This design comes from an exercise in tuning for small area on the open sky130 flow, not from production work.
The RTL was checked by simulation tests, not by an equivalence proof against the original design.
Not every run is shown, and edits may drop behaviour that the tests do not exercise.

<file path="flow/config.mk">
export PLATFORM = sky130hd
export DESIGN_NAME = totd_40mhz
export DESIGN_NICKNAME = totd_40mhz
export VERILOG_FILES = /design/flow/design.v
export SDC_FILE = /design/flow/constraint.sdc
export NUM_CORES = 4
export LEC_CHECK = 0
export CAP_MARGIN = 20
export CORE_MARGIN = 2
export CORE_UTILIZATION = 45
export SLEW_MARGIN = 20
</file>
<file path="flow/constraint.sdc">
create_clock -name core_clock -period 8.3 [get_ports {CLK120}]
set_input_delay 1.6600 -clock core_clock [delete_from_list [all_inputs] [get_ports {CLK120}]]
set_output_delay 1.6600 -clock core_clock [all_outputs]
set_load 0.01 [all_outputs]
</file>
<file path="flow/design.v">
module deconvolve_40mhz(
                        input CLK,                
                        input RST,                
                        input [1:0] ENABLE40,           
                        input [12-1:0] ADC_IN,  
                        input [6-1:0] FD,  
                        input [6-1:0] FN,  
                        output reg [12-1:0] ADC_OUT  
                        );
   reg [6+12-1:0] INT_A0;
   reg [6+12-1:0] INT_A1;
   reg [6+12-1:0] INT_A;
   reg [6+12:0] INT_B;
   reg [6+12-1:0] INT_C;
   reg [6+12+6-1:0] INT_D0;
   reg [6+12+6-1:0] INT_D1;
   reg [6+12+6-1:0] INT_D;
   reg [6+12+6:0] INT_E;
   reg [12-1:0] ADC_LIMITED;
   always @(posedge CLK) begin
      if (ENABLE40 == 0) begin
         ADC_LIMITED <= ADC_IN;
         INT_A0 <= ADC_LIMITED * FD;
         INT_B <= {ADC_LIMITED,6'b0} - INT_A;
         if (INT_B[6+12])
           INT_C <= 0;
         else
           INT_C <= INT_B[6+12-1:0];
         INT_D0 <= INT_C * FN;
         INT_E <= INT_D + (1 << 4+6-1);
         if (INT_E[6+12+4])
           ADC_OUT <= 4095;
         else
           ADC_OUT <= INT_E[6+12-1+
                            4:
                            6+4];
      end
      if (ENABLE40 == 1) begin
	 INT_A1 <= INT_A0;
	 INT_D1 <= INT_D0;
      end
      if (ENABLE40 == 2) begin
	 INT_A <= INT_A1;
	 INT_D <= INT_D1;
      end
      if (RST) begin
         ADC_LIMITED <= 0;
         INT_A0 <= 0;
         INT_A1 <= 0;
         INT_A <= 0;
         INT_B <= 0;
         INT_C <= 0;
         INT_D0 <= 0;
         INT_D1 <= 0;
         INT_D <= 0;
         INT_E <= 0;
         ADC_OUT <= 0;
      end
   end
endmodule
module integral_40mhz(
 input 					CLK,
 input 					RST,
 input [1:0] 				ENABLE40,
 input [12-1:0] 		ADC,
 input [14-3:0]	THRESHOLD,
 output reg [14-1:0] INTEGRAL
		      );
   reg [14-1+6:0] INTEGRALA;
   reg [14-1+6:0] DECAY;
   reg [14-1+6:0] DELTA;
   reg [14-1:0] INTEGRAL_DELAY[0:119];
   reg [14-1:0] DLYD_INTEGRAL;
   reg [12+6-1:0] ADCLONG;
   reg [12+6-1:0] BASELINE;
   reg [12+6-1:0] BASELINE_PLUS_HALF;
   reg [12+6-1:0] BASELINE_MINUS_HALF;
   reg [12+6-1:0] BASELINE_PLUS_ONE;
   reg [12+6-1:0] BASELINE_MINUS_ONE;
   integer              J;
   always @(posedge CLK) begin
      if (ENABLE40 == 0) begin
         INTEGRAL_DELAY[0] <= INTEGRAL;
         for (J=1; J<=119; J=J+1)
           INTEGRAL_DELAY[J] <= INTEGRAL_DELAY[J-1];
         DLYD_INTEGRAL <= INTEGRAL_DELAY[119];
	 ADCLONG[12+6-1:6] <= ADC;
	 ADCLONG[6-1:0] <= 0;
         DELTA <= ADCLONG - BASELINE;
	 if (INTEGRALA[14+6-1] == 0)
	   DECAY <= (1 << (6-1));
	 else
	   DECAY <= 0;
	 if ((INTEGRALA[14+6-1] == 1)
	     || (DLYD_INTEGRAL > {2'b00,THRESHOLD})) INTEGRALA <= 0;
	 else if (INTEGRAL[14-1:0] > {1'b0,THRESHOLD,1'b0})
	   begin
	      INTEGRALA[14+6-1:
			6] <= {1'b0,THRESHOLD,1'b0};
	      INTEGRALA[6-1:0] <= 0;
	   end
	 BASELINE_PLUS_HALF <= BASELINE + (1 << (6-1));
	 BASELINE_MINUS_HALF <= BASELINE - (1 << (6-1));
	 BASELINE_PLUS_ONE <= BASELINE + (1 << (6));
	 BASELINE_MINUS_ONE <= BASELINE - (1 << (6));
      end  
      if (ENABLE40 == 1) begin
	 INTEGRAL <= INTEGRALA[14+6-1:
			       6];     
	 INTEGRALA <= INTEGRALA + DELTA;
	 if (ADCLONG > BASELINE_PLUS_ONE)
	   BASELINE <= BASELINE +
			(4 << (6-6));
	 else if (ADCLONG > BASELINE_PLUS_HALF)
	   BASELINE <= BASELINE +
			(2 << (6-6));
	 else if (ADCLONG > BASELINE)
	   BASELINE <= BASELINE +
			(1 << (6-6));
	 else if (ADCLONG < BASELINE_MINUS_ONE)
	   BASELINE <= BASELINE - 
			(4 << (6-6));
	 else if (ADCLONG < BASELINE_MINUS_HALF)
	   BASELINE <= BASELINE - 
			(2 << (6-6));
	 else if  (ADCLONG < BASELINE)
	   BASELINE <= BASELINE - 
			(1 << (6-6));
      end
      if (ENABLE40 == 2) begin
	 if (INTEGRALA[14+6-1] == 0)
	   INTEGRALA <= INTEGRALA - DECAY;
	 else
	   INTEGRALA <= 0;
      end
      if (RST) begin
         for (J=0; J<=119; J=J+1)
           INTEGRAL_DELAY[J] <= 0;
         DLYD_INTEGRAL <= 0;
         INTEGRAL <= 0;
         INTEGRALA <= 0;
         DECAY <= 0;
         DELTA <= 0;
         ADCLONG <= 0;
         BASELINE <= 0;
         BASELINE_PLUS_HALF <= 0;
         BASELINE_MINUS_HALF <= 0;
         BASELINE_PLUS_ONE <= 0;
         BASELINE_MINUS_ONE <= 0;
      end
   end  
endmodule  
module totd_40mhz(
		  input [1:0] 				  ENABLE40,
		  input 				  CLK120,
		  input 				  RST,
		  input [12-1:0] 		  ADC0,
		  input [12-1:0] 		  ADC1,
		  input [12-1:0] 		  ADC2,
		  input [12-1:0] 		  THRES0,
		  input [12-1:0] 		  THRES1,
		  input [12-1:0] 		  THRES2,
		  input [12-1:0] 		  UP0,
		  input [12-1:0] 		  UP1,
		  input [12-1:0] 		  UP2,
		  input [2:0] 				  TRIG_ENABLE,
		  input [1:0] 				  MULTIPLICITY,
                  input [(9-2)-1:0] 		  OCCUPANCY,
                  input [6-1:0] FD,
                  input [6-1:0] FN,
                  input [14-3:0] 	  INT,
		  output reg 				  TRIG
		  );
   reg 				    SB_TRIG[2:0];
   reg [120-1:0] 	    WINDOW[2:0];
   reg [(9-2):0] 	    OCC_COUNTER[2:0];
   reg [2:0] 			    PMT_TRIG;
   reg [1:0] 			    SUM_PMT_TRIGS;
   reg [12-1:0] 	    THRES[2:0];
   reg [12-1:0] 	    UP[2:0];
   reg 				    TRIG_NOW;
   reg 				    TRIG_PREV;
   reg [12-1:0] 	    ADCD[2:0];
   reg [1:0] 			    LCL_ENABLE40;
   wire [12-1:0] 	    ADCD0;
   wire [12-1:0] 	    ADCD1;
   wire [12-1:0] 	    ADCD2;
   wire [14-1:0] INTEGRAL0;
   wire [14-1:0] INTEGRAL1;
   wire [14-1:0] INTEGRAL2;
   reg [14-1:0]  DLYD_INTEGRAL0[0:4];
   reg [14-1:0]  DLYD_INTEGRAL1[0:4];
   reg [14-1:0]  DLYD_INTEGRAL2[0:4];
   reg [14-1:0]  INTEGRAL[2:0];
   integer 			  INDEX;
   integer 			  J;
   deconvolve_40mhz deconv0(
                            .CLK(CLK120),
                            .RST(RST),
                            .ENABLE40(LCL_ENABLE40),
                            .ADC_IN(ADC0),
                            .FD(FD),
                            .FN(FN),
                            .ADC_OUT(ADCD0)
                            );
   deconvolve_40mhz deconv1(
                            .CLK(CLK120),
                            .RST(RST),
                            .ENABLE40(LCL_ENABLE40),
                            .ADC_IN(ADC1),
                            .FD(FD),
                            .FN(FN),
                            .ADC_OUT(ADCD1)
                            );
   deconvolve_40mhz deconv2(
                            .CLK(CLK120),
                            .RST(RST),
                            .ENABLE40(LCL_ENABLE40),
                            .ADC_IN(ADC2),
                            .FD(FD),
                            .FN(FN),
                            .ADC_OUT(ADCD2)
                            );
   integral_40mhz integral0(
                            .CLK(CLK120),
                            .RST(RST),
                            .ENABLE40(LCL_ENABLE40),
                            .ADC(ADC0),
			    .THRESHOLD(INT),
                            .INTEGRAL(INTEGRAL0)
                            );
   integral_40mhz integral1(
                            .CLK(CLK120),
                            .RST(RST),
                            .ENABLE40(LCL_ENABLE40),
                            .ADC(ADC1),
			    .THRESHOLD(INT),
                            .INTEGRAL(INTEGRAL1)
                            );
   integral_40mhz integral2(
                            .CLK(CLK120),
                            .RST(RST),
                            .ENABLE40(LCL_ENABLE40),
                            .ADC(ADC2),
			    .THRESHOLD(INT),
                            .INTEGRAL(INTEGRAL2)
                            );
   always @(posedge CLK120) begin
      LCL_ENABLE40 <= ENABLE40;
      if (LCL_ENABLE40 == 0) begin
         for (INDEX=0; INDEX<3; INDEX=INDEX+1) begin
	    if ((THRES[INDEX] < ADCD[INDEX]) 
                && (UP[INDEX] >= ADCD[INDEX])
                && (TRIG_ENABLE[INDEX] == 1)) 
	      PMT_TRIG[INDEX] <= 1;
	    else 
	      PMT_TRIG[INDEX] <= 0;
            WINDOW[INDEX][120-1:0]
              <= {WINDOW[INDEX][120-2:0],PMT_TRIG[INDEX]};
            if (WINDOW[INDEX][120-1] && !PMT_TRIG[INDEX])
              OCC_COUNTER[INDEX] <= OCC_COUNTER[INDEX]-1;
            else if (!WINDOW[INDEX][120-1] && PMT_TRIG[INDEX])
              OCC_COUNTER[INDEX] <= OCC_COUNTER[INDEX]+1;
            if ((OCC_COUNTER[INDEX] > OCCUPANCY) &&
		!INTEGRAL[INDEX][14-1]
                && (INTEGRAL[INDEX] > INT)) SB_TRIG[INDEX] <= 1;
            else SB_TRIG[INDEX] <= 0;
         end  
	 THRES[0] <= THRES0;
	 THRES[1] <= THRES1;
	 THRES[2] <= THRES2;
	 UP[0] <= UP0;
	 UP[1] <= UP1;
	 UP[2] <= UP2;
	 ADCD[0] <= ADCD0;
	 ADCD[1] <= ADCD1;
	 ADCD[2] <= ADCD2;
	 DLYD_INTEGRAL0[0] <= INTEGRAL0;
	 DLYD_INTEGRAL1[0] <= INTEGRAL1;
	 DLYD_INTEGRAL2[0] <= INTEGRAL2;
	 for (J=1; J<=4; J=J+1)
	   begin
	      DLYD_INTEGRAL0[J] <= DLYD_INTEGRAL0[J-1];
	      DLYD_INTEGRAL1[J] <= DLYD_INTEGRAL1[J-1];
	      DLYD_INTEGRAL2[J] <= DLYD_INTEGRAL2[J-1];
	   end
	 INTEGRAL[0] <= DLYD_INTEGRAL0[4];
	 INTEGRAL[1] <= DLYD_INTEGRAL1[4];
	 INTEGRAL[2] <= DLYD_INTEGRAL2[4];
	 SUM_PMT_TRIGS <= SB_TRIG[0] + SB_TRIG[1] + SB_TRIG[2];
	 if ((SUM_PMT_TRIGS >= MULTIPLICITY) && (MULTIPLICITY != 0)) begin
	    TRIG_NOW <= 1;
	 end
	 else
	   TRIG_NOW <= 0;
	 TRIG <= TRIG_NOW && !TRIG_PREV;
	 TRIG_PREV <= TRIG_NOW;
      end   
      if (LCL_ENABLE40 == 1)
	begin
	   if (TRIG) begin
	      OCC_COUNTER[0] <= 0;
	      OCC_COUNTER[1] <= 0;
	      OCC_COUNTER[2] <= 0;
	      WINDOW[0] <= 0;
	      WINDOW[1] <= 0;
	      WINDOW[2] <= 0;
	   end
	end
      if (LCL_ENABLE40 == 2)
	begin
	end
      if (RST) begin
         for (INDEX=0; INDEX<3; INDEX=INDEX+1) begin
            SB_TRIG[INDEX] <= 0;
            WINDOW[INDEX] <= 0;
            OCC_COUNTER[INDEX] <= 0;
            ADCD[INDEX] <= 0;
            INTEGRAL[INDEX] <= 0;
         end
         PMT_TRIG <= 0;
         SUM_PMT_TRIGS <= 0;
         TRIG_NOW <= 0;
         TRIG_PREV <= 0;
         TRIG <= 0;
         for (J=0; J<=4; J=J+1) begin
            DLYD_INTEGRAL0[J] <= 0;
            DLYD_INTEGRAL1[J] <= 0;
            DLYD_INTEGRAL2[J] <= 0;
         end
      end
   end
endmodule
</file>
<file path="flow/run.sh">
#!/bin/bash
# synth_recipe.tcl (not shown) runs the flow's synth.tcl, then flattens the netlist and writes it again
# the make line also repeats each setting of config.mk as NAME=value (left out here)
make -C /OpenROAD-flow-scripts/flow DESIGN_CONFIG=/design/flow/config.mk WORK_HOME=/design/flow/orfs CLKGATE_MAP_FILE= SYNTH_SCRIPT=/design/flow/synth_recipe.tcl finish
</file>
Run 1, metal layers overlaid:
Only two layers are drawn.
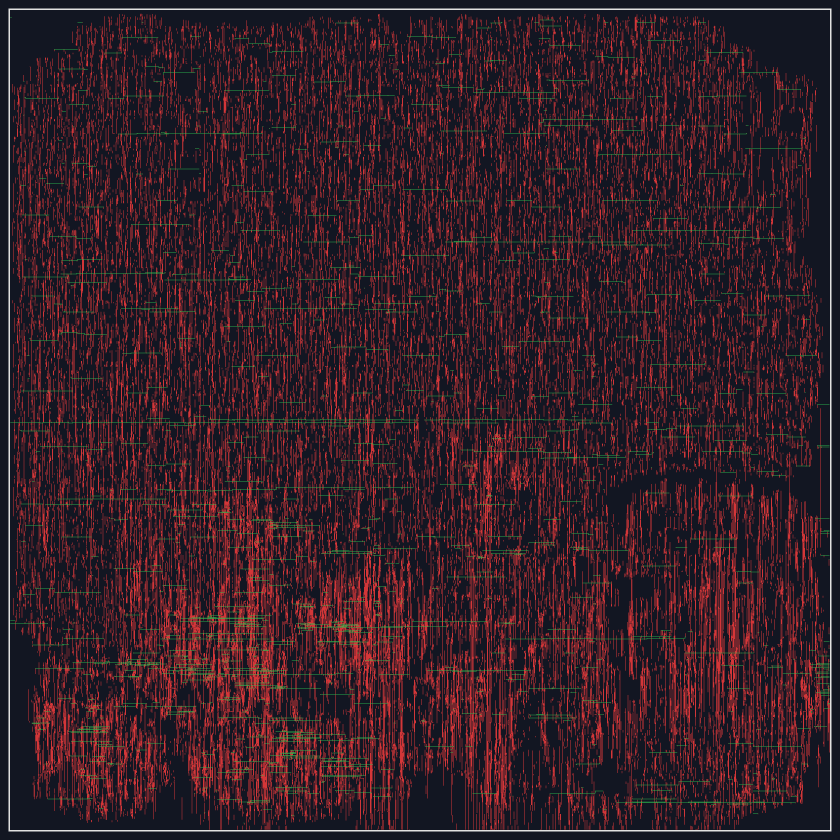
M3: in green, wire length 17200 um. M2: in red, wire length 233 mm.

Run 1, placement view:
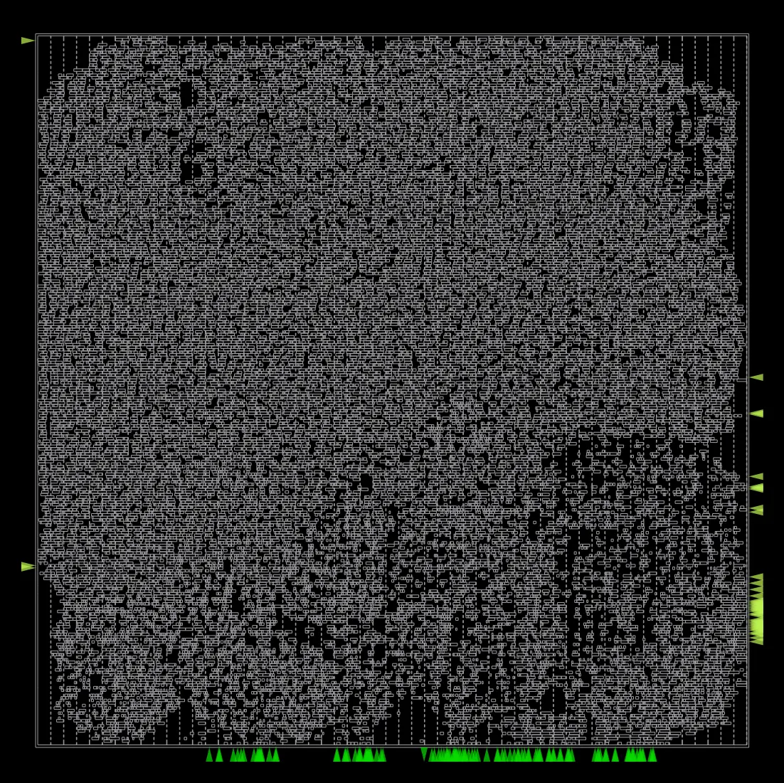
# Taps: 7727
core box area: 576000 um2
final non-filler cell total: 33500
Fillers: 52800

Run 1, metal 3:
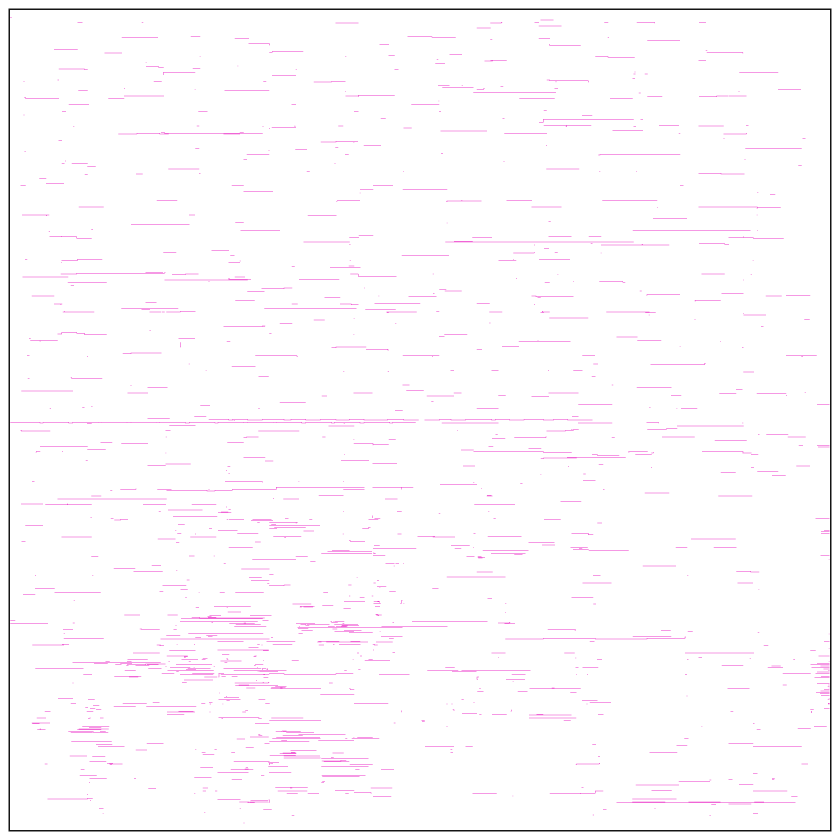
The wires run mostly horizontal. The layer holds 3.2% of the routed length. 481 nets have wire on it.
Final Routed Wirelength: 533000 um
routed vias: 167000
met3 GRT Util: 2.15%

==> results.cfg, run 1 <==
[outcome]
status = complete, no violations

[finish]
final_area_um2 = 291000
syn2layout_area_growth_pct = 11.8
seq_area_share_pct = 44.8
seq_area_um2 = 130000
drive_above_1_share_pct = 5.45
clkCellAreaFrac_pct = 7.89
nNetsFinal = 26400
largest_class = registers
nonClockInverterCount = 735
buf_share_pct = 1.39
fin_util_pct = 50.4
top_regs = integral0.INTEGRAL_DELAY: 1680 flops, integral1.INTEGRAL_DELAY: 1680 flops, integral2.INTEGRAL_DELAY: 1680 flops
antenna_cells = 6
nFlopsAndLatches = 6472
multi_input_comb_cells = 16900
final_common_cell = nor2_1
nClkBuffers = 1004
final_cell_mix = nor2_1, dfxtp_1, mux2i_1
nNonClkBuffers = 400
multi_input_area_um2 = 121000
multi_input_area_share_pct = 41.6

[critical_path]
slowest_delay_ns = 1.11
crit_cells = 17
end_kind = flip-flop
arrival_ns = 7.04
cp_max_fo = 17
critPathMostFrequentCell = fa_1
crit_chain = clkdlybuf4s50_1 -> buf_4 -> and2_1 -> fa_1 -> fa_1 -> inv_1 -> fa_1 -> inv_1 -> ha_1 -> a311oi_1 -> nand2_1 -> o21ai_1 -> a31oi_1 -> a41o_1 -> nor2_1 -> nor4b_1 -> nor4_1
critPathKind = in -> reg
path_buf_inv = 4
crit_slowest_cell = clkdlybuf4s50_1
critPathTopFamily = adder cells
required_ns = 9.18
r2r_cells = 17
start_kind = primary input

[place]
place.port_buffers = 148
dp.cells = 32300
dpl.hpwl_um = 338000
place.gp.congestion = 0.827
dp_slack_ns = 0.966
placedInstanceArea_um2 = 268000

[yosys]
netlist.area_leader.share_pct = 49.3
synth_largest_area_cell = dfxtp_1
yosys_warnings = 14
synth_edf_count = 72
postSynthAreaPerCell_um2 = 10.1
ys_seq_area_share_pct = 50.1
syn_area_um2 = 260000
muxShareOfSynthArea_pct = 22.8
synth-async-reset-ratio_pct = 0
synth_xor_area_share_pct = 1.44
synthFlopType = dfxtp_1
synth_cell_types = 96
synthAdderAreaFrac_pct = 5.74
ys_seq_elements = 6472
synth_compound_area_share_pct = 3.73
synth_cells = 25700
syn_nets = 26900
synth_top_family_by_area = multiplexers
synthTopCellsByArea = dfxtp_1, mux2i_1, nor2_1
synthSimpleGateAreaFrac_pct = 12.8

[floorplan]
rows = 279
initial_utilization_pct = 45.1
die_w_um = 764
die_area_um2 = 583000
die_h_um = 764
io-pin-count = 149

[sta]
timing.final.crit_period_ns = 6.17
final_max_slew_viol_count = 0
tns_ns = 0
hold_viol = 0
slew_headroom_pct = 21.5
skew_ns = 0.0768
period_share_pct = 74.3
fin_hold_ws_ns = 0.449
rsz0062_at_grt = false
finalSetupViolCount = 0
fmax_ghz = 0.162
fin_ws_ns = 2.13
worst_slew_pin_slew_ns = 1.18

[global_route]
overflow = 0
grt_use_total_pct = 17.7
first_global_vias = 161000
grt_pass1_wl_um = 871000
grt_max_degree = 236
antenna_found_initial = 16

[clock_network]
cts_setup_buffers = 0
clockRootBuffer = clkbuf_16
ctsLongestPathBuffers = 4
cts_tree = done
cts_hold_buf = 0
numCtsBuffers = 680
cts_sinks = 6472
cts_resized = 0
cts_htree_levels = 6
insertion_delay_ns = 1.05
path_clk_slew_ns = 0.06

[flow_run]
drv_cap = 0

[route]
vias_per_cell = 4.99
drc_errors = 0
dr.pass1.iters = 6
antenna_left = 0
wl_per_cell_um = 15.9
drtIter0Drc = 9919

[hold_path]
hold_path_depth = 2
hp-class = reg -> reg
-- run 1: path summary, 6_finish.rpt --
kind              slack (ns)                 end             startpoint
setup / recovery        2.13  deconv2.INT_D0[22]                  FN[3]
hold / removal          0.45   deconv1.INT_B[16]      deconv1.INT_B[16]
setup reg to reg        3.21  deconv2.INT_A0[17]  integral2.ADCLONG[12]
hold reg to reg         0.45   deconv1.INT_B[16]      deconv1.INT_B[16]
-- run 1: cells in the mapped netlist, types with 72 or more instances --
cell type	n
a21o_1	106
and2_1	484
mux2i_1	5908
ha_1	687
edfxtp_1	72
dfxtp_1	6400
xor2_1	107
nor2_1	6520
fa_1	316
clkbuf_1	1164
nor3_1	106
o21ai_0	259
xnor2_1	320
nand3_1	139
nand4_1	73
a22oi_1	84
a21oi_1	360
inv_1	718
nand2_1	418
nor2b_1	72
buf_1	422
a211oi_1	205
-- run 1: metal layers --
metal	share of wire, %	GRT usage [%]
met1	51	25.8
met2	44	28.0
met3	3.2	2.15
met4	2.2	4.14
met5	0	0
Run 1, the metal 4 layer:
Scale bar: 200 um.
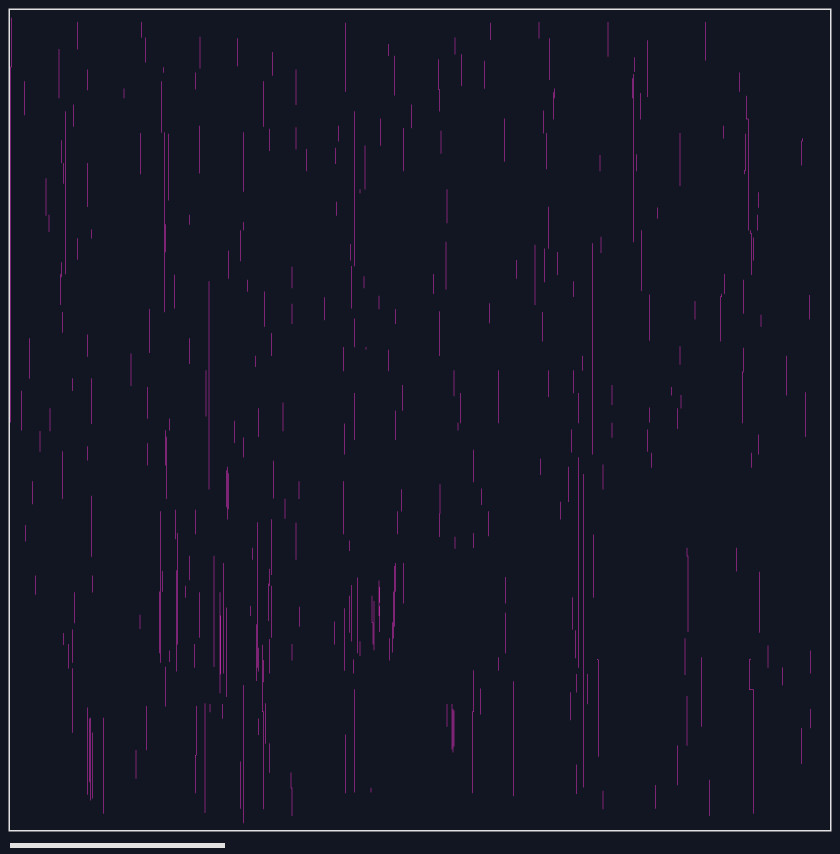

## Run 2: files that changed since run 1, shown whole
==> flow/design.v <==
module totd_40mhz(
		  input [1:0]  ENABLE40,
		  input        CLK120,
		  input        RST,
		  input [11:0] ADC0,
		  input [11:0] ADC1,
		  input [11:0] ADC2,
		  input [11:0] THRES0,
		  input [11:0] THRES1,
		  input [11:0] THRES2,
		  input [11:0] UP0,
		  input [11:0] UP1,
		  input [11:0] UP2,
		  input [2:0]  TRIG_ENABLE,
		  input [1:0]  MULTIPLICITY,
                  input [6:0]  OCCUPANCY,
                  input [5:0]  FD,
                  input [5:0]  FN,
                  input [11:0] INT,
		  output reg   TRIG
		  );
   wire ph_cap = (ENABLE40 == 2'd1);    
   wire ph_p0  = (ENABLE40 == 2'd2);    
   wire ph_p1  = (ENABLE40 == 2'd0);    
   reg [11:0] cap_x, cap_y, cap_z;
   reg        cap_v;                    
   always @(posedge CLK120) begin
      cap_z <= ADC2;
      cap_y <= ph_cap ? ADC1 : cap_z;
      cap_x <= ph_cap ? ADC0 : cap_y;
      if (ph_cap) cap_v <= !RST;
   end
   wire        sr = RST | !cap_v;        
   wire [11:0] x  = cap_x;
   reg [11:0] ap1, ap2, ap3;             
   reg [17:0] bl1, bl2, bl3;             
   reg [19:0] ia1, ia2, ia3;             
   reg        ic1, ic2, ic3;             
   reg [7:0]  oc1, oc2, oc3;             
   wire [11:0] y   = ap3;
   wire [17:0] bo  = bl3;
   wire [19:0] ao  = ia3;
   wire        co  = ic3;
   wire [7:0]  occ = oc3;
   reg [383:0] qline;
   reg [365:0] gline;
   reg [8:0]   cnt;                      
   reg [6:0]   wc;                       
   always @(posedge CLK120) begin
      if (RST)
        cnt <= 0;
      else if (cnt != 9'd384)
        cnt <= cnt + 1'b1;
   end
   wire g21  = gline[20]  & (cnt >= 9'd21);
   wire g366 = gline[365] & (cnt >= 9'd366);
   wire win_in  = qline[23]  & (cnt >= 9'd24);
   wire win_out = qline[383] & (cnt == 9'd384) & (wc == 7'd121);
   wire [17:0] dec_a = y * FD;
   wire [18:0] dec_b = {1'b0, x, 6'b0} - {1'b0, dec_a};
   wire [17:0] dec_c = dec_b[18] ? 18'd0 : dec_b[17:0];
   wire [23:0] dec_p = dec_c * FN;
   wire [23:0] dec_e = dec_p + 24'd512;
   wire [11:0] dec_y = dec_e[22] ? 12'd4095 : dec_e[21:10];
   wire [11:0] thr = ph_p0 ? THRES0 : ph_p1 ? THRES1 : THRES2;
   wire [11:0] up  = ph_p0 ? UP0    : ph_p1 ? UP1    : UP2;
   wire        en  = ph_p0 ? TRIG_ENABLE[0] : ph_p1 ? TRIG_ENABLE[1]
                   : TRIG_ENABLE[2];
   wire        qn  = !sr && en && (thr < dec_y) && (up >= dec_y);
   wire [19:0] delta = {2'b00, y, 6'b0} - {2'b00, bo};
   wire [19:0] ia_a  = (ao[19] | g366) ? 20'd0 :
                       co ? {1'b0, INT, 1'b0, 6'b0} : ao;
   wire        gn    = !sr && (ia_a[19:6] > {2'b00, INT});
   wire        cn    = ia_a[19:6] > {1'b0, INT, 1'b0};
   wire [19:0] ia_b  = ia_a + delta;
   wire [19:0] ia_c  = ia_b[19] ? 20'd0 :
                       ia_b - (ao[19] ? 20'd0 : 20'd32);
   wire [17:0] adcl = {x, 6'b0};
   wire [17:0] b_p1 = bo + 18'd64;
   wire [17:0] b_ph = bo + 18'd32;
   wire [17:0] b_m1 = bo - 18'd64;
   wire [17:0] b_mh = bo - 18'd32;
   reg  [17:0] bn;
   always @(*) begin
      if (adcl > b_p1)      bn = bo + 18'd4;
      else if (adcl > b_ph) bn = bo + 18'd2;
      else if (adcl > bo)   bn = bo + 18'd1;
      else if (adcl < b_m1) bn = bo - 18'd4;
      else if (adcl < b_mh) bn = bo - 18'd2;
      else if (adcl < bo)   bn = bo - 18'd1;
      else                  bn = bo;
   end
   wire       clr  = TRIG;              
   wire [7:0] occn = occ + win_in - win_out;
   wire       sbn  = !sr && (occ > {1'b0, OCCUPANCY}) && g21;
   always @(posedge CLK120) begin
      ap1 <= sr ? 12'd0 : x;
      bl1 <= sr ? 18'd0 : bn;
      ia1 <= sr ? 20'd0 : ia_c;
      ic1 <= sr ? 1'b0  : cn;
      oc1 <= (sr | clr) ? 8'd0 : occn;
      {ap3, ap2} <= {ap2, ap1};
      {bl3, bl2} <= {bl2, bl1};
      {ia3, ia2} <= {ia2, ia1};
      {ic3, ic2} <= {ic2, ic1};
      {oc3, oc2} <= {oc2, oc1};
      qline <= {qline[382:0], qn};
      gline <= {gline[364:0], gn};
   end
   always @(posedge CLK120) begin
      if (RST)
        wc <= 0;
      else if (ph_cap) begin
         if (clr)
           wc <= 7'd1;
         else if (wc != 7'd121)
           wc <= wc + 1'b1;
      end
   end
   reg sb_d1, sb_d2;
   reg trig_m, trig_now, trig_prev;
   always @(posedge CLK120) begin
      sb_d1 <= sbn;
      sb_d2 <= sb_d1;
      if (RST) begin
         trig_m <= 0;
         trig_now <= 0;
         trig_prev <= 0;
         TRIG <= 0;
      end else if (ph_cap) begin
         trig_m <= ({1'b0, sb_d2} + {1'b0, sb_d1} + {1'b0, sbn} >= MULTIPLICITY)
                   && (MULTIPLICITY != 2'd0);
         trig_now <= trig_m;
         trig_prev <= trig_now;
         TRIG <= trig_now && !trig_prev;
      end
   end
endmodule
Run 2, the metal 4 layer:
Scale bar: 100 um.
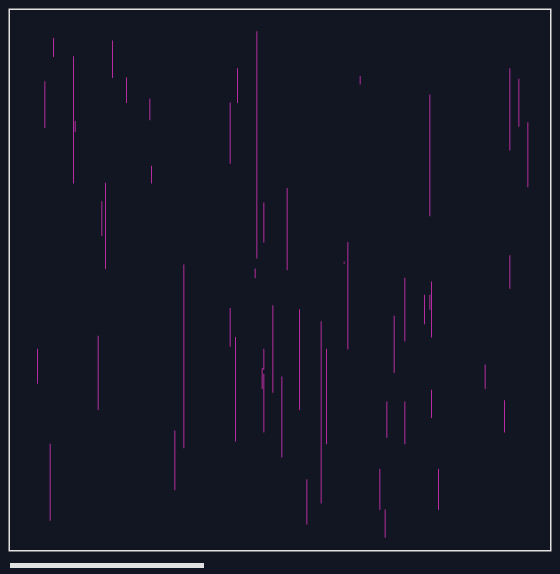
The layer holds 2.2% of the routed length. The longest straight run is 117 um. The wires run mostly vertical. 32 nets have wire on it.
routed vias: 21300
Final Routed Wirelength: 73500 um

==> run 2 against run 1 <==
Effect of this change: synthesized area shrank 87%; fmax shrank 43%; largest cell class unchanged; critical path depth grew 24; register-to-register slack lost 5.0 ns; the layout now fails its checks (negative setup slack); non-clock buffer count shrank 27; sequential cell count shrank 5486; clock skew shrank 0.039 ns; sequential share of layout area grew 2.2 points; first-iteration DRC count shrank 90%; highest routed layer is now met5.
==> results.cfg, run 2 <==
[sta]
period_share_pct = 131
timing.final.crit_period_ns = 10.84
fin_ws_ns = -2.54
finalSetupViolCount = 1
rsz0062_at_grt = true
fmax_ghz = 0.0923
tns_ns = -2.54
hold_viol = 0
final_max_slew_viol_count = 0

[critical_path]
r2r_cells = 39
slowest_delay_ns = 0.55
critPathKind = in -> reg
start_kind = primary input
critPathTopFamily = adder cells
required_ns = 8.85
r2r_end = qline[0]

[finish]
nNonClkBuffers = 373
seq_area_share_pct = 47.0
nNetsFinal = 3853
nFillCells = 6346
clkCellAreaFrac_pct = 7.63
nClkBuffers = 117
antenna_cells = 1
final_cells = 4379
syn2layout_area_growth_pct = 23.6
final_cell_mix = dfxtp_1, nand2_1, ha_1
multi_input_area_share_pct = 32.8
drive_above_1_share_pct = 14.6
multi_input_area_um2 = 13800
nFlopsAndLatches = 986
buf_share_pct = 7.76

[hold_path]
hold_end = gline[202]
hold_path_depth = 0
hp-class = reg -> reg

[global_route]
overflow = 0
antenna_found_initial = 3
grt_use_total_pct = 19.2
grt_max_degree = 52

[place]
place.gp.congestion = 0.882
dp.cells = 4185
dpl.hpwl_um = 53700

[yosys]
syn_area_um2 = 34000
yosys_warnings = 1
muxShareOfSynthArea_pct = 1.43
synth_largest_area_cell = dfxtp_1
synth_compound_area_share_pct = 7.36
synth_commonest_cells = dfxtp_1, nand2_1, ha_1
synth_most_common_cell = dfxtp_1
syn_nets = 3459
netlist.area_leader.share_pct = 58.1
postSynthAreaPerCell_um2 = 11.5
synth_cells = 2943
synth-async-reset-ratio_pct = 0
synth_edf_count = 1
synthTopCellsByArea = dfxtp_1, ha_1, fa_1

[route]
drc_errors = 0
dr.pass1.iters = 6
vias_per_cell = 4.86
drtIter0Drc = 1037
antenna_left = 0

[floorplan]
die_area_um2 = 77700
core_area_um2 = 74600
die_h_um = 279
initial_utilization_pct = 45.5
rows = 100
io-pin-count = 149

[clock_network]
cts_hold_buf = 0
insertion_delay_ns = 0.65
numCtsBuffers = 90
cts_tree = done
ctsLongestPathBuffers = 3
clockRootBuffer = clkbuf_16

[outcome]
status = complete, but fails checks
so.violations = negative setup slack

[flow_run]
drv_cap = 0
Run 2, metal layers overlaid:
Only two layers are drawn.
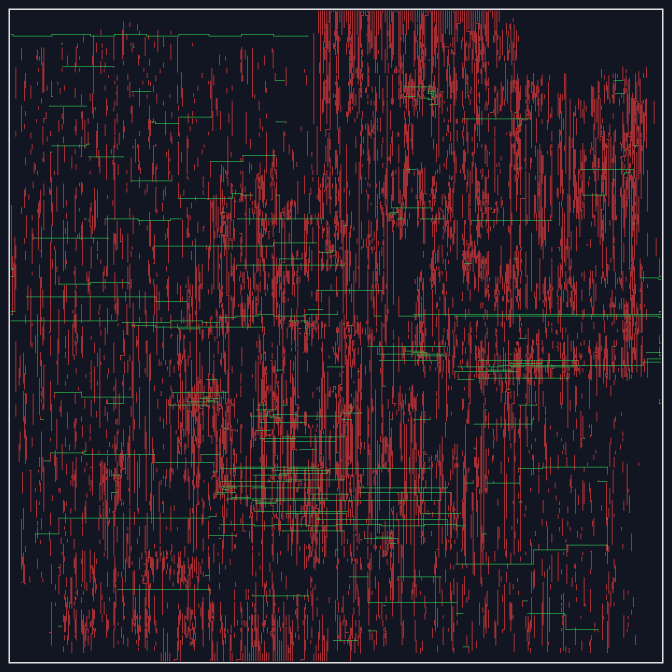
M3: in green, wire length 3400 um. M2: in red, wire length 33.5 mm.

-- run 2: cell types whose count changed in the layout (fill, tap and decap cells not counted), sizes merged, moves of 452 or more --
cell    delta
and2     -452
clkbuf   -884
dfxtp   -5415
inv      -541
mux2i   -5863
nor2    -6350
-- run 2: how the worst max path moves through the flow --
stage / startpoint / endpoint / cells after the start
2_1_floorplan: FD[0] / qline[0] / 41
3_3_place_gp: FD[0] / qline[0] / 40
3_5_place_dp: FD[0] / qline[0] / 40
4_1_cts: FD[2] / qline[0] / 44
5_1_grt: FD[4] / qline[0] / 40
6_report: FD[4] / qline[0] / 41
-- run 2: repair_timing --
action | 4_1_cts | 5_1_grt
endpoints found under the setup margin | 1 | 1
setup buffers | 12 | 15
resized for setup | 37 | 65
pin swaps | 30 | 56
cloned | 1 | 1
-- run 2: routing by layer --
layer	wire length, um	vias up	global-route usage, %
met3	3390	124	3.47
li1	-	10600	-
met2	33500	382	31.0
met4	1590	4	5.27
met5	27	-	0
met1	34900	10200	26.6
-- run 2: metrics by stage --
step                      cell area (um2)  utilization [%]
final                               42000             56.3
after global routing                42000             56.3
after CTS                           41600             55.8
after detailed placement            38100             51.1
after global placement              38100             51.1
after floorplan                     34300                -
Run 2, placement view:
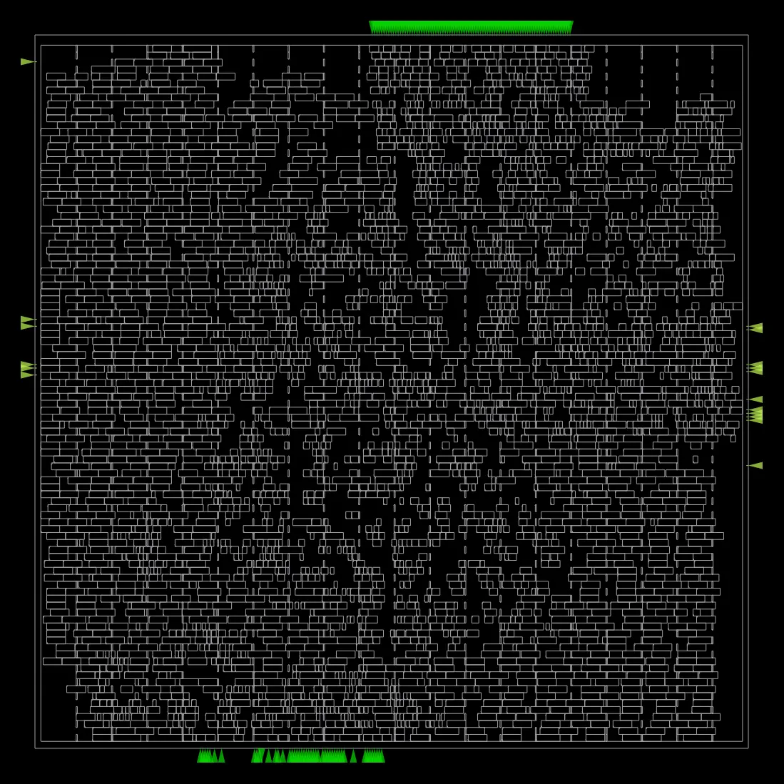

==> inputs of run 3 (changes only) <==
--- a/flow/design.v
+++ b/flow/design.v
@@ -42,31 +42,33 @@
    wire [19:0] ao  = ia3;
    wire        co  = ic3;
    wire [7:0]  occ = oc3;
-   reg [383:0] qline;
+   reg [382:0] qline;
    reg [365:0] gline;
    reg [8:0]   cnt;                      
    reg [6:0]   wc;                       
    always @(posedge CLK120) begin
       if (RST)
         cnt <= 0;
-      else if (cnt != 9'd384)
+      else if (cnt != 9'd383)
         cnt <= cnt + 1'b1;
    end
    wire g21  = gline[20]  & (cnt >= 9'd21);
    wire g366 = gline[365] & (cnt >= 9'd366);
-   wire win_in  = qline[23]  & (cnt >= 9'd24);
-   wire win_out = qline[383] & (cnt == 9'd384) & (wc == 7'd121);
+   wire win_in  = qline[22]  & (cnt >= 9'd23);
+   wire win_out = qline[382] & (cnt == 9'd383) & (wc == 7'd121);
    wire [17:0] dec_a = y * FD;
    wire [18:0] dec_b = {1'b0, x, 6'b0} - {1'b0, dec_a};
-   wire [17:0] dec_c = dec_b[18] ? 18'd0 : dec_b[17:0];
+   reg  [17:0] dec_c;
+   always @(posedge CLK120)
+     dec_c <= (sr | dec_b[18]) ? 18'd0 : dec_b[17:0];
    wire [23:0] dec_p = dec_c * FN;
    wire [23:0] dec_e = dec_p + 24'd512;
    wire [11:0] dec_y = dec_e[22] ? 12'd4095 : dec_e[21:10];
-   wire [11:0] thr = ph_p0 ? THRES0 : ph_p1 ? THRES1 : THRES2;
-   wire [11:0] up  = ph_p0 ? UP0    : ph_p1 ? UP1    : UP2;
-   wire        en  = ph_p0 ? TRIG_ENABLE[0] : ph_p1 ? TRIG_ENABLE[1]
+   wire [11:0] thr = ph_p1 ? THRES0 : ph_cap ? THRES1 : THRES2;
+   wire [11:0] up  = ph_p1 ? UP0    : ph_cap ? UP1    : UP2;
+   wire        en  = ph_p1 ? TRIG_ENABLE[0] : ph_cap ? TRIG_ENABLE[1]
                    : TRIG_ENABLE[2];
-   wire        qn  = !sr && en && (thr < dec_y) && (up >= dec_y);
+   wire        qn  = en && (thr < dec_y) && (up >= dec_y);
    wire [19:0] delta = {2'b00, y, 6'b0} - {2'b00, bo};
    wire [19:0] ia_a  = (ao[19] | g366) ? 20'd0 :
                        co ? {1'b0, INT, 1'b0, 6'b0} : ao;
@@ -104,7 +106,7 @@
       {ia3, ia2} <= {ia2, ia1};
       {ic3, ic2} <= {ic2, ic1};
       {oc3, oc2} <= {oc2, oc1};
-      qline <= {qline[382:0], qn};
+      qline <= {qline[381:0], qn};
       gline <= {gline[364:0], gn};
    end
    always @(posedge CLK120) begin
Run 3, placement view:
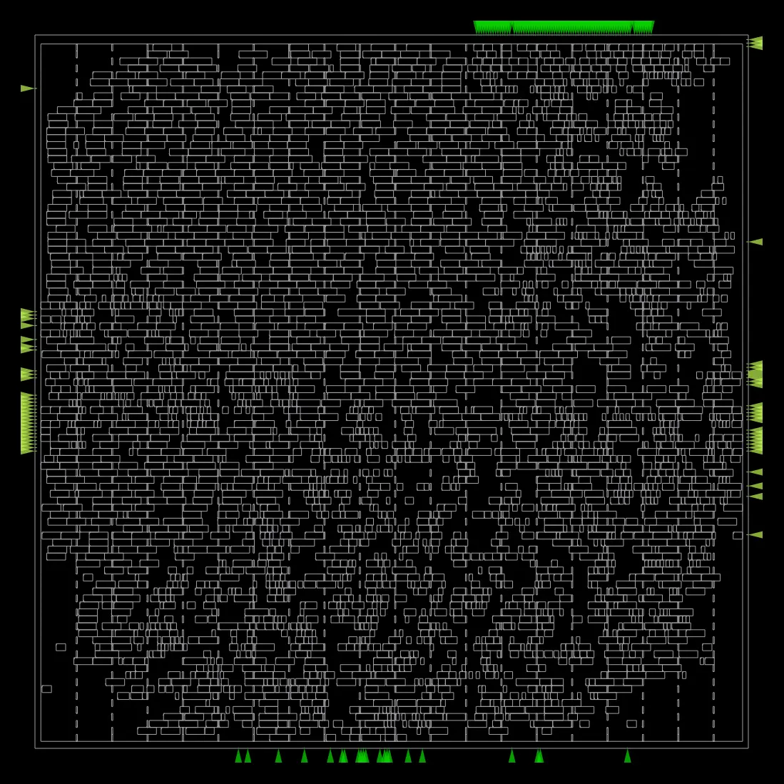
Core Util, Final: 53.4%
final non-filler cell total: 4104
core box area: 74400 um2
Core Rows: 100

Run 3, metal layers overlaid:
Only two layers are drawn.
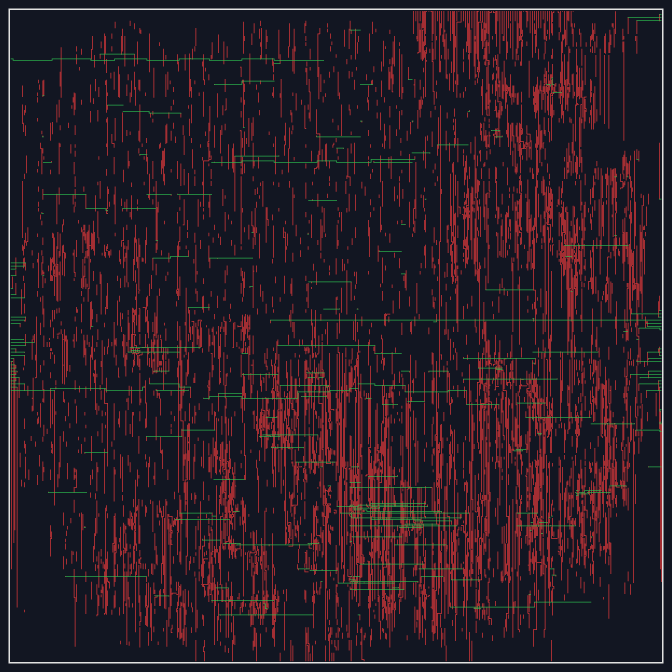
M2: in red, wire length 30.9 mm. M3: in green, wire length 2760 um.
routed vias: 19700
Final Routed Wirelength: 68900 um
total track usage: 18.2%
drt wl/cell: 16.8 um

==> run 3 against run 2 <==
Effect of this change: the run now finishes clean; register-to-register slack gained 3.8 ns; global-route usage shrank 1.0 points; first-iteration DRC count is 0.68% lower; synthesized area down 0.36%; largest cell class unchanged; worst hold slack got worse by 0.017 ns; critical path type unchanged; cell count is 6.3% lower; sequential cell count grew 17; routed wire length decreased by 6.3%; clock skew increased by 0.021 ns; critical path depth fell by 16.
==> results.cfg, run 3 <==
[critical_path]
required_ns = 8.80
crit_end = qline[0]
r2r_end = qline[0]
rrSetupSlack_ns = 1.98
r2r_start = dec_c[4]
path_buf_inv = 2
r2r_cells = 24
cp_max_fo = 10
end_kind = flip-flop
startpoint = FN[1]
start_kind = primary input
critPathKind = in -> reg
crit_slowest_cell = clkdlybuf4s50_1
arrival_ns = 8.11
slowest_delay_ns = 0.67
critPathTopFamily = adder cells

[floorplan]
die_w_um = 278
io-pin-count = 149

[yosys]
ys_seq_elements = 1003
ys_seq_area_share_pct = 59.4
synthFlopType = dfxtp_1
synth_largest_area_cell = dfxtp_1
syn_nets = 3377
netlist.area_leader.share_pct = 59.3
yosys_warnings = 1
synth_edf_count = 1
synthTopCellsByArea = dfxtp_1, ha_1, fa_1
synth_cells = 2862
synth_cell_types = 76
synth_commonest_cells = dfxtp_1, nand2_1, ha_1
synth-async-reset-ratio_pct = 0

[flow_run]
drv_cap = 0

[finish]
syn2layout_area_growth_pct = 17.4
top_regs = qline: 383 flops, gline: 366 flops
final_common_cell = dfxtp_1
nNetsFinal = 3570
drive_above_1_share_pct = 6.23
nFillCells = 6329

[sta]
finalSetupViolCount = 0
rsz0062_at_grt = false
tns_ns = 0
fmax_ghz = 0.131
worst_slew_pin_slew_ns = 1.10
hold_viol = 0
timing.final.crit_period_ns = 7.61
skew_ns = 0.0587
final_max_slew_viol_count = 0
slew_headroom_pct = 26.6

[global_route]
antenna_found_initial = 2
use_met1_pct = 25.3
grtUsageMet3_pct = 3.06
top_usage_layer = met2
met2_usage_pct = 29.0

[hold_path]
hold_start = gline[241]
hold_path_depth = 0
hp-class = reg -> reg

[clock_network]
cts_hold_buf = 0
insertion_delay_ns = 0.66
cts_tree = done
cts_resized = 0
numCtsBuffers = 92
ctsLongestPathBuffers = 3
clockRootBuffer = clkbuf_16

[route]
antenna_left = 0
top_layer_used = met4
vias_per_cell = 4.81
drc_errors = 0
wl_met2_um = 30900
drt-met1-wl_um = 33400
wl_met3_um = 2760
drtIter0Drc = 1030

[place]
dpl.hpwl_um = 49400
dp_slack_ns = 0.111
place.port_buffers = 148

[outcome]
status = complete, no violations
==> run 3: area by class of cell <==
type	instances	area (um2)	area share, %
Sequential cell	1003	20100	50.6
Multi-Input combinational cell	1613	12800	32.3
Clock buffer	132	2660	6.70
Timing Repair Buffer	161	1570	3.96
Tap cell	969	1210	3.05
Inverter	184	691	1.74
Clock inverter	39	661	1.66
Antenna cell	3	7.51	0.0189
==> run 3: kinds of logic (layout without fill, tap and decap cells) <==
kind of cell	count (synthesis)	count (layout)	synth area share (%)
buf+inv	246	516	2.75
mux	45	45	1.37
flops	1003	1003	59.4
other cells	0	3	0
fa+ha+maj	367	367	16.2
xor+xnor	134	134	3.49
simple gates	724	724	10.3
compound gates	343	343	6.53
==> run 3: per-stage QoR <==
step | cells | hold slack, ns | area, um2
floorplan | 2862 | 0.310 | 33800
finish | 4104 | 0.285 | 39700
global placement | 3930 | 0.310 | 36400
CTS | 4101 | 0.277 | 39700
global route | 4101 | 0.286 | 39700
detailed placement | 3930 | 0.312 | 36400
Run 3, layout detail:
Window x 124 to 154, y 124 to 154 um. Cells in gray, sequential cells in the stronger gray; small squares are vias.
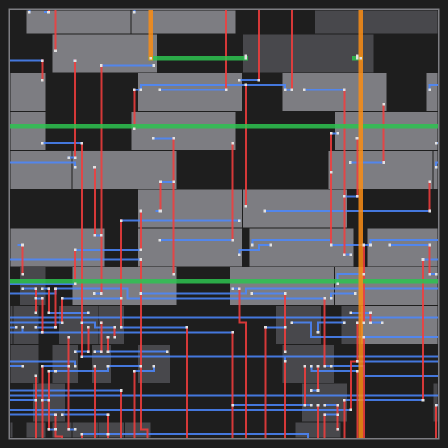

==> inputs of run 4 (changes only) <==
--- a/flow/design.v
+++ b/flow/design.v
@@ -77,21 +77,24 @@
    wire [19:0] ia_b  = ia_a + delta;
    wire [19:0] ia_c  = ia_b[19] ? 20'd0 :
                        ia_b - (ao[19] ? 20'd0 : 20'd32);
-   wire [17:0] adcl = {x, 6'b0};
-   wire [17:0] b_p1 = bo + 18'd64;
-   wire [17:0] b_ph = bo + 18'd32;
-   wire [17:0] b_m1 = bo - 18'd64;
-   wire [17:0] b_mh = bo - 18'd32;
-   reg  [17:0] bn;
-   always @(*) begin
-      if (adcl > b_p1)      bn = bo + 18'd4;
-      else if (adcl > b_ph) bn = bo + 18'd2;
-      else if (adcl > bo)   bn = bo + 18'd1;
-      else if (adcl < b_m1) bn = bo - 18'd4;
-      else if (adcl < b_mh) bn = bo - 18'd2;
-      else if (adcl < bo)   bn = bo - 18'd1;
-      else                  bn = bo;
-   end
+   wire [18:0] bd   = {1'b0, x, 6'b0} - {1'b0, bo};
+   wire        bneg = bd[18];
+   wire        xnz  = |x;
+   wire gt64 = !bneg && (|bd[17:7] || (bd[6] && |bd[5:0]));
+   wire gt32 = !bneg && (|bd[17:6] || (bd[5] && |bd[4:0]));
+   wire lt64 = bneg && !(&bd[17:6]);
+   wire lt32 = bneg && !(&bd[17:5]);
+   wire bc1 = (&bo[17:6]) ? xnz : gt64;                     
+   wire bc2 = (&bo[17:5]) ? xnz : gt32;                     
+   wire bc3 = !bneg && (|bd[17:0]);                         
+   wire bc4 = (~|bo[17:6]) ? !((&x) && (bo == 18'd0)) : lt64;  
+   wire bc5 = (~|bo[17:5]) | lt32;                          
+   wire bc6 = bneg;                                         
+   wire       bup  = bc1 | bc2 | bc3;
+   wire       bdn  = !bup & (bc4 | bc5 | bc6);
+   wire [2:0] bmag = bc1 ? 3'd4 : bc2 ? 3'd2 : bc3 ? 3'd1 :
+                     bc4 ? 3'd4 : bc5 ? 3'd2 : bc6 ? 3'd1 : 3'd0;
+   wire [17:0] bn  = bo + (bdn ? -{15'd0, bmag} : {15'd0, bmag});
    wire       clr  = TRIG;              
    wire [7:0] occn = occ + win_in - win_out;
    wire       sbn  = !sr && (occ > {1'b0, OCCUPANCY}) && g21;
--- a/flow/config.mk
+++ b/flow/config.mk
@@ -8,4 +8,5 @@
 export CAP_MARGIN = 20
 export CORE_MARGIN = 2
 export CORE_UTILIZATION = 45
+export CTS_BUF_LIST = sky130_fd_sc_hd__clkbuf_8
 export SLEW_MARGIN = 20
Run 4, layout detail:
Window x 122 to 152, y 122 to 152 um. Cells in gray, sequential cells in the stronger gray; small squares are vias.
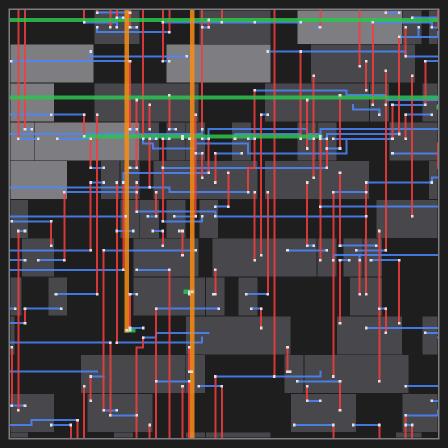
M3: in green. M1: in blue. M2: in red. M4: in orange.
Netlist names of flops here include `ap2` (2), `ap3` (2). 49 logic cells have their middle in the window. Most frequent: nand2_1 (12), inv_1 (11), fa_1 (10). Sequential cells in the window: 5.

Run 4, metal layers overlaid:
Only two layers are drawn.
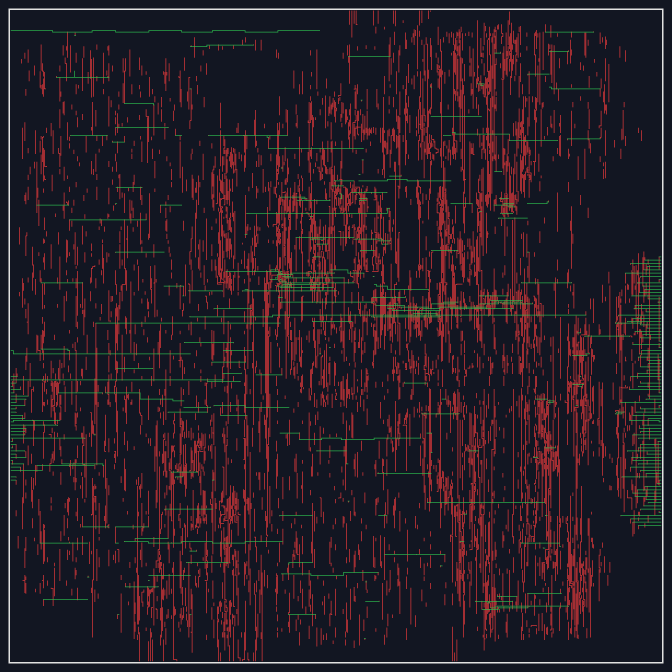
M3: in green, wire length 3760 um. M2: in red, wire length 25.5 mm.

==> run 4 against run 3 <==
Effect of this change: still clean; cell count shrank 1.5%; routed wire length shrank 13%; synthesized area shrank 2.9%.
==> results.cfg, run 4 <==
[outcome]
status = complete, no violations

[route]
drc_errors = 0
dr.pass1.iters = 7
antenna_left = 0
drtIter0Drc = 855
wl_um = 59900

[global_route]
overflow = 0
grt_max_degree = 51
grt_pass1_wl_um = 98900
grt_use_total_pct = 16.4
first_global_vias = 19700

[clock_network]
cts_hold_buf = 0
cts_resized = 0
ctsLongestPathBuffers = 3
cts_sinks = 1003

[floorplan]
rows = 99
initial_utilization_pct = 45.3
die_w_um = 274
die_area_um2 = 75200
die_h_um = 274
io-pin-count = 149

[finish]
fin_util_pct = 53.0
final_common_cell = dfxtp_1
nNetsFinal = 3459
syn2layout_area_growth_pct = 17.2
final_area_um2 = 38500
final_cell_mix = dfxtp_1, nand2_1, ha_1
drive_above_1_share_pct = 8.60
final_cells = 4043

[yosys]
synth_largest_area_cell = dfxtp_1
ys_seq_area_share_pct = 61.1
synth_xor_area_share_pct = 2.53
synthSimpleGateAreaFrac_pct = 10.2
yosys_warnings = 1
postSynthAreaPerCell_um2 = 12.1
syn_area_um2 = 32900
synthAdderAreaFrac_pct = 15.3
synth_commonest_cells = dfxtp_1, nand2_1, ha_1
synth_cell_types = 85
synth_edf_count = 1
synthTopCellsByArea = dfxtp_1, ha_1, fa_1
synthFlopType = dfxtp_1
netlist.area_leader.share_pct = 61.1
synth_compound_area_share_pct = 7.10
muxShareOfSynthArea_pct = 1.25
synth_most_common_cell = dfxtp_1
synth-async-reset-ratio_pct = 0
ys_seq_elements = 1003
synth_cells = 2712

[sta]
finalSetupViolCount = 0
hold_viol = 0
final_max_slew_viol_count = 0
fin_hold_ws_ns = 0.291
timing.final.crit_period_ns = 7.49
tns_ns = 0
fin_ws_ns = 0.812
worst_slew_pin_slew_ns = 0.991
skew_ns = 0.0449

[critical_path]
critPathTopFamily = adder cells
end_kind = flip-flop
arrival_ns = 8.13
required_ns = 8.94
start_kind = primary input
cp_max_fo = 14
slowest_delay_ns = 0.66
path_buf_inv = 3

[place]
dpl.hpwl_um = 41900
place.port_buffers = 148
placedInstanceArea_um2 = 35500
dp_slack_ns = 0.0308

[hold_path]
hp-class = reg -> reg

[flow_run]
drv_cap = 0
[run 4: cell count changes after synthesis, sizes merged, moves of 7 or more]
cell    delta
nor3       -7
buf        -7
inv       -19
xnor2     -45
or2        +7
ha        -37
o211ai    -10
clkbuf     -9
o21bai     +7
a21oi     -28
nor2      -14
nand2     -18
a21o      +13
[run 4: area by class of cell]
cell class / instances / area, um2
sequential: 1003 / 20100
clock inverter: 74 / 556
antenna: 1 / 2.50
tap: 959 / 1200
clock buffer: 180 / 2480
timing repair buffer: 164 / 1600
inverter: 165 / 619
fill: 6337 / 34100
multi-input combinational: 1497 / 12000
[run 4: final timing paths]
check	startpoint	to	slack, ns	cells after the start
worst max-delay path	FN[2]	qline[0]	0.81	26
worst min-delay path	ap2[11]	ap3[11]	0.29	0
worst max register to register	cap_x[3]	bl1[16]	1.42	23
worst min register to register	ap2[11]	ap3[11]	0.29	0
[run 4: metal layers]
metal	vias up	track usage, %	share of wire, %
met1	8998	22.4	49
met3	114	4.41	6.3
li1	9553	-	-
met2	470	24.7	43
met5	-	0	0.045
met4	4	6.34	2.3
Run 4, placement view:
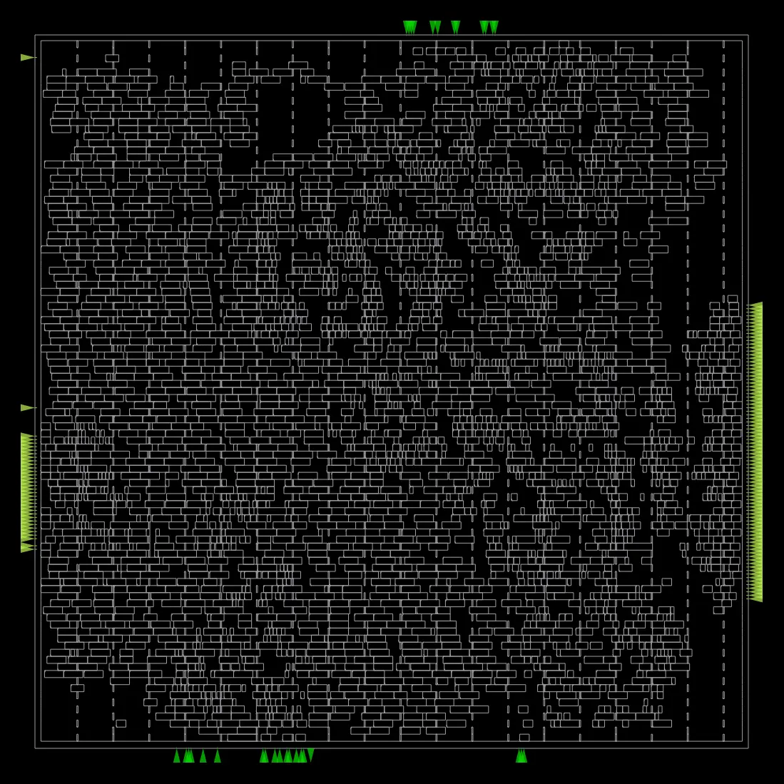

==> inputs of run 5 (changes only) <==
--- a/flow/config.mk
+++ b/flow/config.mk
@@ -8,5 +8,4 @@
 export CAP_MARGIN = 20
 export CORE_MARGIN = 2
 export CORE_UTILIZATION = 45
-export CTS_BUF_LIST = sky130_fd_sc_hd__clkbuf_8
 export SLEW_MARGIN = 20
Run 5, placement view:
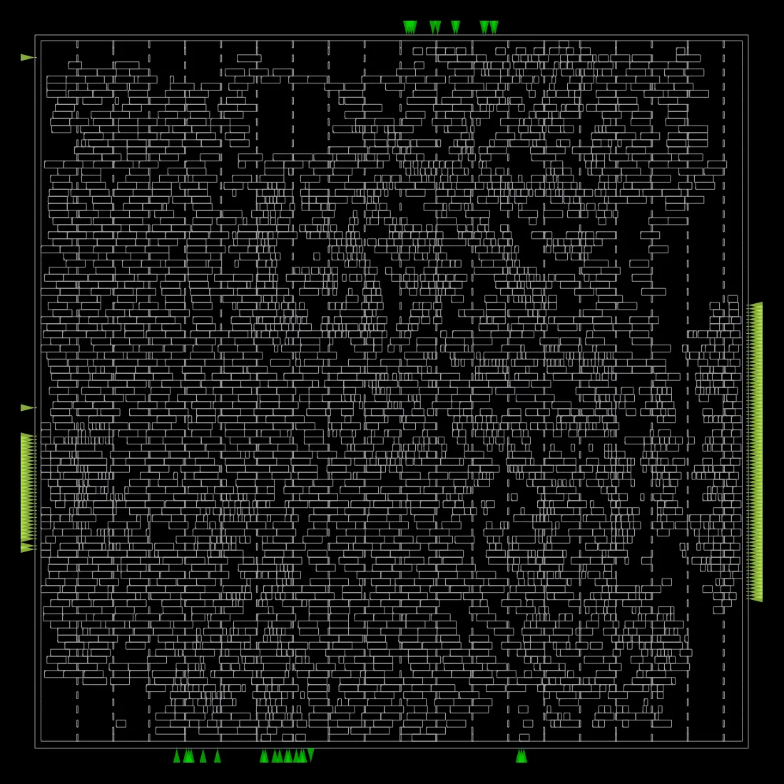
Core Rows: 99
Core Util, Final: 53.3%

Run 5, layout detail:
Window x 122 to 152, y 122 to 152 um. Cells in gray, sequential cells in the stronger gray; small squares are vias.
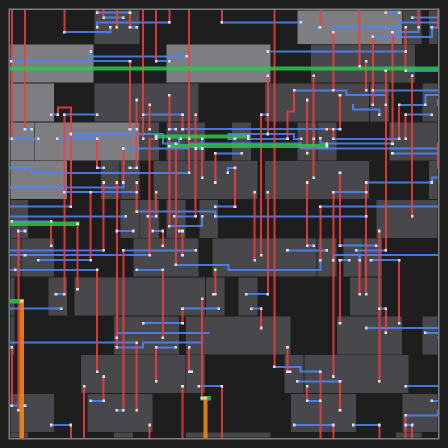
M3: in green. M1: in blue. M2: in red. M4: in orange.
49 logic cells have their middle in the window. Most frequent: nand2_1 (12), inv_1 (11), fa_1 (10). Netlist names of flops here include `ap2` (2), `ap3` (2). Sequential cells in the window: 5.

==> run 5 against run 4 <==
Effect of this change: still clean on timing, DRC and antenna; register-to-register slack better by 0.02 ns; cell count is 2.1% lower; utilization is 0.24 points higher; clock skew is 0.0037 ns lower; synthesized area stayed put; worst setup slack worse by 0.11 ns; cell area is 0.46% higher; via count is 1.6% lower; clock-buffer cell count is 51 lower; routed wire length is 0.87% lower; critical path depth stayed put; largest cell class unchanged; highest routed layer unchanged.
==> results.cfg, run 5 <==
[outcome]
status = complete, no violations

[critical_path]
startpoint = FN[2]
end_kind = flip-flop
critPathMostFrequentCell = a21o_1
required_ns = 8.81
r2r_end = bl1[16]
cp_max_fo = 14
slowest_delay_ns = 0.65
arrival_ns = 8.11
rrSetupSlack_ns = 1.44
critPathKind = in -> reg
r2r_cells = 24
r2r_start = cap_x[1]
crit_slowest_cell = clkdlybuf4s50_1
start_kind = primary input
crit_end = qline[0]

[yosys]
ys_seq_elements = 1003
yosys_warnings = 1
synth_commonest_cells = dfxtp_1, nand2_1, ha_1
synth_largest_area_cell = dfxtp_1
synth_cells = 2712
synth_most_common_cell = dfxtp_1
syn_area_um2 = 32900
synth_edf_count = 1
synthTopCellsByArea = dfxtp_1, ha_1, fa_1
syn_nets = 3191
postSynthAreaPerCell_um2 = 12.1
netlist.area_leader.share_pct = 61.1
ys_seq_area_share_pct = 61.1
synth-async-reset-ratio_pct = 0
synthFlopType = dfxtp_1
synth_cell_types = 85

[route]
vias_per_cell = 4.76
wl_met2_um = 25400
vias = 18800
drtIter0Drc = 888
wl_per_cell_um = 15.0
wl_met3_um = 3500
drt-met1-wl_um = 29200
antenna_left = 0
dr.pass1.iters = 5
wl_um = 59400
drc_errors = 0
top_layer_used = met5

[sta]
period_share_pct = 91.6
fin_hold_ws_ns = 0.291
skew_ns = 0.0411
worst_slew_pin_slew_ns = 1.01
hold_viol = 0
finalSetupViolCount = 0
fmax_ghz = 0.132
final_max_slew_viol_count = 0
tns_ns = 0
timing.final.crit_period_ns = 7.60
slew_headroom_pct = 32.4
rsz0062_at_grt = false

[clock_network]
cts_sinks = 1003
clockRootBuffer = clkbuf_16
numCtsBuffers = 93
ctsLongestPathBuffers = 3
cts_resized = 0
cts_hold_buf = 0
cts_htree_levels = 3
cts_tree = done
insertion_delay_ns = 0.65
path_clk_slew_ns = 0.07
cts_setup_buffers = 0

[global_route]
top_usage_layer = met2
grt_pass1_wl_um = 97600
grt_max_degree = 51
overflow = 0
use_met1_pct = 22.4
grt_use_total_pct = 16.0
antenna_found_initial = 6
first_global_vias = 19300
grtUsageMet3_pct = 3.56
met2_usage_pct = 24.8

[finish]
syn2layout_area_growth_pct = 17.7
nNetsFinal = 3403
top_regs = qline: 383 flops, gline: 366 flops
final_cell_mix = dfxtp_1, nand2_1, ha_1
regMostFlops = qline
final_common_cell = dfxtp_1
nFillCells = 6247
antenna_cells = 0
largest_register_ffs = 383
drive_above_1_share_pct = 6.90

[hold_path]
hp-class = reg -> reg
hold_start = qline[133]
hold_end = qline[134]
hold_path_depth = 0

[floorplan]
core_area_um2 = 72600
initial_utilization_pct = 45.3
die_h_um = 274
io-pin-count = 149
die_w_um = 274
die_area_um2 = 75200

[place]
dpl.hpwl_um = 41900
place.gp.congestion = 0.847
place.port_buffers = 148

[flow_run]
drv_cap = 0
## run 5: cell counts after synthesis
Identical to the previous run, type by type.
## run 5: critical path, delay by kind of cell
kind / cells / cell delay (ns)
adder cells (fa/ha/maj): 6 / 2.60
AO/OA/AOI/OAI: 13 / 2.28
buffers and inverters: 3 / 1.07
AND/OR/NAND/NOR: 4 / 0.49
## run 5: through the flow
step                      setup WS [ns]  util [%]  cells  area, um2
final                             0.699      53.3   3960      38700
after detailed placement         0.0308      48.9   3788      35500
after floorplan                   0.713         -   2712      32900
after global placement            0.100      48.9   3788      35500
after global routing              0.293      53.3   3960      38700
after CTS                         0.714      53.3   3960      38700
## run 5: cells by family after synthesis
kind of cell    after synthesis  synth area share (%)
fa+ha+maj                   331                  15.3
mux                          41                  1.25
simple gates                688                  10.2
xor+xnor                     94                  2.53
compound gates              343                  7.10
buf+inv                     212                  2.46
flops                      1003                  61.1
## run 5: area by class of cell
class,count,area [um2],share of cell area (%)
inverter,165,619,1.60
sequential,1003,20100,51.9
multi-input combinational,1497,12000,30.9
tap,959,1200,3.10
timing repair buffer,164,1600,4.14
clock inverter,43,549,1.42
clock buffer,129,2660,6.89
Run 5, metal 3:
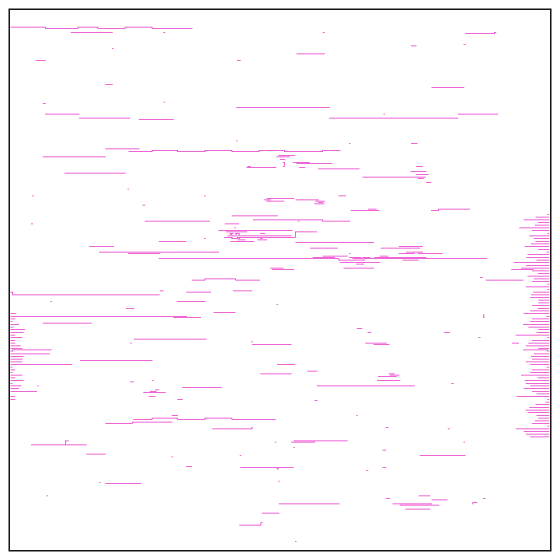

==> inputs of run 6 (changes only) <==
--- a/flow/config.mk
+++ b/flow/config.mk
@@ -8,4 +8,7 @@
 export CAP_MARGIN = 20
 export CORE_MARGIN = 2
 export CORE_UTILIZATION = 45
+export CTS_BUF_LIST = sky130_fd_sc_hd__clkbuf_4
+export CTS_CLUSTER_DIAMETER = 50
+export CTS_CLUSTER_SIZE = 12
 export SLEW_MARGIN = 20
Run 6, metal 3:
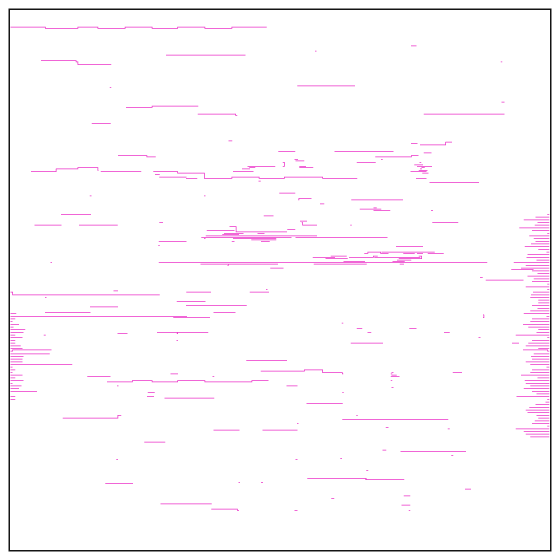
The layer holds 5.8% of the routed length. The longest straight run is 167 um.
routed vias: 18700
Final Routed Wirelength: 58500 um
met3 GRT Util: 3.71%

==> run 6 against run 5 <==
Effect of this change: largest cell class unchanged; routed wire length is 1.6% lower; clock skew increased by 0.012 ns; fmax is 2.9% higher.
==> results.cfg, run 6 <==
[place]
placedInstanceArea_um2 = 35500
place.gp.congestion = 0.847
place.port_buffers = 148
dpl.hpwl_um = 41900
dp_slack_ns = 0.0308

[floorplan]
die_h_um = 274
die_w_um = 274
taps = 959
die_area_um2 = 75200
io-pin-count = 149
initial_utilization_pct = 45.3
rows = 99

[outcome]
status = complete, no violations

[global_route]
grt_pass1_wl_um = 96600
overflow = 0
grt_use_total_pct = 15.9
grt_max_degree = 51
met2_usage_pct = 24.1
first_global_vias = 19100
top_usage_layer = met2
use_met1_pct = 22.3
antenna_found_initial = 9

[critical_path]
critPathMostFrequentCell = a21o_1
critPathKind = in -> reg
path_buf_inv = 3
crit_cells = 26
rrSetupSlack_ns = 1.43
end_kind = flip-flop
r2r_cells = 24
slowest_delay_ns = 0.67
required_ns = 9.05
critPathTopFamily = adder cells
r2r_end = bl1[16]
cp_max_fo = 14
arrival_ns = 8.14
startpoint = FN[2]
start_kind = primary input
r2r_start = cap_x[3]
crit_slowest_cell = clkdlybuf4s50_1

[route]
antenna_left = 0
dr.pass1.iters = 5
wl_per_cell_um = 14.9
drt-met1-wl_um = 28900
vias_per_cell = 4.77
drc_errors = 0
drtIter0Drc = 809
top_layer_used = met5
wl_met3_um = 3400
wl_met2_um = 24700

[finish]
largest_class = registers
antenna_cells = 4
final_area_um2 = 36600
multi_input_area_share_pct = 32.6
seq_area_um2 = 20100
final_cell_mix = dfxtp_1, nand2_1, ha_1
nonClockInverterCount = 165
regMostFlops = qline
nNetsFinal = 3413
top_regs = qline: 383 flops, gline: 366 flops
nClkBuffers = 107
largest_register_ffs = 383
multi_input_comb_cells = 1497
seq_area_share_pct = 54.9
syn2layout_area_growth_pct = 11.5
clkCellAreaFrac_pct = 3.12
final_common_cell = dfxtp_1
nNonClkBuffers = 164
buf_share_pct = 4.37
drive_above_1_share_pct = 6.21
multi_input_area_um2 = 12000

[clock_network]
cts_tree = done
path_clk_slew_ns = 0.11
cts_sinks = 1003
insertion_delay_ns = 0.89
cts_setup_buffers = 0
ctsLongestPathBuffers = 3
clockRootBuffer = clkbuf_4
cts_hold_buf = 0
cts_htree_levels = 3
numCtsBuffers = 103
cts_resized = 0

[sta]
fmax_ghz = 0.135
timing.final.crit_period_ns = 7.39
skew_ns = 0.0527
tns_ns = 0
period_share_pct = 89.0
rsz0062_at_grt = false
final_max_slew_viol_count = 0
hold_viol = 0
finalSetupViolCount = 0
worst_slew_pin_slew_ns = 0.987
fin_ws_ns = 0.914
slew_headroom_pct = 33.8

[yosys]
postSynthAreaPerCell_um2 = 12.1
synth_edf_count = 1
synth_cell_types = 85
yosys_warnings = 1
ys_seq_area_share_pct = 61.1
ys_seq_elements = 1003
synth_commonest_cells = dfxtp_1, nand2_1, ha_1
syn_nets = 3191
netlist.area_leader.share_pct = 61.1
syn_area_um2 = 32900
synth_largest_area_cell = dfxtp_1
synth-async-reset-ratio_pct = 0
synth_cells = 2712
synthTopCellsByArea = dfxtp_1, ha_1, fa_1
synthFlopType = dfxtp_1
synth_most_common_cell = dfxtp_1

[hold_path]
hold_path_depth = 0
hold_start = gline[332]
hold_end = gline[333]
hp-class = reg -> reg

[flow_run]
drv_cap = 0
Run 6, placement view:
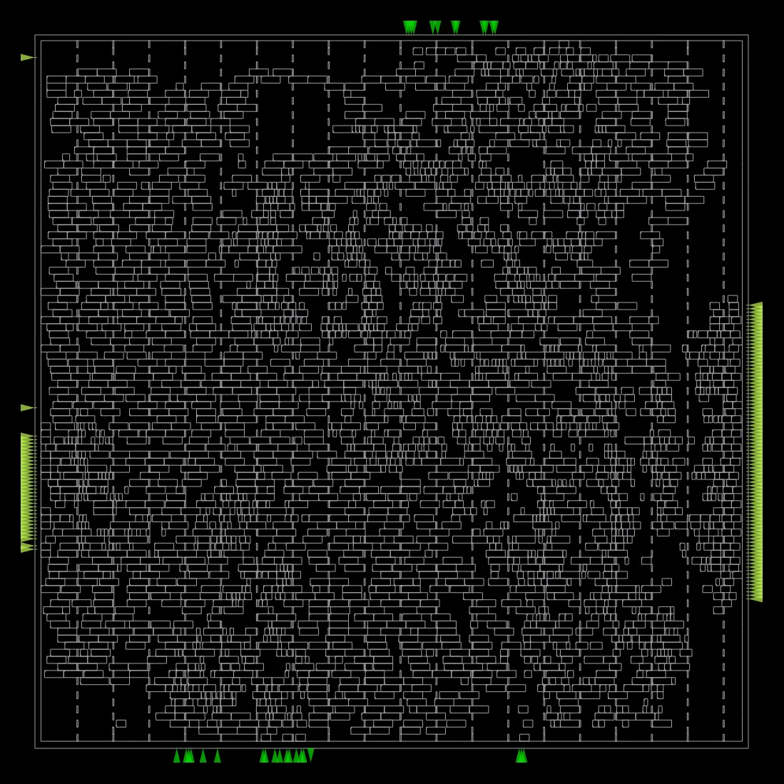
Seq cells: 1003
core box area: 72600 um2
Fillers: 6471

## run 6: cell counts after synthesis
Identical to the previous run, type by type.
## run 6: worst max-delay path by stage
stage                          end
after floorplan           qline[0]
after CTS                 qline[0]
final                     qline[0]
after global routing      qline[0]
after detailed placement  qline[0]
after global placement    qline[0]
## run 6: cell families (layout without fill, tap and decap cells)
kind of cell    after synthesis  count (layout)  synth area share [%]
flops                      1003            1003                  61.1
simple gates                688             688                  10.2
compound gates              343             343                  7.10
fa+ha+maj                   331             331                  15.3
buf+inv                     212             464                  2.46
xor+xnor                     94              94                  2.53
mux                          41              41                  1.25
other cells                   0               4                     0
## run 6: per-stage QoR
stage / utilization [%] / hold WS (ns) / std cells
final: 50.4 / 0.294 / 3927
after global routing: 50.4 / 0.306 / 3927
after CTS: 50.4 / 0.277 / 3923
after detailed placement: 48.9 / 0.312 / 3788
after global placement: 48.9 / 0.310 / 3788
after floorplan: - / 0.310 / 2712
Run 6, layout detail:
Window x 122 to 152, y 122 to 152 um. Cells in gray, sequential cells in the stronger gray; small squares are vias.
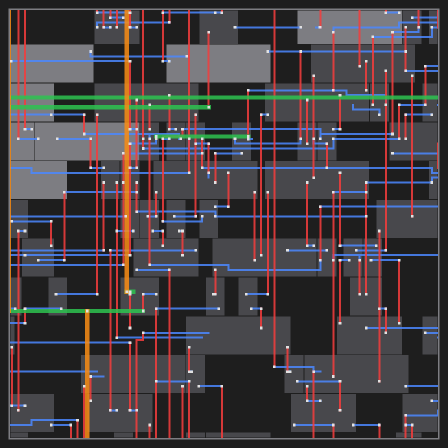

==> inputs of run 7 (changes only) <==
--- a/flow/config.mk
+++ b/flow/config.mk
@@ -10,5 +10,5 @@
 export CORE_UTILIZATION = 45
 export CTS_BUF_LIST = sky130_fd_sc_hd__clkbuf_4
 export CTS_CLUSTER_DIAMETER = 50
-export CTS_CLUSTER_SIZE = 12
+export CTS_CLUSTER_SIZE = 10
 export SLEW_MARGIN = 20
Run 7, layout detail:
Window x 122 to 152, y 122 to 152 um. Cells in gray, sequential cells in the stronger gray; small squares are vias.
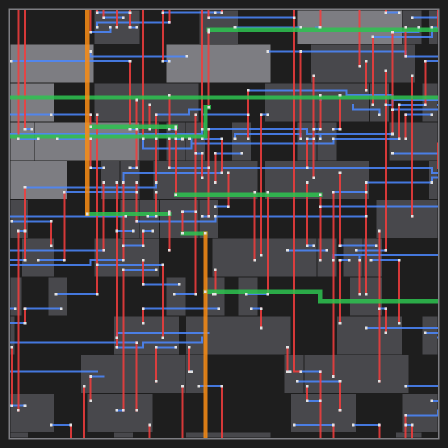
M4: in orange. M2: in red. M1: in blue. M3: in green.
Sequential cells in the window: 5. Most frequent: nand2_1 (12), inv_1 (11), fa_1 (10). 50 logic cells have their middle in the window. Netlist names of flops here include `ap2` (2), `ap3` (2).

Run 7, metal 3:
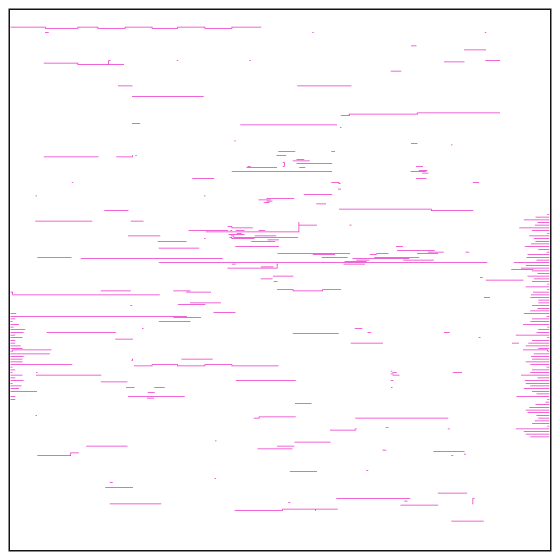
The wires run mostly horizontal. The layer holds 6.0% of the routed length. 199 nets have wire on it. The layer carries 3500 um of wire. The longest straight run is 167 um.

==> run 7 against run 6 <==
Effect of this change: cell count grew 0.18%; routed wire length grew 0.24%; sequential cell count is the same; critical path type unchanged; critical endpoint unchanged.
==> results.cfg, run 7 <==
[place]
dp.cells = 3788
place.port_buffers = 148
dp_slack_ns = 0.0308
place.gp.congestion = 0.847

[floorplan]
taps = 959
rows = 99
io-pin-count = 149
core_area_um2 = 72600
initial_utilization_pct = 45.3
die_area_um2 = 75200
die_h_um = 274
die_w_um = 274

[sta]
skew_ns = 0.107
finalSetupViolCount = 0
worst_slew_pin_slew_ns = 0.995
final_max_slew_viol_count = 0
rsz0062_at_grt = false
fin_hold_ws_ns = 0.271
slew_headroom_pct = 33.3

[global_route]
first_global_vias = 19300
grt_pass1_wl_um = 97000
grt_max_degree = 51

[clock_network]
insertion_delay_ns = 0.88
ctsLongestPathBuffers = 3
cts_setup_buffers = 0
cts_tree = done
clockRootBuffer = clkbuf_4
path_clk_slew_ns = 0.10
cts_sinks = 1003

[yosys]
netlist.area_leader.share_pct = 61.1
syn_area_um2 = 32900
postSynthAreaPerCell_um2 = 12.1
synth_cells = 2712
synth_edf_count = 1
synthFlopType = dfxtp_1
synth_commonest_cells = dfxtp_1, nand2_1, ha_1
ys_seq_area_share_pct = 61.1
yosys_warnings = 1

[finish]
nFlopsAndLatches = 1003
nNetsFinal = 3427
final_common_cell = dfxtp_1
final_area_um2 = 36600
nFillCells = 6464
clkCellAreaFrac_pct = 3.04
nonClockInverterCount = 165
drive_above_1_share_pct = 6.49
buf_share_pct = 4.38
syn2layout_area_growth_pct = 11.4
top_regs = qline: 383 flops, gline: 366 flops
largest_class = registers
nNonClkBuffers = 164
final_cell_mix = dfxtp_1, nand2_1, ha_1
seq_area_share_pct = 54.9
antenna_cells = 2
fin_util_pct = 50.4
regMostFlops = qline

[route]
antenna_left = 0
drtIter0Drc = 899
vias_per_cell = 4.79
wl_um = 58600
wl_per_cell_um = 14.9
vias = 18800

[critical_path]
arrival_ns = 8.10
critPathTopFamily = adder cells
end_kind = flip-flop
cp_max_fo = 14
slowest_delay_ns = 0.65
crit_slowest_cell = clkdlybuf4s50_1
start_kind = primary input

[outcome]
status = complete, no violations

[hold_path]
hp-class = reg -> reg
## run 7: cells by family after synthesis
logic type / Yosys count / share of synthesized area (%)
multiplexers: 41 / 1.25
flip-flops: 1003 / 61.1
buffers and inverters: 212 / 2.46
XOR/XNOR: 94 / 2.53
AND/OR/NAND/NOR: 688 / 10.2
adder cells (fa/ha/maj): 331 / 15.3
AO/OA/AOI/OAI: 343 / 7.10
## run 7: final timing paths
| kind | startpoint | end | slack, ns | depth (start not counted) |
|---|---|---|---|---|
| worst min register to register | gline[214] | gline[215] | 0.27 | 0 |
| worst max register to register | cap_x[1] | bl1[16] | 1.48 | 24 |
| worst max-delay path | FN[2] | qline[0] | 0.97 | 26 |
| worst min-delay path | gline[214] | gline[215] | 0.27 | 0 |
## run 7: layer usage
metal,global-route usage [%],vias to the layer above,share of wire (%)
met5,0,-,0.061
met3,3.61,99,6.0
met2,24.3,426,43
met4,5.55,6,2.1
met1,22.2,8843,49
li1,-,9453,-
Run 7, metal layers overlaid:
Only two layers are drawn.
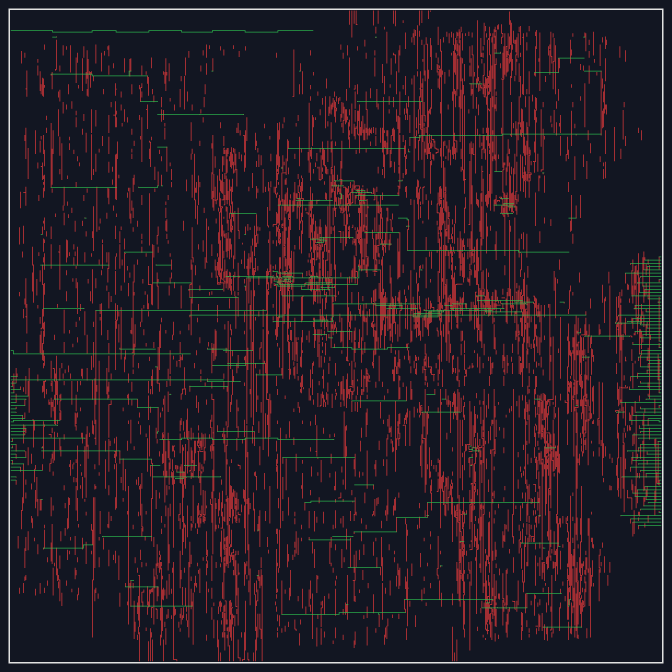

==> inputs of run 8 (changes only) <==
==> flow/flow/run.sh (new file) <==
#!/bin/bash
export BUFFER_PORTS_ARGS="-buffer_cell sky130_fd_sc_hd__buf_1"
bash standard.sh > standard.log 2>&1
==> flow/standard.sh (new file) <==
#!/bin/bash
# synth_recipe.tcl (not shown) runs the flow's synth.tcl, then flattens the netlist and writes it again
# the make line also repeats each setting of config.mk as NAME=value (left out here)
make -C /OpenROAD-flow-scripts/flow DESIGN_CONFIG=/design/flow/config.mk WORK_HOME=/design/flow/orfs CLKGATE_MAP_FILE= SYNTH_SCRIPT=/design/flow/synth_recipe.tcl "${@:-finish}"
removed: flow/run.sh
Run 8, metal layers overlaid:
Only two layers are drawn.
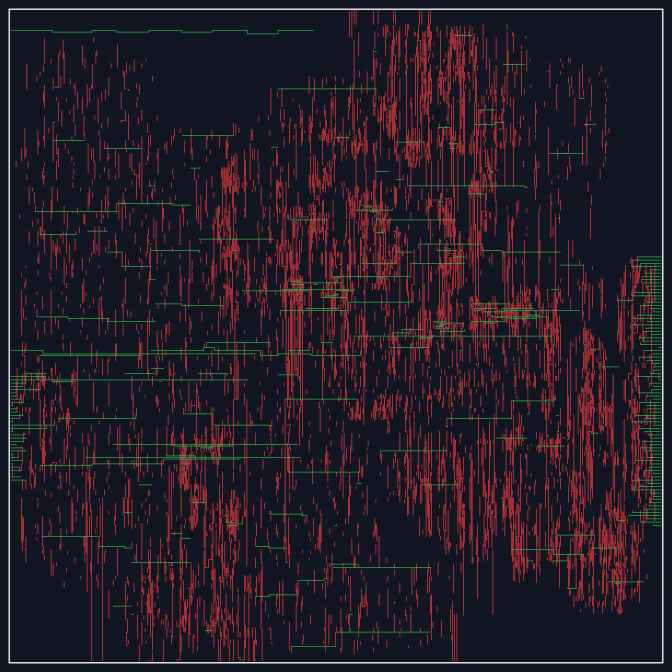
M3: in green, wire length 3430 um. M2: in red, wire length 25.3 mm.
routed vias: 18900
Final Routed Wirelength: 57700 um
total track usage: 15.8%
drt wl/cell: 14.7 um

Run 8, placement view:
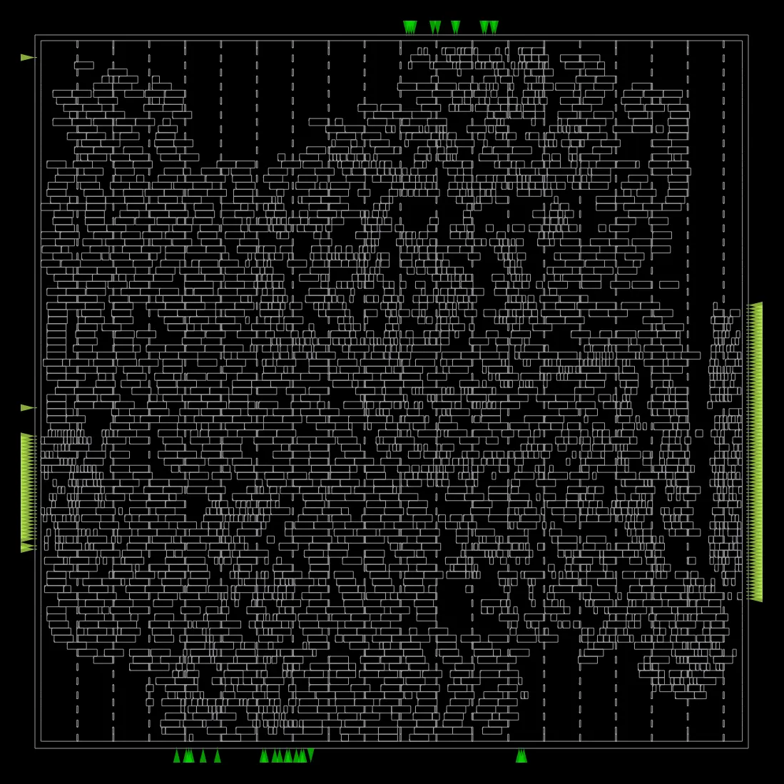
Core Util, Final: 49.1%
Fillers: 6583
final non-filler cell total: 3922

==> run 8 against run 7 <==
Effect of this change: die area did not move; critical path depth grew 1; register-to-register slack worse by 0.16 ns; synthesized area did not move; first-iteration DRC count decreased by 12%; sequential cell count is the same; clock-buffer cell count shrank 3.
==> results.cfg, run 8 <==
[outcome]
status = complete, no violations

[critical_path]
rrSetupSlack_ns = 1.32
r2r_start = cap_x[1]
crit_slowest_cell = buf_1
critPathMostFrequentCell = a21o_1
arrival_ns = 8.12
path_buf_inv = 3
end_kind = flip-flop
start_kind = primary input
slowest_delay_ns = 0.62
required_ns = 9.00
r2r_cells = 23
cp_max_fo = 18
r2r_end = bl1[16]
critPathKind = in -> reg
critPathTopFamily = compound AO/OA/AOI/OAI gates

[finish]
regMostFlops = qline
largest_register_ffs = 383
syn2layout_area_growth_pct = 8.45
final_common_cell = dfxtp_1
seq_area_um2 = 20100
top_regs = qline: 383 flops, gline: 366 flops
multi_input_area_um2 = 12000
nNetsFinal = 3420
drive_above_1_share_pct = 6.25
final_cell_mix = dfxtp_1, nand2_1, ha_1

[yosys]
ys_seq_elements = 1003
netlist.area_leader.share_pct = 61.1
synth_cell_types = 85
synth_most_common_cell = dfxtp_1
synthFlopType = dfxtp_1
synth_xor_area_share_pct = 2.53
syn_nets = 3191
muxShareOfSynthArea_pct = 1.25
synth_compound_area_share_pct = 7.10
synthTopCellsByArea = dfxtp_1, ha_1, fa_1
synth_cells = 2712
synth_top_family_by_area = adder cells
postSynthAreaPerCell_um2 = 12.1
synth-async-reset-ratio_pct = 0
synthSimpleGateAreaFrac_pct = 10.2
synth_edf_count = 1
synth_largest_area_cell = dfxtp_1
yosys_warnings = 1
synth_commonest_cells = dfxtp_1, nand2_1, ha_1
ys_seq_area_share_pct = 61.1
syn_area_um2 = 32900
synthAdderAreaFrac_pct = 15.3

[place]
place.port_buffers = 148
place.gp.congestion = 0.870
dpl.hpwl_um = 41100
dp.cells = 3783

[hold_path]
hold_start = gline[205]
hp-class = reg -> reg
hold_end = gline[206]
hold_path_depth = 0

[floorplan]
rows = 99
core_area_um2 = 72600
initial_utilization_pct = 45.3
die_area_um2 = 75200
io-pin-count = 149
die_h_um = 274
die_w_um = 274

[clock_network]
clockRootBuffer = clkbuf_4
insertion_delay_ns = 0.89
path_clk_slew_ns = 0.10
cts_hold_buf = 0
cts_setup_buffers = 0
cts_resized = 0
ctsLongestPathBuffers = 3
numCtsBuffers = 114
cts_sinks = 1003
cts_tree = done
cts_htree_levels = 3

[route]
wl_met3_um = 3430
wl_met2_um = 25300
drtIter0Drc = 791
drc_errors = 0
antenna_left = 0
dr.pass1.iters = 5
vias_per_cell = 4.83
top_layer_used = met5
drt-met1-wl_um = 27400

[flow_run]
drv_cap = 0

[sta]
slew_headroom_pct = 42.9
rsz0062_at_grt = false
skew_ns = 0.0831
period_share_pct = 89.3
tns_ns = 0
hold_viol = 0
fin_hold_ws_ns = 0.278
timing.final.crit_period_ns = 7.41
final_max_slew_viol_count = 0
worst_slew_pin_slew_ns = 0.856
finalSetupViolCount = 0
fmax_ghz = 0.135

[global_route]
overflow = 0
antenna_found_initial = 5
first_global_vias = 19400
grt_pass1_wl_um = 95800
grt_max_degree = 51
run 8: per-stage QoR:
step,instance area [um2],util (%),setup slack [ns]
floorplan,32900,-,0.713
global placement,34500,47.5,0.266
detailed placement,34500,47.5,0.172
CTS,35600,49.1,1.11
global route,35600,49.1,0.640
finish,35600,49.1,0.885
run 8: layout make-up:
type | count | share of cell area (%)
Antenna cell | 2 | 0.0140
Clock buffer | 119 | 2.51
Clock inverter | 17 | 0.590
Inverter | 165 | 1.74
Multi-Input combinational cell | 1497 | 33.6
Sequential cell | 1003 | 56.4
Tap cell | 959 | 3.37
Timing Repair Buffer | 160 | 1.84
run 8: metal layers:
| layer | track usage [%] | vias up |
|---|---|---|
| li1 | - | 9465 |
| met1 | 21.1 | 8931 |
| met2 | 24.9 | 438 |
| met3 | 3.50 | 109 |
| met4 | 6.16 | 6 |
| met5 | 0 | - |
run 8: worst max-delay path by stage:
| stage | start | endpoint | cells after the start |
|---|---|---|---|
| after floorplan | FN[5] | qline[0] | 26 |
| after global placement | FN[2] | qline[0] | 25 |
| after detailed placement | FN[2] | qline[0] | 27 |
| after CTS | FN[2] | qline[0] | 27 |
| after global routing | FN[2] | qline[0] | 25 |
| final | FN[2] | qline[0] | 27 |
Run 8, layout detail:
Window x 122 to 152, y 122 to 152 um. Cells in gray, sequential cells in the stronger gray; small squares are vias.
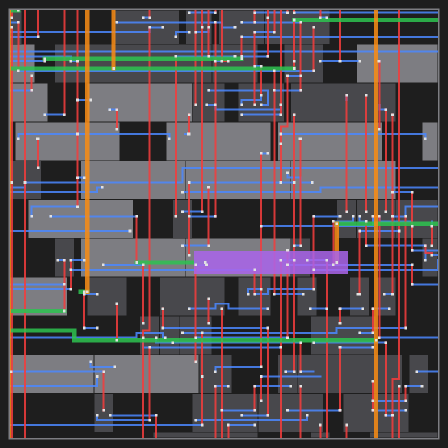

==> inputs of run 9 (changes only) <==
--- a/flow/design.v
+++ b/flow/design.v
@@ -22,6 +22,16 @@
    wire ph_cap = (ENABLE40 == 2'd1);    
    wire ph_p0  = (ENABLE40 == 2'd2);    
    wire ph_p1  = (ENABLE40 == 2'd0);    
+   function gt13(input [12:0] a, input [12:0] b);
+      integer i;
+      reg c;
+      begin
+         c = 1'b0;
+         for (i = 0; i < 13; i = i + 1)
+           c = (a[i] & ~b[i]) | (a[i] & c) | (~b[i] & c);
+         gt13 = c;
+      end
+   endfunction
    reg [11:0] cap_x, cap_y, cap_z;
    reg        cap_v;                    
    always @(posedge CLK120) begin
@@ -68,15 +78,16 @@
    wire [11:0] up  = ph_p1 ? UP0    : ph_cap ? UP1    : UP2;
    wire        en  = ph_p1 ? TRIG_ENABLE[0] : ph_cap ? TRIG_ENABLE[1]
                    : TRIG_ENABLE[2];
-   wire        qn  = en && (thr < dec_y) && (up >= dec_y);
-   wire [19:0] delta = {2'b00, y, 6'b0} - {2'b00, bo};
-   wire [19:0] ia_a  = (ao[19] | g366) ? 20'd0 :
-                       co ? {1'b0, INT, 1'b0, 6'b0} : ao;
-   wire        gn    = !sr && (ia_a[19:6] > {2'b00, INT});
-   wire        cn    = ia_a[19:6] > {1'b0, INT, 1'b0};
-   wire [19:0] ia_b  = ia_a + delta;
-   wire [19:0] ia_c  = ia_b[19] ? 20'd0 :
-                       ia_b - (ao[19] ? 20'd0 : 20'd32);
+   wire        qn  = en && gt13({1'b0, dec_y}, {1'b0, thr}) &&
+                     !gt13({1'b0, dec_y}, {1'b0, up});
+   wire        ia_r  = ao[19] | g366;    
+   wire [19:0] ia_a  = ia_r ? 20'd0 : co ? {1'b0, INT, 1'b0, 6'b0} : ao;
+   wire        gn    = !sr && !ia_r &&
+                       (co ? (INT != 12'd0) : gt13(ao[18:6], {1'b0, INT}));
+   wire        cn    = !ia_r && !co && gt13(ao[18:6], {INT, 1'b0});
+   wire [19:0] ia_b  = ia_a + {2'b00, y, 6'b0} - {2'b00, bo};
+   wire [14:0] ia_h  = ia_b[19:5] - {14'd0, !ao[19]};      
+   wire [19:0] ia_c  = ia_b[19] ? 20'd0 : {ia_h, ia_b[4:0]};
    wire [18:0] bd   = {1'b0, x, 6'b0} - {1'b0, bo};
    wire        bneg = bd[18];
    wire        xnz  = |x;
@@ -97,7 +108,7 @@
    wire [17:0] bn  = bo + (bdn ? -{15'd0, bmag} : {15'd0, bmag});
    wire       clr  = TRIG;              
    wire [7:0] occn = occ + win_in - win_out;
-   wire       sbn  = !sr && (occ > {1'b0, OCCUPANCY}) && g21;
+   wire       sbn  = !sr && gt13({5'd0, occ}, {6'd0, OCCUPANCY}) && g21;
    always @(posedge CLK120) begin
       ap1 <= sr ? 12'd0 : x;
       bl1 <= sr ? 18'd0 : bn;
Run 9, layout detail:
Window x 121 to 151, y 121 to 151 um. Cells in gray, sequential cells in the stronger gray; small squares are vias.
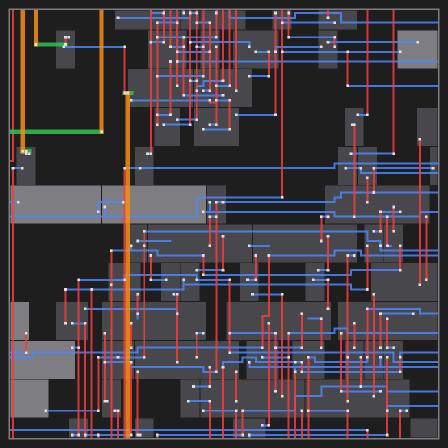
M3: in green. M1: in blue. M2: in red. M4: in orange.
Most frequent: nand2_1 (11), inv_1 (11), fa_1 (10). Sequential cells in the window: 3. Netlist names of flops here include `ap3` (2), `ap2` (1). 54 logic cells have their middle in the window.

Run 9, the metal 4 layer:
Scale bar: 100 um.
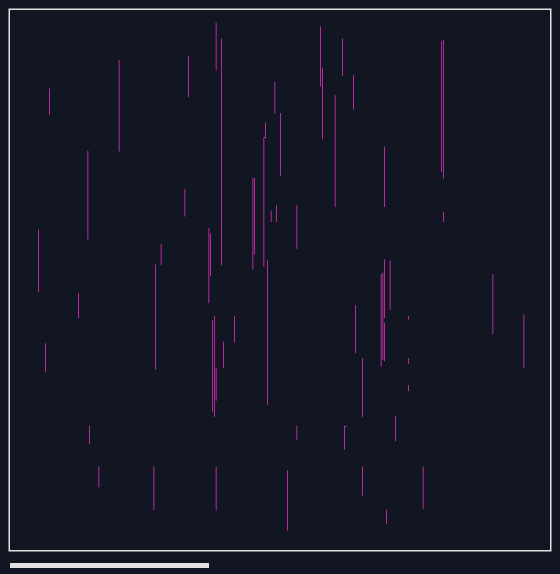
Final Routed Wirelength: 56400 um
routed vias: 18300

==> run 9 against run 8 <==
Effect of this change: still clean on timing, DRC and antenna; synthesized cell count shrank 1.4%; synthesized area shrank 2.3%; fmax shrank 1.4%; sequential share of layout area grew 1.2 points; utilization grew 0.46 points; global-route usage shrank 0.13 points; via count shrank 3.6%; cell area shrank 2.1%; routed wire length shrank 2.3%.
==> results.cfg, run 9 <==
[outcome]
status = complete, no violations

[hold_path]
hold_path_depth = 0
hold_end = qline[109]
hold_start = qline[108]
hp-class = reg -> reg

[yosys]
yosys_warnings = 1
synth-async-reset-ratio_pct = 0
synth_cell_types = 75
ys_seq_elements = 1003
synth_edf_count = 1
synth_commonest_cells = dfxtp_1, nand2_1, inv_1
netlist.area_leader.share_pct = 62.5
syn_nets = 3103

[sta]
worst_slew_pin_slew_ns = 0.979
slew_headroom_pct = 34.7
hold_viol = 0
timing.final.crit_period_ns = 7.52
fin_ws_ns = 0.780
fmax_ghz = 0.133
rsz0062_at_grt = false
finalSetupViolCount = 0
final_max_slew_viol_count = 0

[place]
placedInstanceArea_um2 = 33700
place.port_buffers = 148
dpl.hpwl_um = 39900
place.gp.congestion = 0.854
dp_slack_ns = 0.464

[global_route]
overflow = 0
grt_use_total_pct = 15.6
grt_pass1_wl_um = 93500
first_global_vias = 18900
grt_max_degree = 53

[finish]
final_cell_mix = dfxtp_1, nand2_1, inv_1
fin_util_pct = 49.5
regMostFlops = qline
final_cells = 3858
nFillCells = 6399
syn2layout_area_growth_pct = 8.61

[critical_path]
path_buf_inv = 1
arrival_ns = 8.27
end_kind = flip-flop
cp_max_fo = 7
rrSetupSlack_ns = 0.78
slowest_delay_ns = 0.68
crit_cells = 27
start_kind = flip-flop
required_ns = 9.05
critPathKind = reg -> reg
crit_end = bl1[16]
r2r_start = cap_x[0]
critPathTopFamily = compound AO/OA/AOI/OAI gates

[floorplan]
rows = 97
io-pin-count = 149
die_w_um = 271
die_h_um = 271
initial_utilization_pct = 45.6

[route]
drc_errors = 0
wl_per_cell_um = 14.6

[clock_network]
cts_resized = 0
clockRootBuffer = clkbuf_4
cts_sinks = 1003
cts_htree_levels = 3
cts_hold_buf = 0
path_clk_slew_ns = 0.11

[flow_run]
drv_cap = 0
## run 9: cell count changes in the layout (fill, tap and decap cells not counted), moves of 12 or more
cell     delta
a21o_1     -32
a21oi_1    +18
fa_1       +12
ha_1       -61
inv_1      +46
maj3_1     +20
nand2_1    +22
## run 9: area by class of cell
cell class | instances | area, um2 | area share [%]
flip-flops and latches | 1003 | 20100 | 57.6
multi-input cells | 1412 | 11100 | 31.7
well taps | 940 | 1180 | 3.37
clock buffers | 120 | 901 | 2.58
inverters | 210 | 788 | 2.26
repair buffers | 155 | 611 | 1.75
clock inverters | 17 | 255 | 0.732
diodes | 1 | 2.50 | 0.00718
## run 9: cells by family after synthesis
family	synth area share [%]
flip-flops	62.6
AND/OR/NAND/NOR	10.3
adder cells (fa/ha/maj)	14.7
XOR/XNOR	2.32
buffers and inverters	3.03
AO/OA/AOI/OAI	6.04
multiplexers	1.07
## run 9: per-layer routing
metal | GRT usage, % | wire length, um | up-vias
li1 | - | - | 9126
met1 | 20.1 | 26100 | 8624
met2 | 25.8 | 25900 | 391
met3 | 3.37 | 2660 | 129
met4 | 6.16 | 1670 | 6
met5 | 0 | 30 | -
Run 9, placement view:
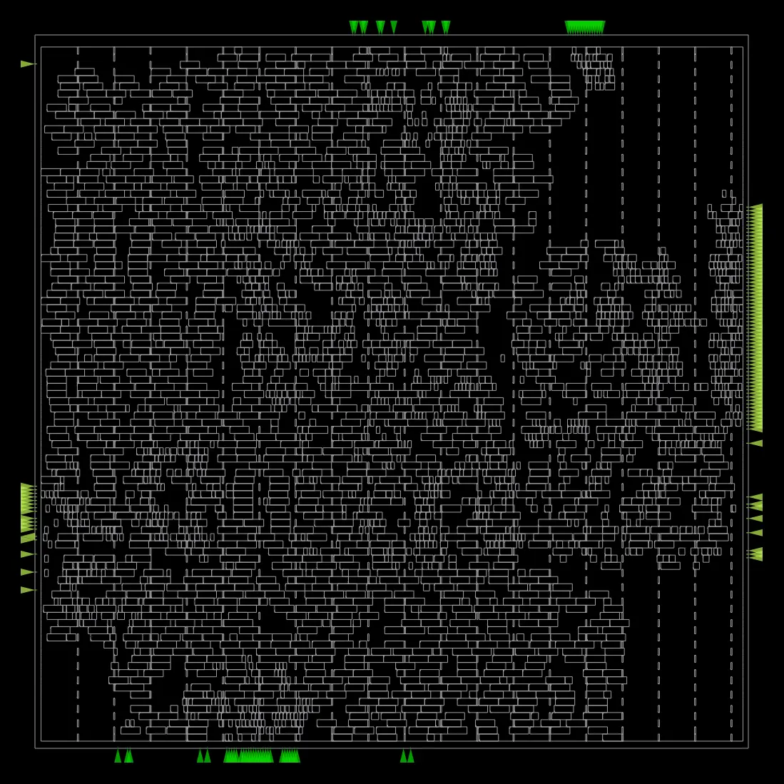

==> inputs of run 10 (changes only) <==
--- a/flow/design.v
+++ b/flow/design.v
@@ -45,12 +45,12 @@
    reg [11:0] ap1, ap2, ap3;             
    reg [17:0] bl1, bl2, bl3;             
    reg [19:0] ia1, ia2, ia3;             
-   reg        ic1, ic2, ic3;             
+   reg        ica, icb, icc;             
+   reg [1:0]  it2;                       
+   reg        id2, id3;                  
    reg [7:0]  oc1, oc2, oc3;             
    wire [11:0] y   = ap3;
    wire [17:0] bo  = bl3;
-   wire [19:0] ao  = ia3;
-   wire        co  = ic3;
    wire [7:0]  occ = oc3;
    reg [382:0] qline;
    reg [365:0] gline;
@@ -62,7 +62,7 @@
       else if (cnt != 9'd383)
         cnt <= cnt + 1'b1;
    end
-   wire g21  = gline[20]  & (cnt >= 9'd21);
+   wire g23  = gline[22]  & (cnt >= 9'd23);
    wire g366 = gline[365] & (cnt >= 9'd366);
    wire win_in  = qline[22]  & (cnt >= 9'd23);
    wire win_out = qline[382] & (cnt == 9'd383) & (wc == 7'd121);
@@ -80,14 +80,46 @@
                    : TRIG_ENABLE[2];
    wire        qn  = en && gt13({1'b0, dec_y}, {1'b0, thr}) &&
                      !gt13({1'b0, dec_y}, {1'b0, up});
-   wire        ia_r  = ao[19] | g366;    
-   wire [19:0] ia_a  = ia_r ? 20'd0 : co ? {1'b0, INT, 1'b0, 6'b0} : ao;
-   wire        gn    = !sr && !ia_r &&
-                       (co ? (INT != 12'd0) : gt13(ao[18:6], {1'b0, INT}));
-   wire        cn    = !ia_r && !co && gt13(ao[18:6], {INT, 1'b0});
-   wire [19:0] ia_b  = ia_a + {2'b00, y, 6'b0} - {2'b00, bo};
-   wire [14:0] ia_h  = ia_b[19:5] - {14'd0, !ao[19]};      
-   wire [19:0] ia_c  = ia_b[19] ? 20'd0 : {ia_h, ia_b[4:0]};
+   function [11:0] add3_10(input [9:0] a, input [9:0] b, input [9:0] c,
+                           input kin, input ci);
+      integer i;
+      reg [9:0] s, k;
+      reg [10:0] kk;
+      reg [9:0] r;
+      reg cy;
+      begin
+         s = a ^ b ^ c;
+         k = (a & b) | (a & c) | (b & c);
+         kk = {k, kin};
+         cy = ci;
+         for (i = 0; i < 10; i = i + 1) begin
+            r[i] = s[i] ^ kk[i] ^ cy;
+            cy = (s[i] & kk[i]) | (s[i] & cy) | (kk[i] & cy);
+         end
+         add3_10 = {kk[10], cy, r};
+      end
+   endfunction
+   wire        ia_r  = ia1[19] | g366;   
+   wire [19:0] ia_a  = ia_r ? 20'd0 : icc ? {1'b0, INT, 1'b0, 6'b0} : ia1;
+   wire        gn    = !ia_r &&
+                       (icc ? (INT != 12'd0) : gt13(ia1[18:6], {1'b0, INT}));
+   wire        cn    = !ia_r && !icc && gt13(ia1[18:6], {INT, 1'b0});
+   wire [11:0] ia_lo = add3_10(ia_a[9:0], {ap1[3:0], 6'd0}, ~bl1[9:0],
+                               1'b0, 1'b1);
+   wire [11:0] ia_hs = add3_10(ia2[19:10], {2'b00, ap2[11:4]},
+                               {2'b11, ~bl2[17:10]}, it2[1], it2[0]);
+   wire [9:0]  ia_hi = ia_hs[9:0];
+   reg  [14:0] ia_h;
+   reg         ia_bw;
+   integer     ii;
+   always @(*) begin
+      ia_bw = id3;
+      for (ii = 0; ii < 15; ii = ii + 1) begin
+         ia_h[ii] = ia3[ii+5] ^ ia_bw;
+         ia_bw = ia_bw & ~ia3[ii+5];
+      end
+   end
+   wire [19:0] ia_c  = (sr | ia3[19]) ? 20'd0 : {ia_h, ia3[4:0]};
    wire [18:0] bd   = {1'b0, x, 6'b0} - {1'b0, bo};
    wire        bneg = bd[18];
    wire        xnz  = |x;
@@ -108,17 +140,22 @@
    wire [17:0] bn  = bo + (bdn ? -{15'd0, bmag} : {15'd0, bmag});
    wire       clr  = TRIG;              
    wire [7:0] occn = occ + win_in - win_out;
-   wire       sbn  = !sr && gt13({5'd0, occ}, {6'd0, OCCUPANCY}) && g21;
+   wire       sbn  = !sr && gt13({5'd0, occ}, {6'd0, OCCUPANCY}) && g23;
    always @(posedge CLK120) begin
       ap1 <= sr ? 12'd0 : x;
       bl1 <= sr ? 18'd0 : bn;
-      ia1 <= sr ? 20'd0 : ia_c;
-      ic1 <= sr ? 1'b0  : cn;
+      ia1 <= ia_c;
+      ia2 <= {ia_a[19:10], ia_lo[9:0]};
+      it2 <= ia_lo[11:10];
+      id2 <= !ia1[19];
+      ia3 <= {ia_hi, ia2[9:0]};
+      id3 <= id2;
+      ica <= cn;
+      icb <= ica;
+      icc <= sr ? 1'b0 : icb;
       oc1 <= (sr | clr) ? 8'd0 : occn;
       {ap3, ap2} <= {ap2, ap1};
       {bl3, bl2} <= {bl2, bl1};
-      {ia3, ia2} <= {ia2, ia1};
-      {ic3, ic2} <= {ic2, ic1};
       {oc3, oc2} <= {oc2, oc1};
       qline <= {qline[381:0], qn};
       gline <= {gline[364:0], gn};
--- a/flow/config.mk
+++ b/flow/config.mk
@@ -8,7 +8,7 @@
 export CAP_MARGIN = 20
 export CORE_MARGIN = 2
 export CORE_UTILIZATION = 45
-export CTS_BUF_LIST = sky130_fd_sc_hd__clkbuf_4
+export CTS_BUF_LIST = sky130_fd_sc_hd__clkbuf_8
 export CTS_CLUSTER_DIAMETER = 50
-export CTS_CLUSTER_SIZE = 10
+export CTS_CLUSTER_SIZE = 18
 export SLEW_MARGIN = 20
Run 10, placement view:
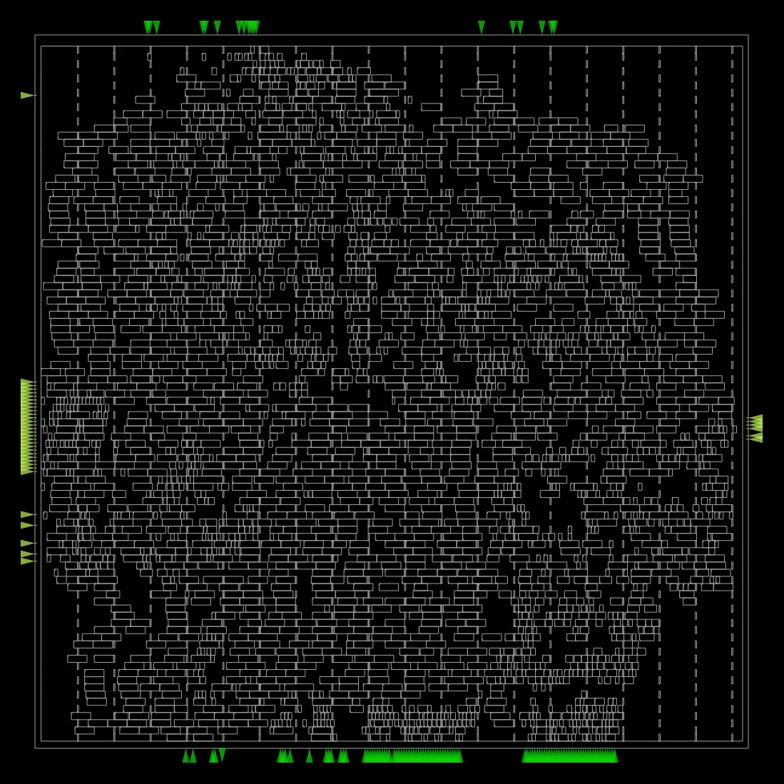
# Taps: 940
final non-filler cell total: 3790
fraction of area in registers: 56.7%
Core Rows: 97
core box area: 70300 um2

==> run 10 against run 9 <==
Effect of this change: fmax up 3.3%; die area is 0.24% lower; worst setup slack better by 0.24 ns; cell count fell by 1.8%; critical path type unchanged; critical endpoint is now bl1[14].
==> results.cfg, run 10 <==
[critical_path]
critPathKind = reg -> reg
start_kind = flip-flop
critPathMostFrequentCell = o21ai_0
arrival_ns = 7.91
required_ns = 8.93
rrSetupSlack_ns = 1.02
end_kind = flip-flop
critPathTopFamily = compound AO/OA/AOI/OAI gates
slowest_delay_ns = 0.84
path_buf_inv = 1
cp_max_fo = 7
crit_slowest_cell = a2111oi_0

[clock_network]
cts_hold_buf = 0
ctsLongestPathBuffers = 3
cts_resized = 0
insertion_delay_ns = 0.72
cts_htree_levels = 3
clockRootBuffer = clkbuf_8
numCtsBuffers = 83
path_clk_slew_ns = 0.11
cts_setup_buffers = 0
cts_tree = done
cts_sinks = 1007

[global_route]
overflow = 0
grt_pass1_wl_um = 91800
grt_use_total_pct = 15.3
antenna_found_initial = 4
grt_max_degree = 51
first_global_vias = 18400

[sta]
fmax_ghz = 0.137
rsz0062_at_grt = false
finalSetupViolCount = 0
timing.final.crit_period_ns = 7.28
slew_headroom_pct = 39.9
worst_slew_pin_slew_ns = 0.878
period_share_pct = 87.7
fin_hold_ws_ns = 0.297
fin_ws_ns = 1.02
tns_ns = 0
hold_viol = 0
final_max_slew_viol_count = 0
skew_ns = 0.0481

[finish]
syn2layout_area_growth_pct = 11.0
top_regs = qline: 383 flops, gline: 366 flops
regMostFlops = qline
final_cell_mix = dfxtp_1, inv_1, nand2_1
multi_input_area_um2 = 10800
final_area_um2 = 35500
fin_util_pct = 50.6
seq_area_um2 = 20200
nFillCells = 6166
final_common_cell = dfxtp_1
drive_above_1_share_pct = 6.07
largest_register_ffs = 383
nNetsFinal = 3233

[floorplan]
initial_utilization_pct = 45.6
die_w_um = 271
die_h_um = 271
io-pin-count = 149
die_area_um2 = 73300

[yosys]
netlist.area_leader.share_pct = 62.9
synth_most_common_cell = dfxtp_1
synth-async-reset-ratio_pct = 0
ys_seq_area_share_pct = 63.0
synthFlopType = dfxtp_1
postSynthAreaPerCell_um2 = 12.3
ys_seq_elements = 1007
synth_cells = 2595
synthTopCellsByArea = dfxtp_1, fa_1, ha_1
syn_nets = 3035
synth_cell_types = 82
synth_commonest_cells = dfxtp_1, inv_1, nand2_1
synth_largest_area_cell = dfxtp_1
syn_area_um2 = 32000
synth_edf_count = 1
yosys_warnings = 1

[route]
drtIter0Drc = 810
wl_um = 54500
drc_errors = 0
antenna_left = 0
vias_per_cell = 4.66
wl_per_cell_um = 14.4
dr.pass1.iters = 6

[place]
dp.cells = 3648
dp_slack_ns = 0.547
place.port_buffers = 148
place.gp.congestion = 0.838
dpl.hpwl_um = 38600
placedInstanceArea_um2 = 33600

[flow_run]
drv_cap = 0

[hold_path]
hp-class = reg -> reg

[outcome]
status = complete, no violations
Run 10, metal 3:
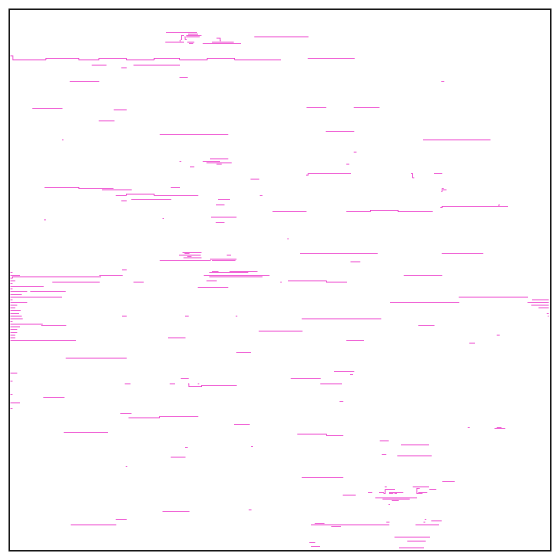
The longest straight run is 44.4 um. The layer carries 2110 um of wire. 118 nets have wire on it. The layer holds 3.9% of the routed length.
met3 GRT Util: 2.82%
routed vias: 17600

run 10: layout make-up:
class	instances	share of cell area (%)
clock inverter	48	1.76
inverter	252	2.66
sequential	1007	56.7
multi-input combinational	1297	30.3
tap	940	3.31
clock buffer	93	3.60
antenna	1	0.00704
timing repair buffer	152	1.65
run 10: cell families after synthesis:
group	synth area share, %
DFF	63.0
other	0.0117
xor gates and xnor gates	1.48
buffers and inverters	3.46
muxes	1.32
AOI/OAI and AO/OA	5.45
adders and majority gates	15.6
and+or+nand+nor	9.70
run 10: per-layer routing:
metal  global-route usage (%)  share of wire, %  vias to the layer above
met2                     24.3                45                      310
met3                     2.82               3.9                      100
li1                         -                 -                     8777
met4                     5.19               2.5                        4
met5                        0             0.055                        -
met1                     20.9                48                     8457
run 10: worst paths after layout:
kind	from	to	cells past startpoint
worst min register to register	qline[257]	qline[258]	0
worst max register to register	cap_x[0]	bl1[14]	28
worst min-delay path	qline[257]	qline[258]	0
worst max-delay path	cap_x[0]	bl1[14]	28
Run 10, the metal 4 layer:
Scale bar: 100 um.
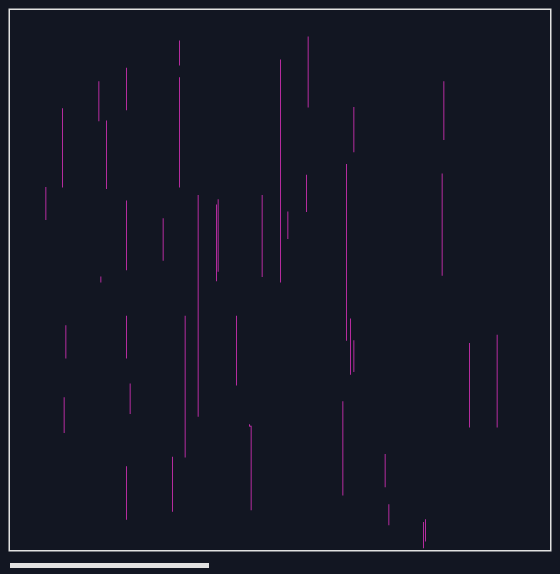

==> inputs of run 11 (changes only) <==
--- a/flow/config.mk
+++ b/flow/config.mk
@@ -8,7 +8,7 @@
 export CAP_MARGIN = 20
 export CORE_MARGIN = 2
 export CORE_UTILIZATION = 45
-export CTS_BUF_LIST = sky130_fd_sc_hd__clkbuf_8
+export CTS_BUF_LIST = sky130_fd_sc_hd__clkbuf_4
 export CTS_CLUSTER_DIAMETER = 50
-export CTS_CLUSTER_SIZE = 18
+export CTS_CLUSTER_SIZE = 10
 export SLEW_MARGIN = 20
Run 11, the metal 4 layer:
Scale bar: 100 um.
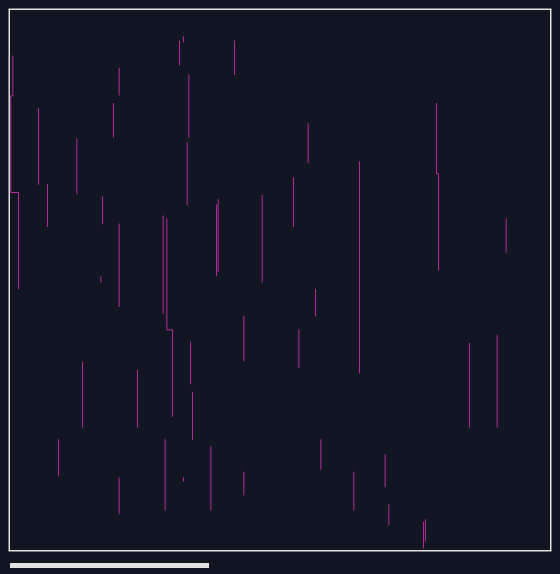
22 nets have wire on it. The layer holds 2.5% of the routed length. The layer carries 1360 um of wire. The longest straight run is 106 um. The wires run mostly vertical.
routed vias: 17700
Final Routed Wirelength: 54300 um

Run 11, placement view:
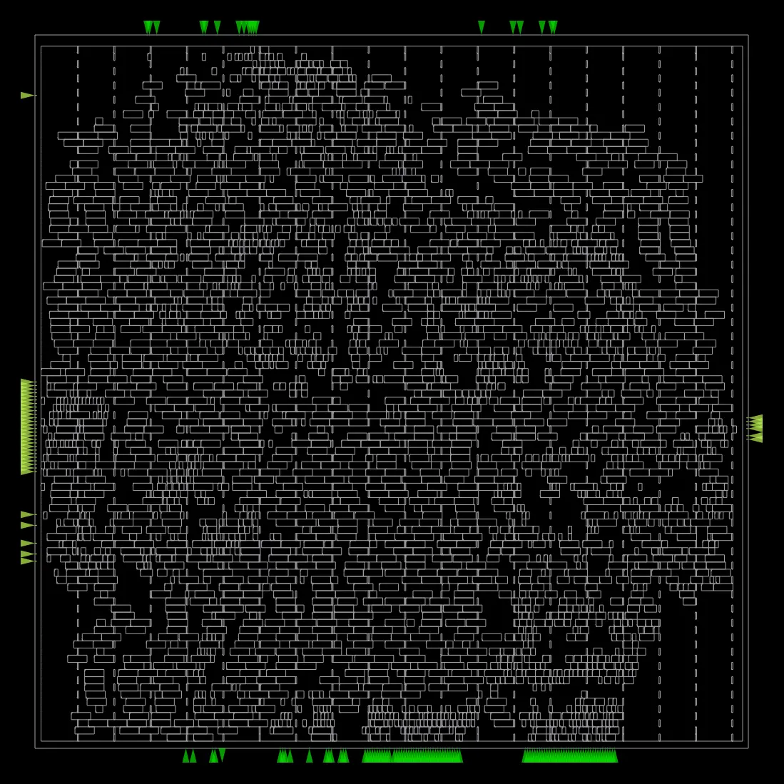
Fillers: 6267
Core Util, Final: 49.3%

==> run 11 against run 10 <==
Effect of this change: highest routed layer unchanged; die area unchanged; critical path type unchanged; global-route usage rose by 0.083 points; first-iteration DRC count grew 2.6%; sequential cell count unchanged.
==> results.cfg, run 11 <==
[critical_path]
arrival_ns = 8.11
crit_cells = 26
r2r_end = bl1[14]
rrSetupSlack_ns = 0.98
cp_max_fo = 7
r2r_start = cap_x[0]
end_kind = flip-flop
r2r_cells = 26

[clock_network]
numCtsBuffers = 114
cts_hold_buf = 0
insertion_delay_ns = 0.91
path_clk_slew_ns = 0.10

[floorplan]
io-pin-count = 149
die_w_um = 271
rows = 97
initial_utilization_pct = 45.6
core_area_um2 = 70300

[finish]
final_cell_mix = dfxtp_1, inv_1, nand2_1
regMostFlops = qline
final_area_um2 = 34700
final_cells = 3783
seq_area_um2 = 20200
nNetsFinal = 3264
multi_input_area_um2 = 10800

[yosys]
synth_cells = 2595
synthTopCellsByArea = dfxtp_1, fa_1, ha_1
synthSimpleGateAreaFrac_pct = 9.70
ys_seq_area_share_pct = 63.0
synth_cell_types = 82
synth_largest_area_cell = dfxtp_1
synth_xor_area_share_pct = 1.48
synthAdderAreaFrac_pct = 15.6
netlist.area_leader.share_pct = 62.9
syn_area_um2 = 32000
ys_seq_elements = 1007
synth_compound_area_share_pct = 5.45
synth_most_common_cell = dfxtp_1
syn_nets = 3035

[global_route]
met2_usage_pct = 24.3
grtUsageMet3_pct = 3.20
use_met1_pct = 20.9
overflow = 0
antenna_found_initial = 4
grt_pass1_wl_um = 92300
grt_use_total_pct = 15.3
top_usage_layer = met2

[place]
placedInstanceArea_um2 = 33600
place.port_buffers = 148
dp.cells = 3648

[flow_run]
drv_cap = 0

[outcome]
status = complete, no violations

[sta]
period_share_pct = 88.2
skew_ns = 0.0823
worst_slew_pin_slew_ns = 0.836
hold_viol = 0
timing.final.crit_period_ns = 7.32
fmax_ghz = 0.137

[route]
antenna_left = 0
wl_met2_um = 24600
wl_per_cell_um = 14.4
drtIter0Drc = 831
vias_per_cell = 4.69

[hold_path]
hp-class = reg -> reg
hold_start = qline[257]
hold_end = qline[258]
hold_path_depth = 0
run 11: cell types whose count changed in the layout (fill, tap and decap cells not counted), moves of 4 or more:
cell	change
clkbuf_4	+118
clkbuf_8	-93
inv_8	-8
clkinvlp_4	-6
inv_12	-6
bufinv_16	-5
clkinv_1	+4
inv_1	-4
run 11: stage by stage:
stage | util, % | hold slack (ns)
6_report | 49.3 | 0.254
5_1_grt | 49.3 | 0.255
2_1_floorplan | - | 0.310
4_1_cts | 49.3 | 0.233
3_5_place_dp | 47.9 | 0.312
3_3_place_gp | 47.9 | 0.310
run 11: layout make-up:
cell class | instances | share of cell area, %
sequential | 1007 | 58.2
multi-input combinational | 1297 | 31.0
tap | 940 | 3.39
inverter | 252 | 2.73
clock buffer | 118 | 2.55
timing repair buffer | 152 | 1.70
clock inverter | 16 | 0.433
antenna | 1 | 0.00722
run 11: worst max path at each step:
stage	end	from
after CTS	bl1[14]	cap_x[0]
final	bl1[14]	cap_x[0]
after detailed placement	qline[0]	FN[4]
after global routing	bl1[14]	cap_x[0]
after floorplan	qline[0]	FN[0]
after global placement	qline[0]	FN[4]
Run 11, metal 3:
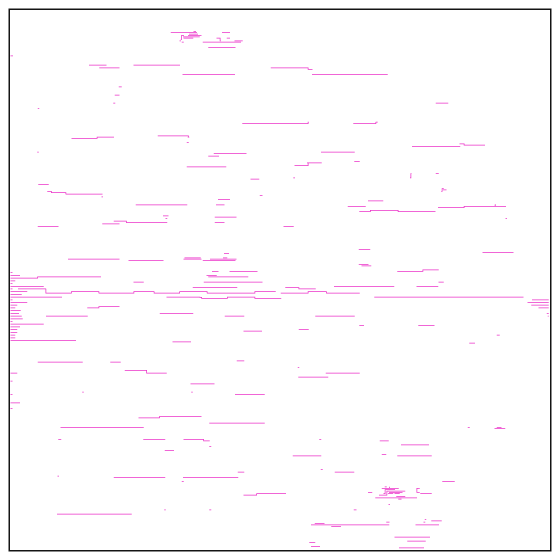

--- run 12: outline of the changes from run 11 ---
flow/design.v: 191 -> 247 lines; modules unchanged: 0
  totd_40mhz: edited, 191 -> 247 lines
--- a/flow/config.mk
+++ b/flow/config.mk
@@ -9,6 +9,6 @@
 export CORE_MARGIN = 2
 export CORE_UTILIZATION = 45
-export CTS_BUF_LIST = sky130_fd_sc_hd__clkbuf_4
-export CTS_CLUSTER_DIAMETER = 50
-export CTS_CLUSTER_SIZE = 10
+export CTS_BUF_LIST = sky130_fd_sc_hd__clkbuf_16
+export CTS_CLUSTER_DIAMETER = 60
+export CTS_CLUSTER_SIZE = 30
 export SLEW_MARGIN = 20
Run 12, metal 3:
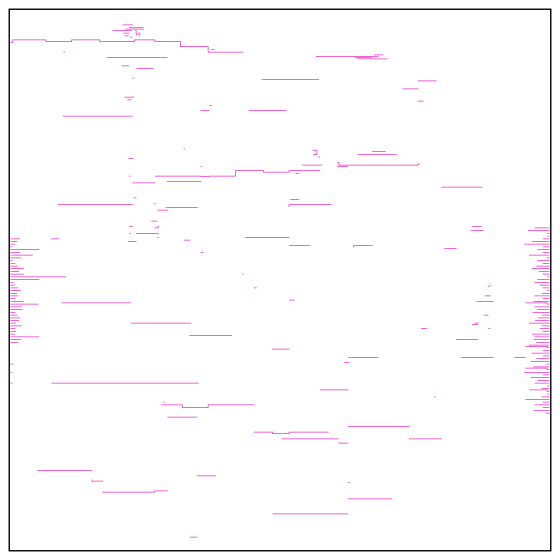
met3 GRT Util: 2.44%
routed vias: 16700

==> run 12 against run 11 <==
Effect of this change: sequential cell count grew 4; via count shrank 5.7%; routed wire length shrank 5.0%.
==> results.cfg, run 12 <==
[place]
dp_slack_ns = 0.335
dp.cells = 3584
placedInstanceArea_um2 = 33300
place.gp.congestion = 0.843

[yosys]
synth_cell_types = 79
synth_cells = 2538
syn_area_um2 = 31700
synthFlopType = dfxtp_1
synthTopCellsByArea = dfxtp_1, fa_1, ha_1
postSynthAreaPerCell_um2 = 12.5
synth_edf_count = 1
syn_nets = 2963
ys_seq_elements = 1011
synth_largest_area_cell = dfxtp_1
netlist.area_leader.share_pct = 63.7
yosys_warnings = 1

[clock_network]
cts_tree = done
cts_setup_buffers = 0
path_clk_slew_ns = 0.10
cts_htree_levels = 2
insertion_delay_ns = 0.63
cts_sinks = 1011
numCtsBuffers = 50
cts_hold_buf = 0
clockRootBuffer = clkbuf_16

[critical_path]
crit_end = qline[0]
crit_chain = buf_1 -> and2_1 -> fa_1 -> fa_1 -> fa_1 -> ha_1 -> ha_1 -> a2111oi_4 -> o21ai_2 -> a2111oi_4 -> nor4_2 -> nor4_4 -> nor3_1 -> nor3_4 -> nand3_1 -> a211oi_1 -> nor3_1 -> a2111oi_2
rrSetupSlack_ns = 1.03
slowest_delay_ns = 0.80
critPathKind = in -> reg
startpoint = FN[1]
end_kind = flip-flop
cp_max_fo = 18
r2r_end = bs1[2]
r2r_cells = 26
crit_cells = 18
required_ns = 8.82
crit_slowest_cell = nor4_4

[flow_run]
drv_cap = 0

[hold_path]
hold_path_depth = 0
hold_start = gline[263]

[global_route]
use_met1_pct = 20.4
grt_pass1_wl_um = 87400
met2_usage_pct = 23.2
top_usage_layer = met2
grt_use_total_pct = 14.5

[sta]
fmax_ghz = 0.137
final_max_slew_viol_count = 0
rsz0062_at_grt = false
slew_headroom_pct = 32.7
period_share_pct = 88.0
hold_viol = 0
skew_ns = 0.0342
finalSetupViolCount = 0
timing.final.crit_period_ns = 7.31
fin_hold_ws_ns = 0.311

[finish]
final_area_um2 = 35100
nFillCells = 6225
largest_register_ffs = 383
nFlopsAndLatches = 1011
antenna_cells = 0
multi_input_comb_cells = 1231
nonClockInverterCount = 248
nClkBuffers = 50
regMostFlops = qline
final_cells = 3663
largest_class = registers
fin_util_pct = 50.2
drive_above_1_share_pct = 4.48
nNetsFinal = 3121
syn2layout_area_growth_pct = 10.6

[route]
dr.pass1.iters = 7
drtIter0Drc = 696
wl_per_cell_um = 14.1
antenna_left = 0

[floorplan]
core_area_um2 = 69900
initial_utilization_pct = 45.4
die_area_um2 = 72700
rows = 97

[outcome]
status = complete, no violations
Run 12, layout detail:
Window x 120 to 150, y 120 to 150 um. Cells in gray, sequential cells in the stronger gray; small squares are vias.
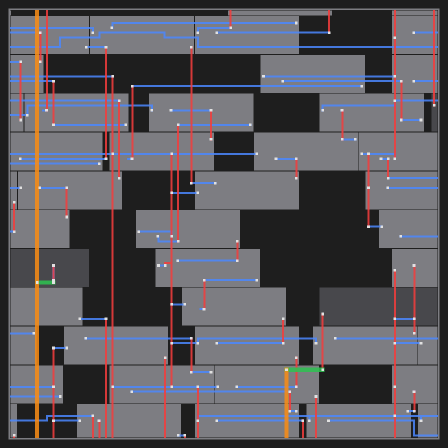
M3: in green. M1: in blue. M2: in red. M4: in orange.
Sequential cells in the window: 29. Most frequent: dfxtp_1 (29), clkbuf_16 (2). 31 logic cells have their middle in the window. Netlist names of flops here include `gline` (29).

-- run 12: logic make-up (layout without fill, tap and decap cells) --
| logic type | after synthesis | in the layout | synth area share (%) |
|---|---|---|---|
| other | 1 | 1 | 0.0118 |
| DFF | 1011 | 1011 | 63.8 |
| muxes | 52 | 52 | 1.66 |
| buffers and inverters | 296 | 481 | 3.51 |
| and+or+nand+nor | 624 | 624 | 9.86 |
| AOI/OAI and AO/OA | 201 | 201 | 4.30 |
| xor gates and xnor gates | 60 | 60 | 1.66 |
| adders and majority gates | 293 | 293 | 15.2 |
-- run 12: routing by layer --
layer	part of all wire [%]	routed length, um	vias up
li1	-	-	8386
met1	49	25300	7998
met2	45	23200	281
met3	3.8	1970	76
met4	2.1	1090	0
met5	0	0	-

-- port drivers added, routing unchanged --
In the flow no input, the clock included, has a driving cell. The finished layouts below were timed again as built, in two steps.
Step 1 sets driving cells, clkbuf_16 on the clock port and buf_2 on the other inputs (assumed; they add their load-dependent delay and slew).
Step 2 adds t to the input delays and takes it off the output delays; t is the mean of the earliest and latest rising clock arrival at the registers after step 1. Input paths then give back, and output paths get back, about the clock's delay inside the block.
Slacks: ideal / step 1 / step 2; pairs: ideal / step 1.
run	t (ns)	slack for setup (ns)	worst setup path at the end	pins driven straight from the clock port
run 1	1.135	2.135 / 2.227 / 1.093	input to register	1
run 2	0.697	-2.538 / -2.506 / -3.203	input to register	1
run 3	0.693	0.691 / 0.720 / 0.028	input to register	1
run 4	0.809	0.812 / 0.836 / 0.026	input to register	1
run 5	0.688	0.699 / 0.725 / 0.037	input to register	1
run 6	0.930	0.914 / 0.936 / 0.006	input to register	1
run 7	0.889	0.971 / 0.992 / 0.103	input to register	1
run 8	0.913	0.885 / 0.909 / -0.004	input to register	1
run 9	0.900	0.780 / 0.780 / 0.412	input to register	1
run 10	0.749	1.021 / 1.021 / 0.467	input to register	1
run 11	0.921	0.979 / 0.979 / 0.476	input to register	1
run 12	0.669	0.993 / 1.022 / 0.353	input to register	1
Met with ideal ports but missed after step 2: setup timing in run 8. For run 1, which loses most, drivers alone change the setup slack by +0.092 ns; drivers and shift together by -1.042 ns.
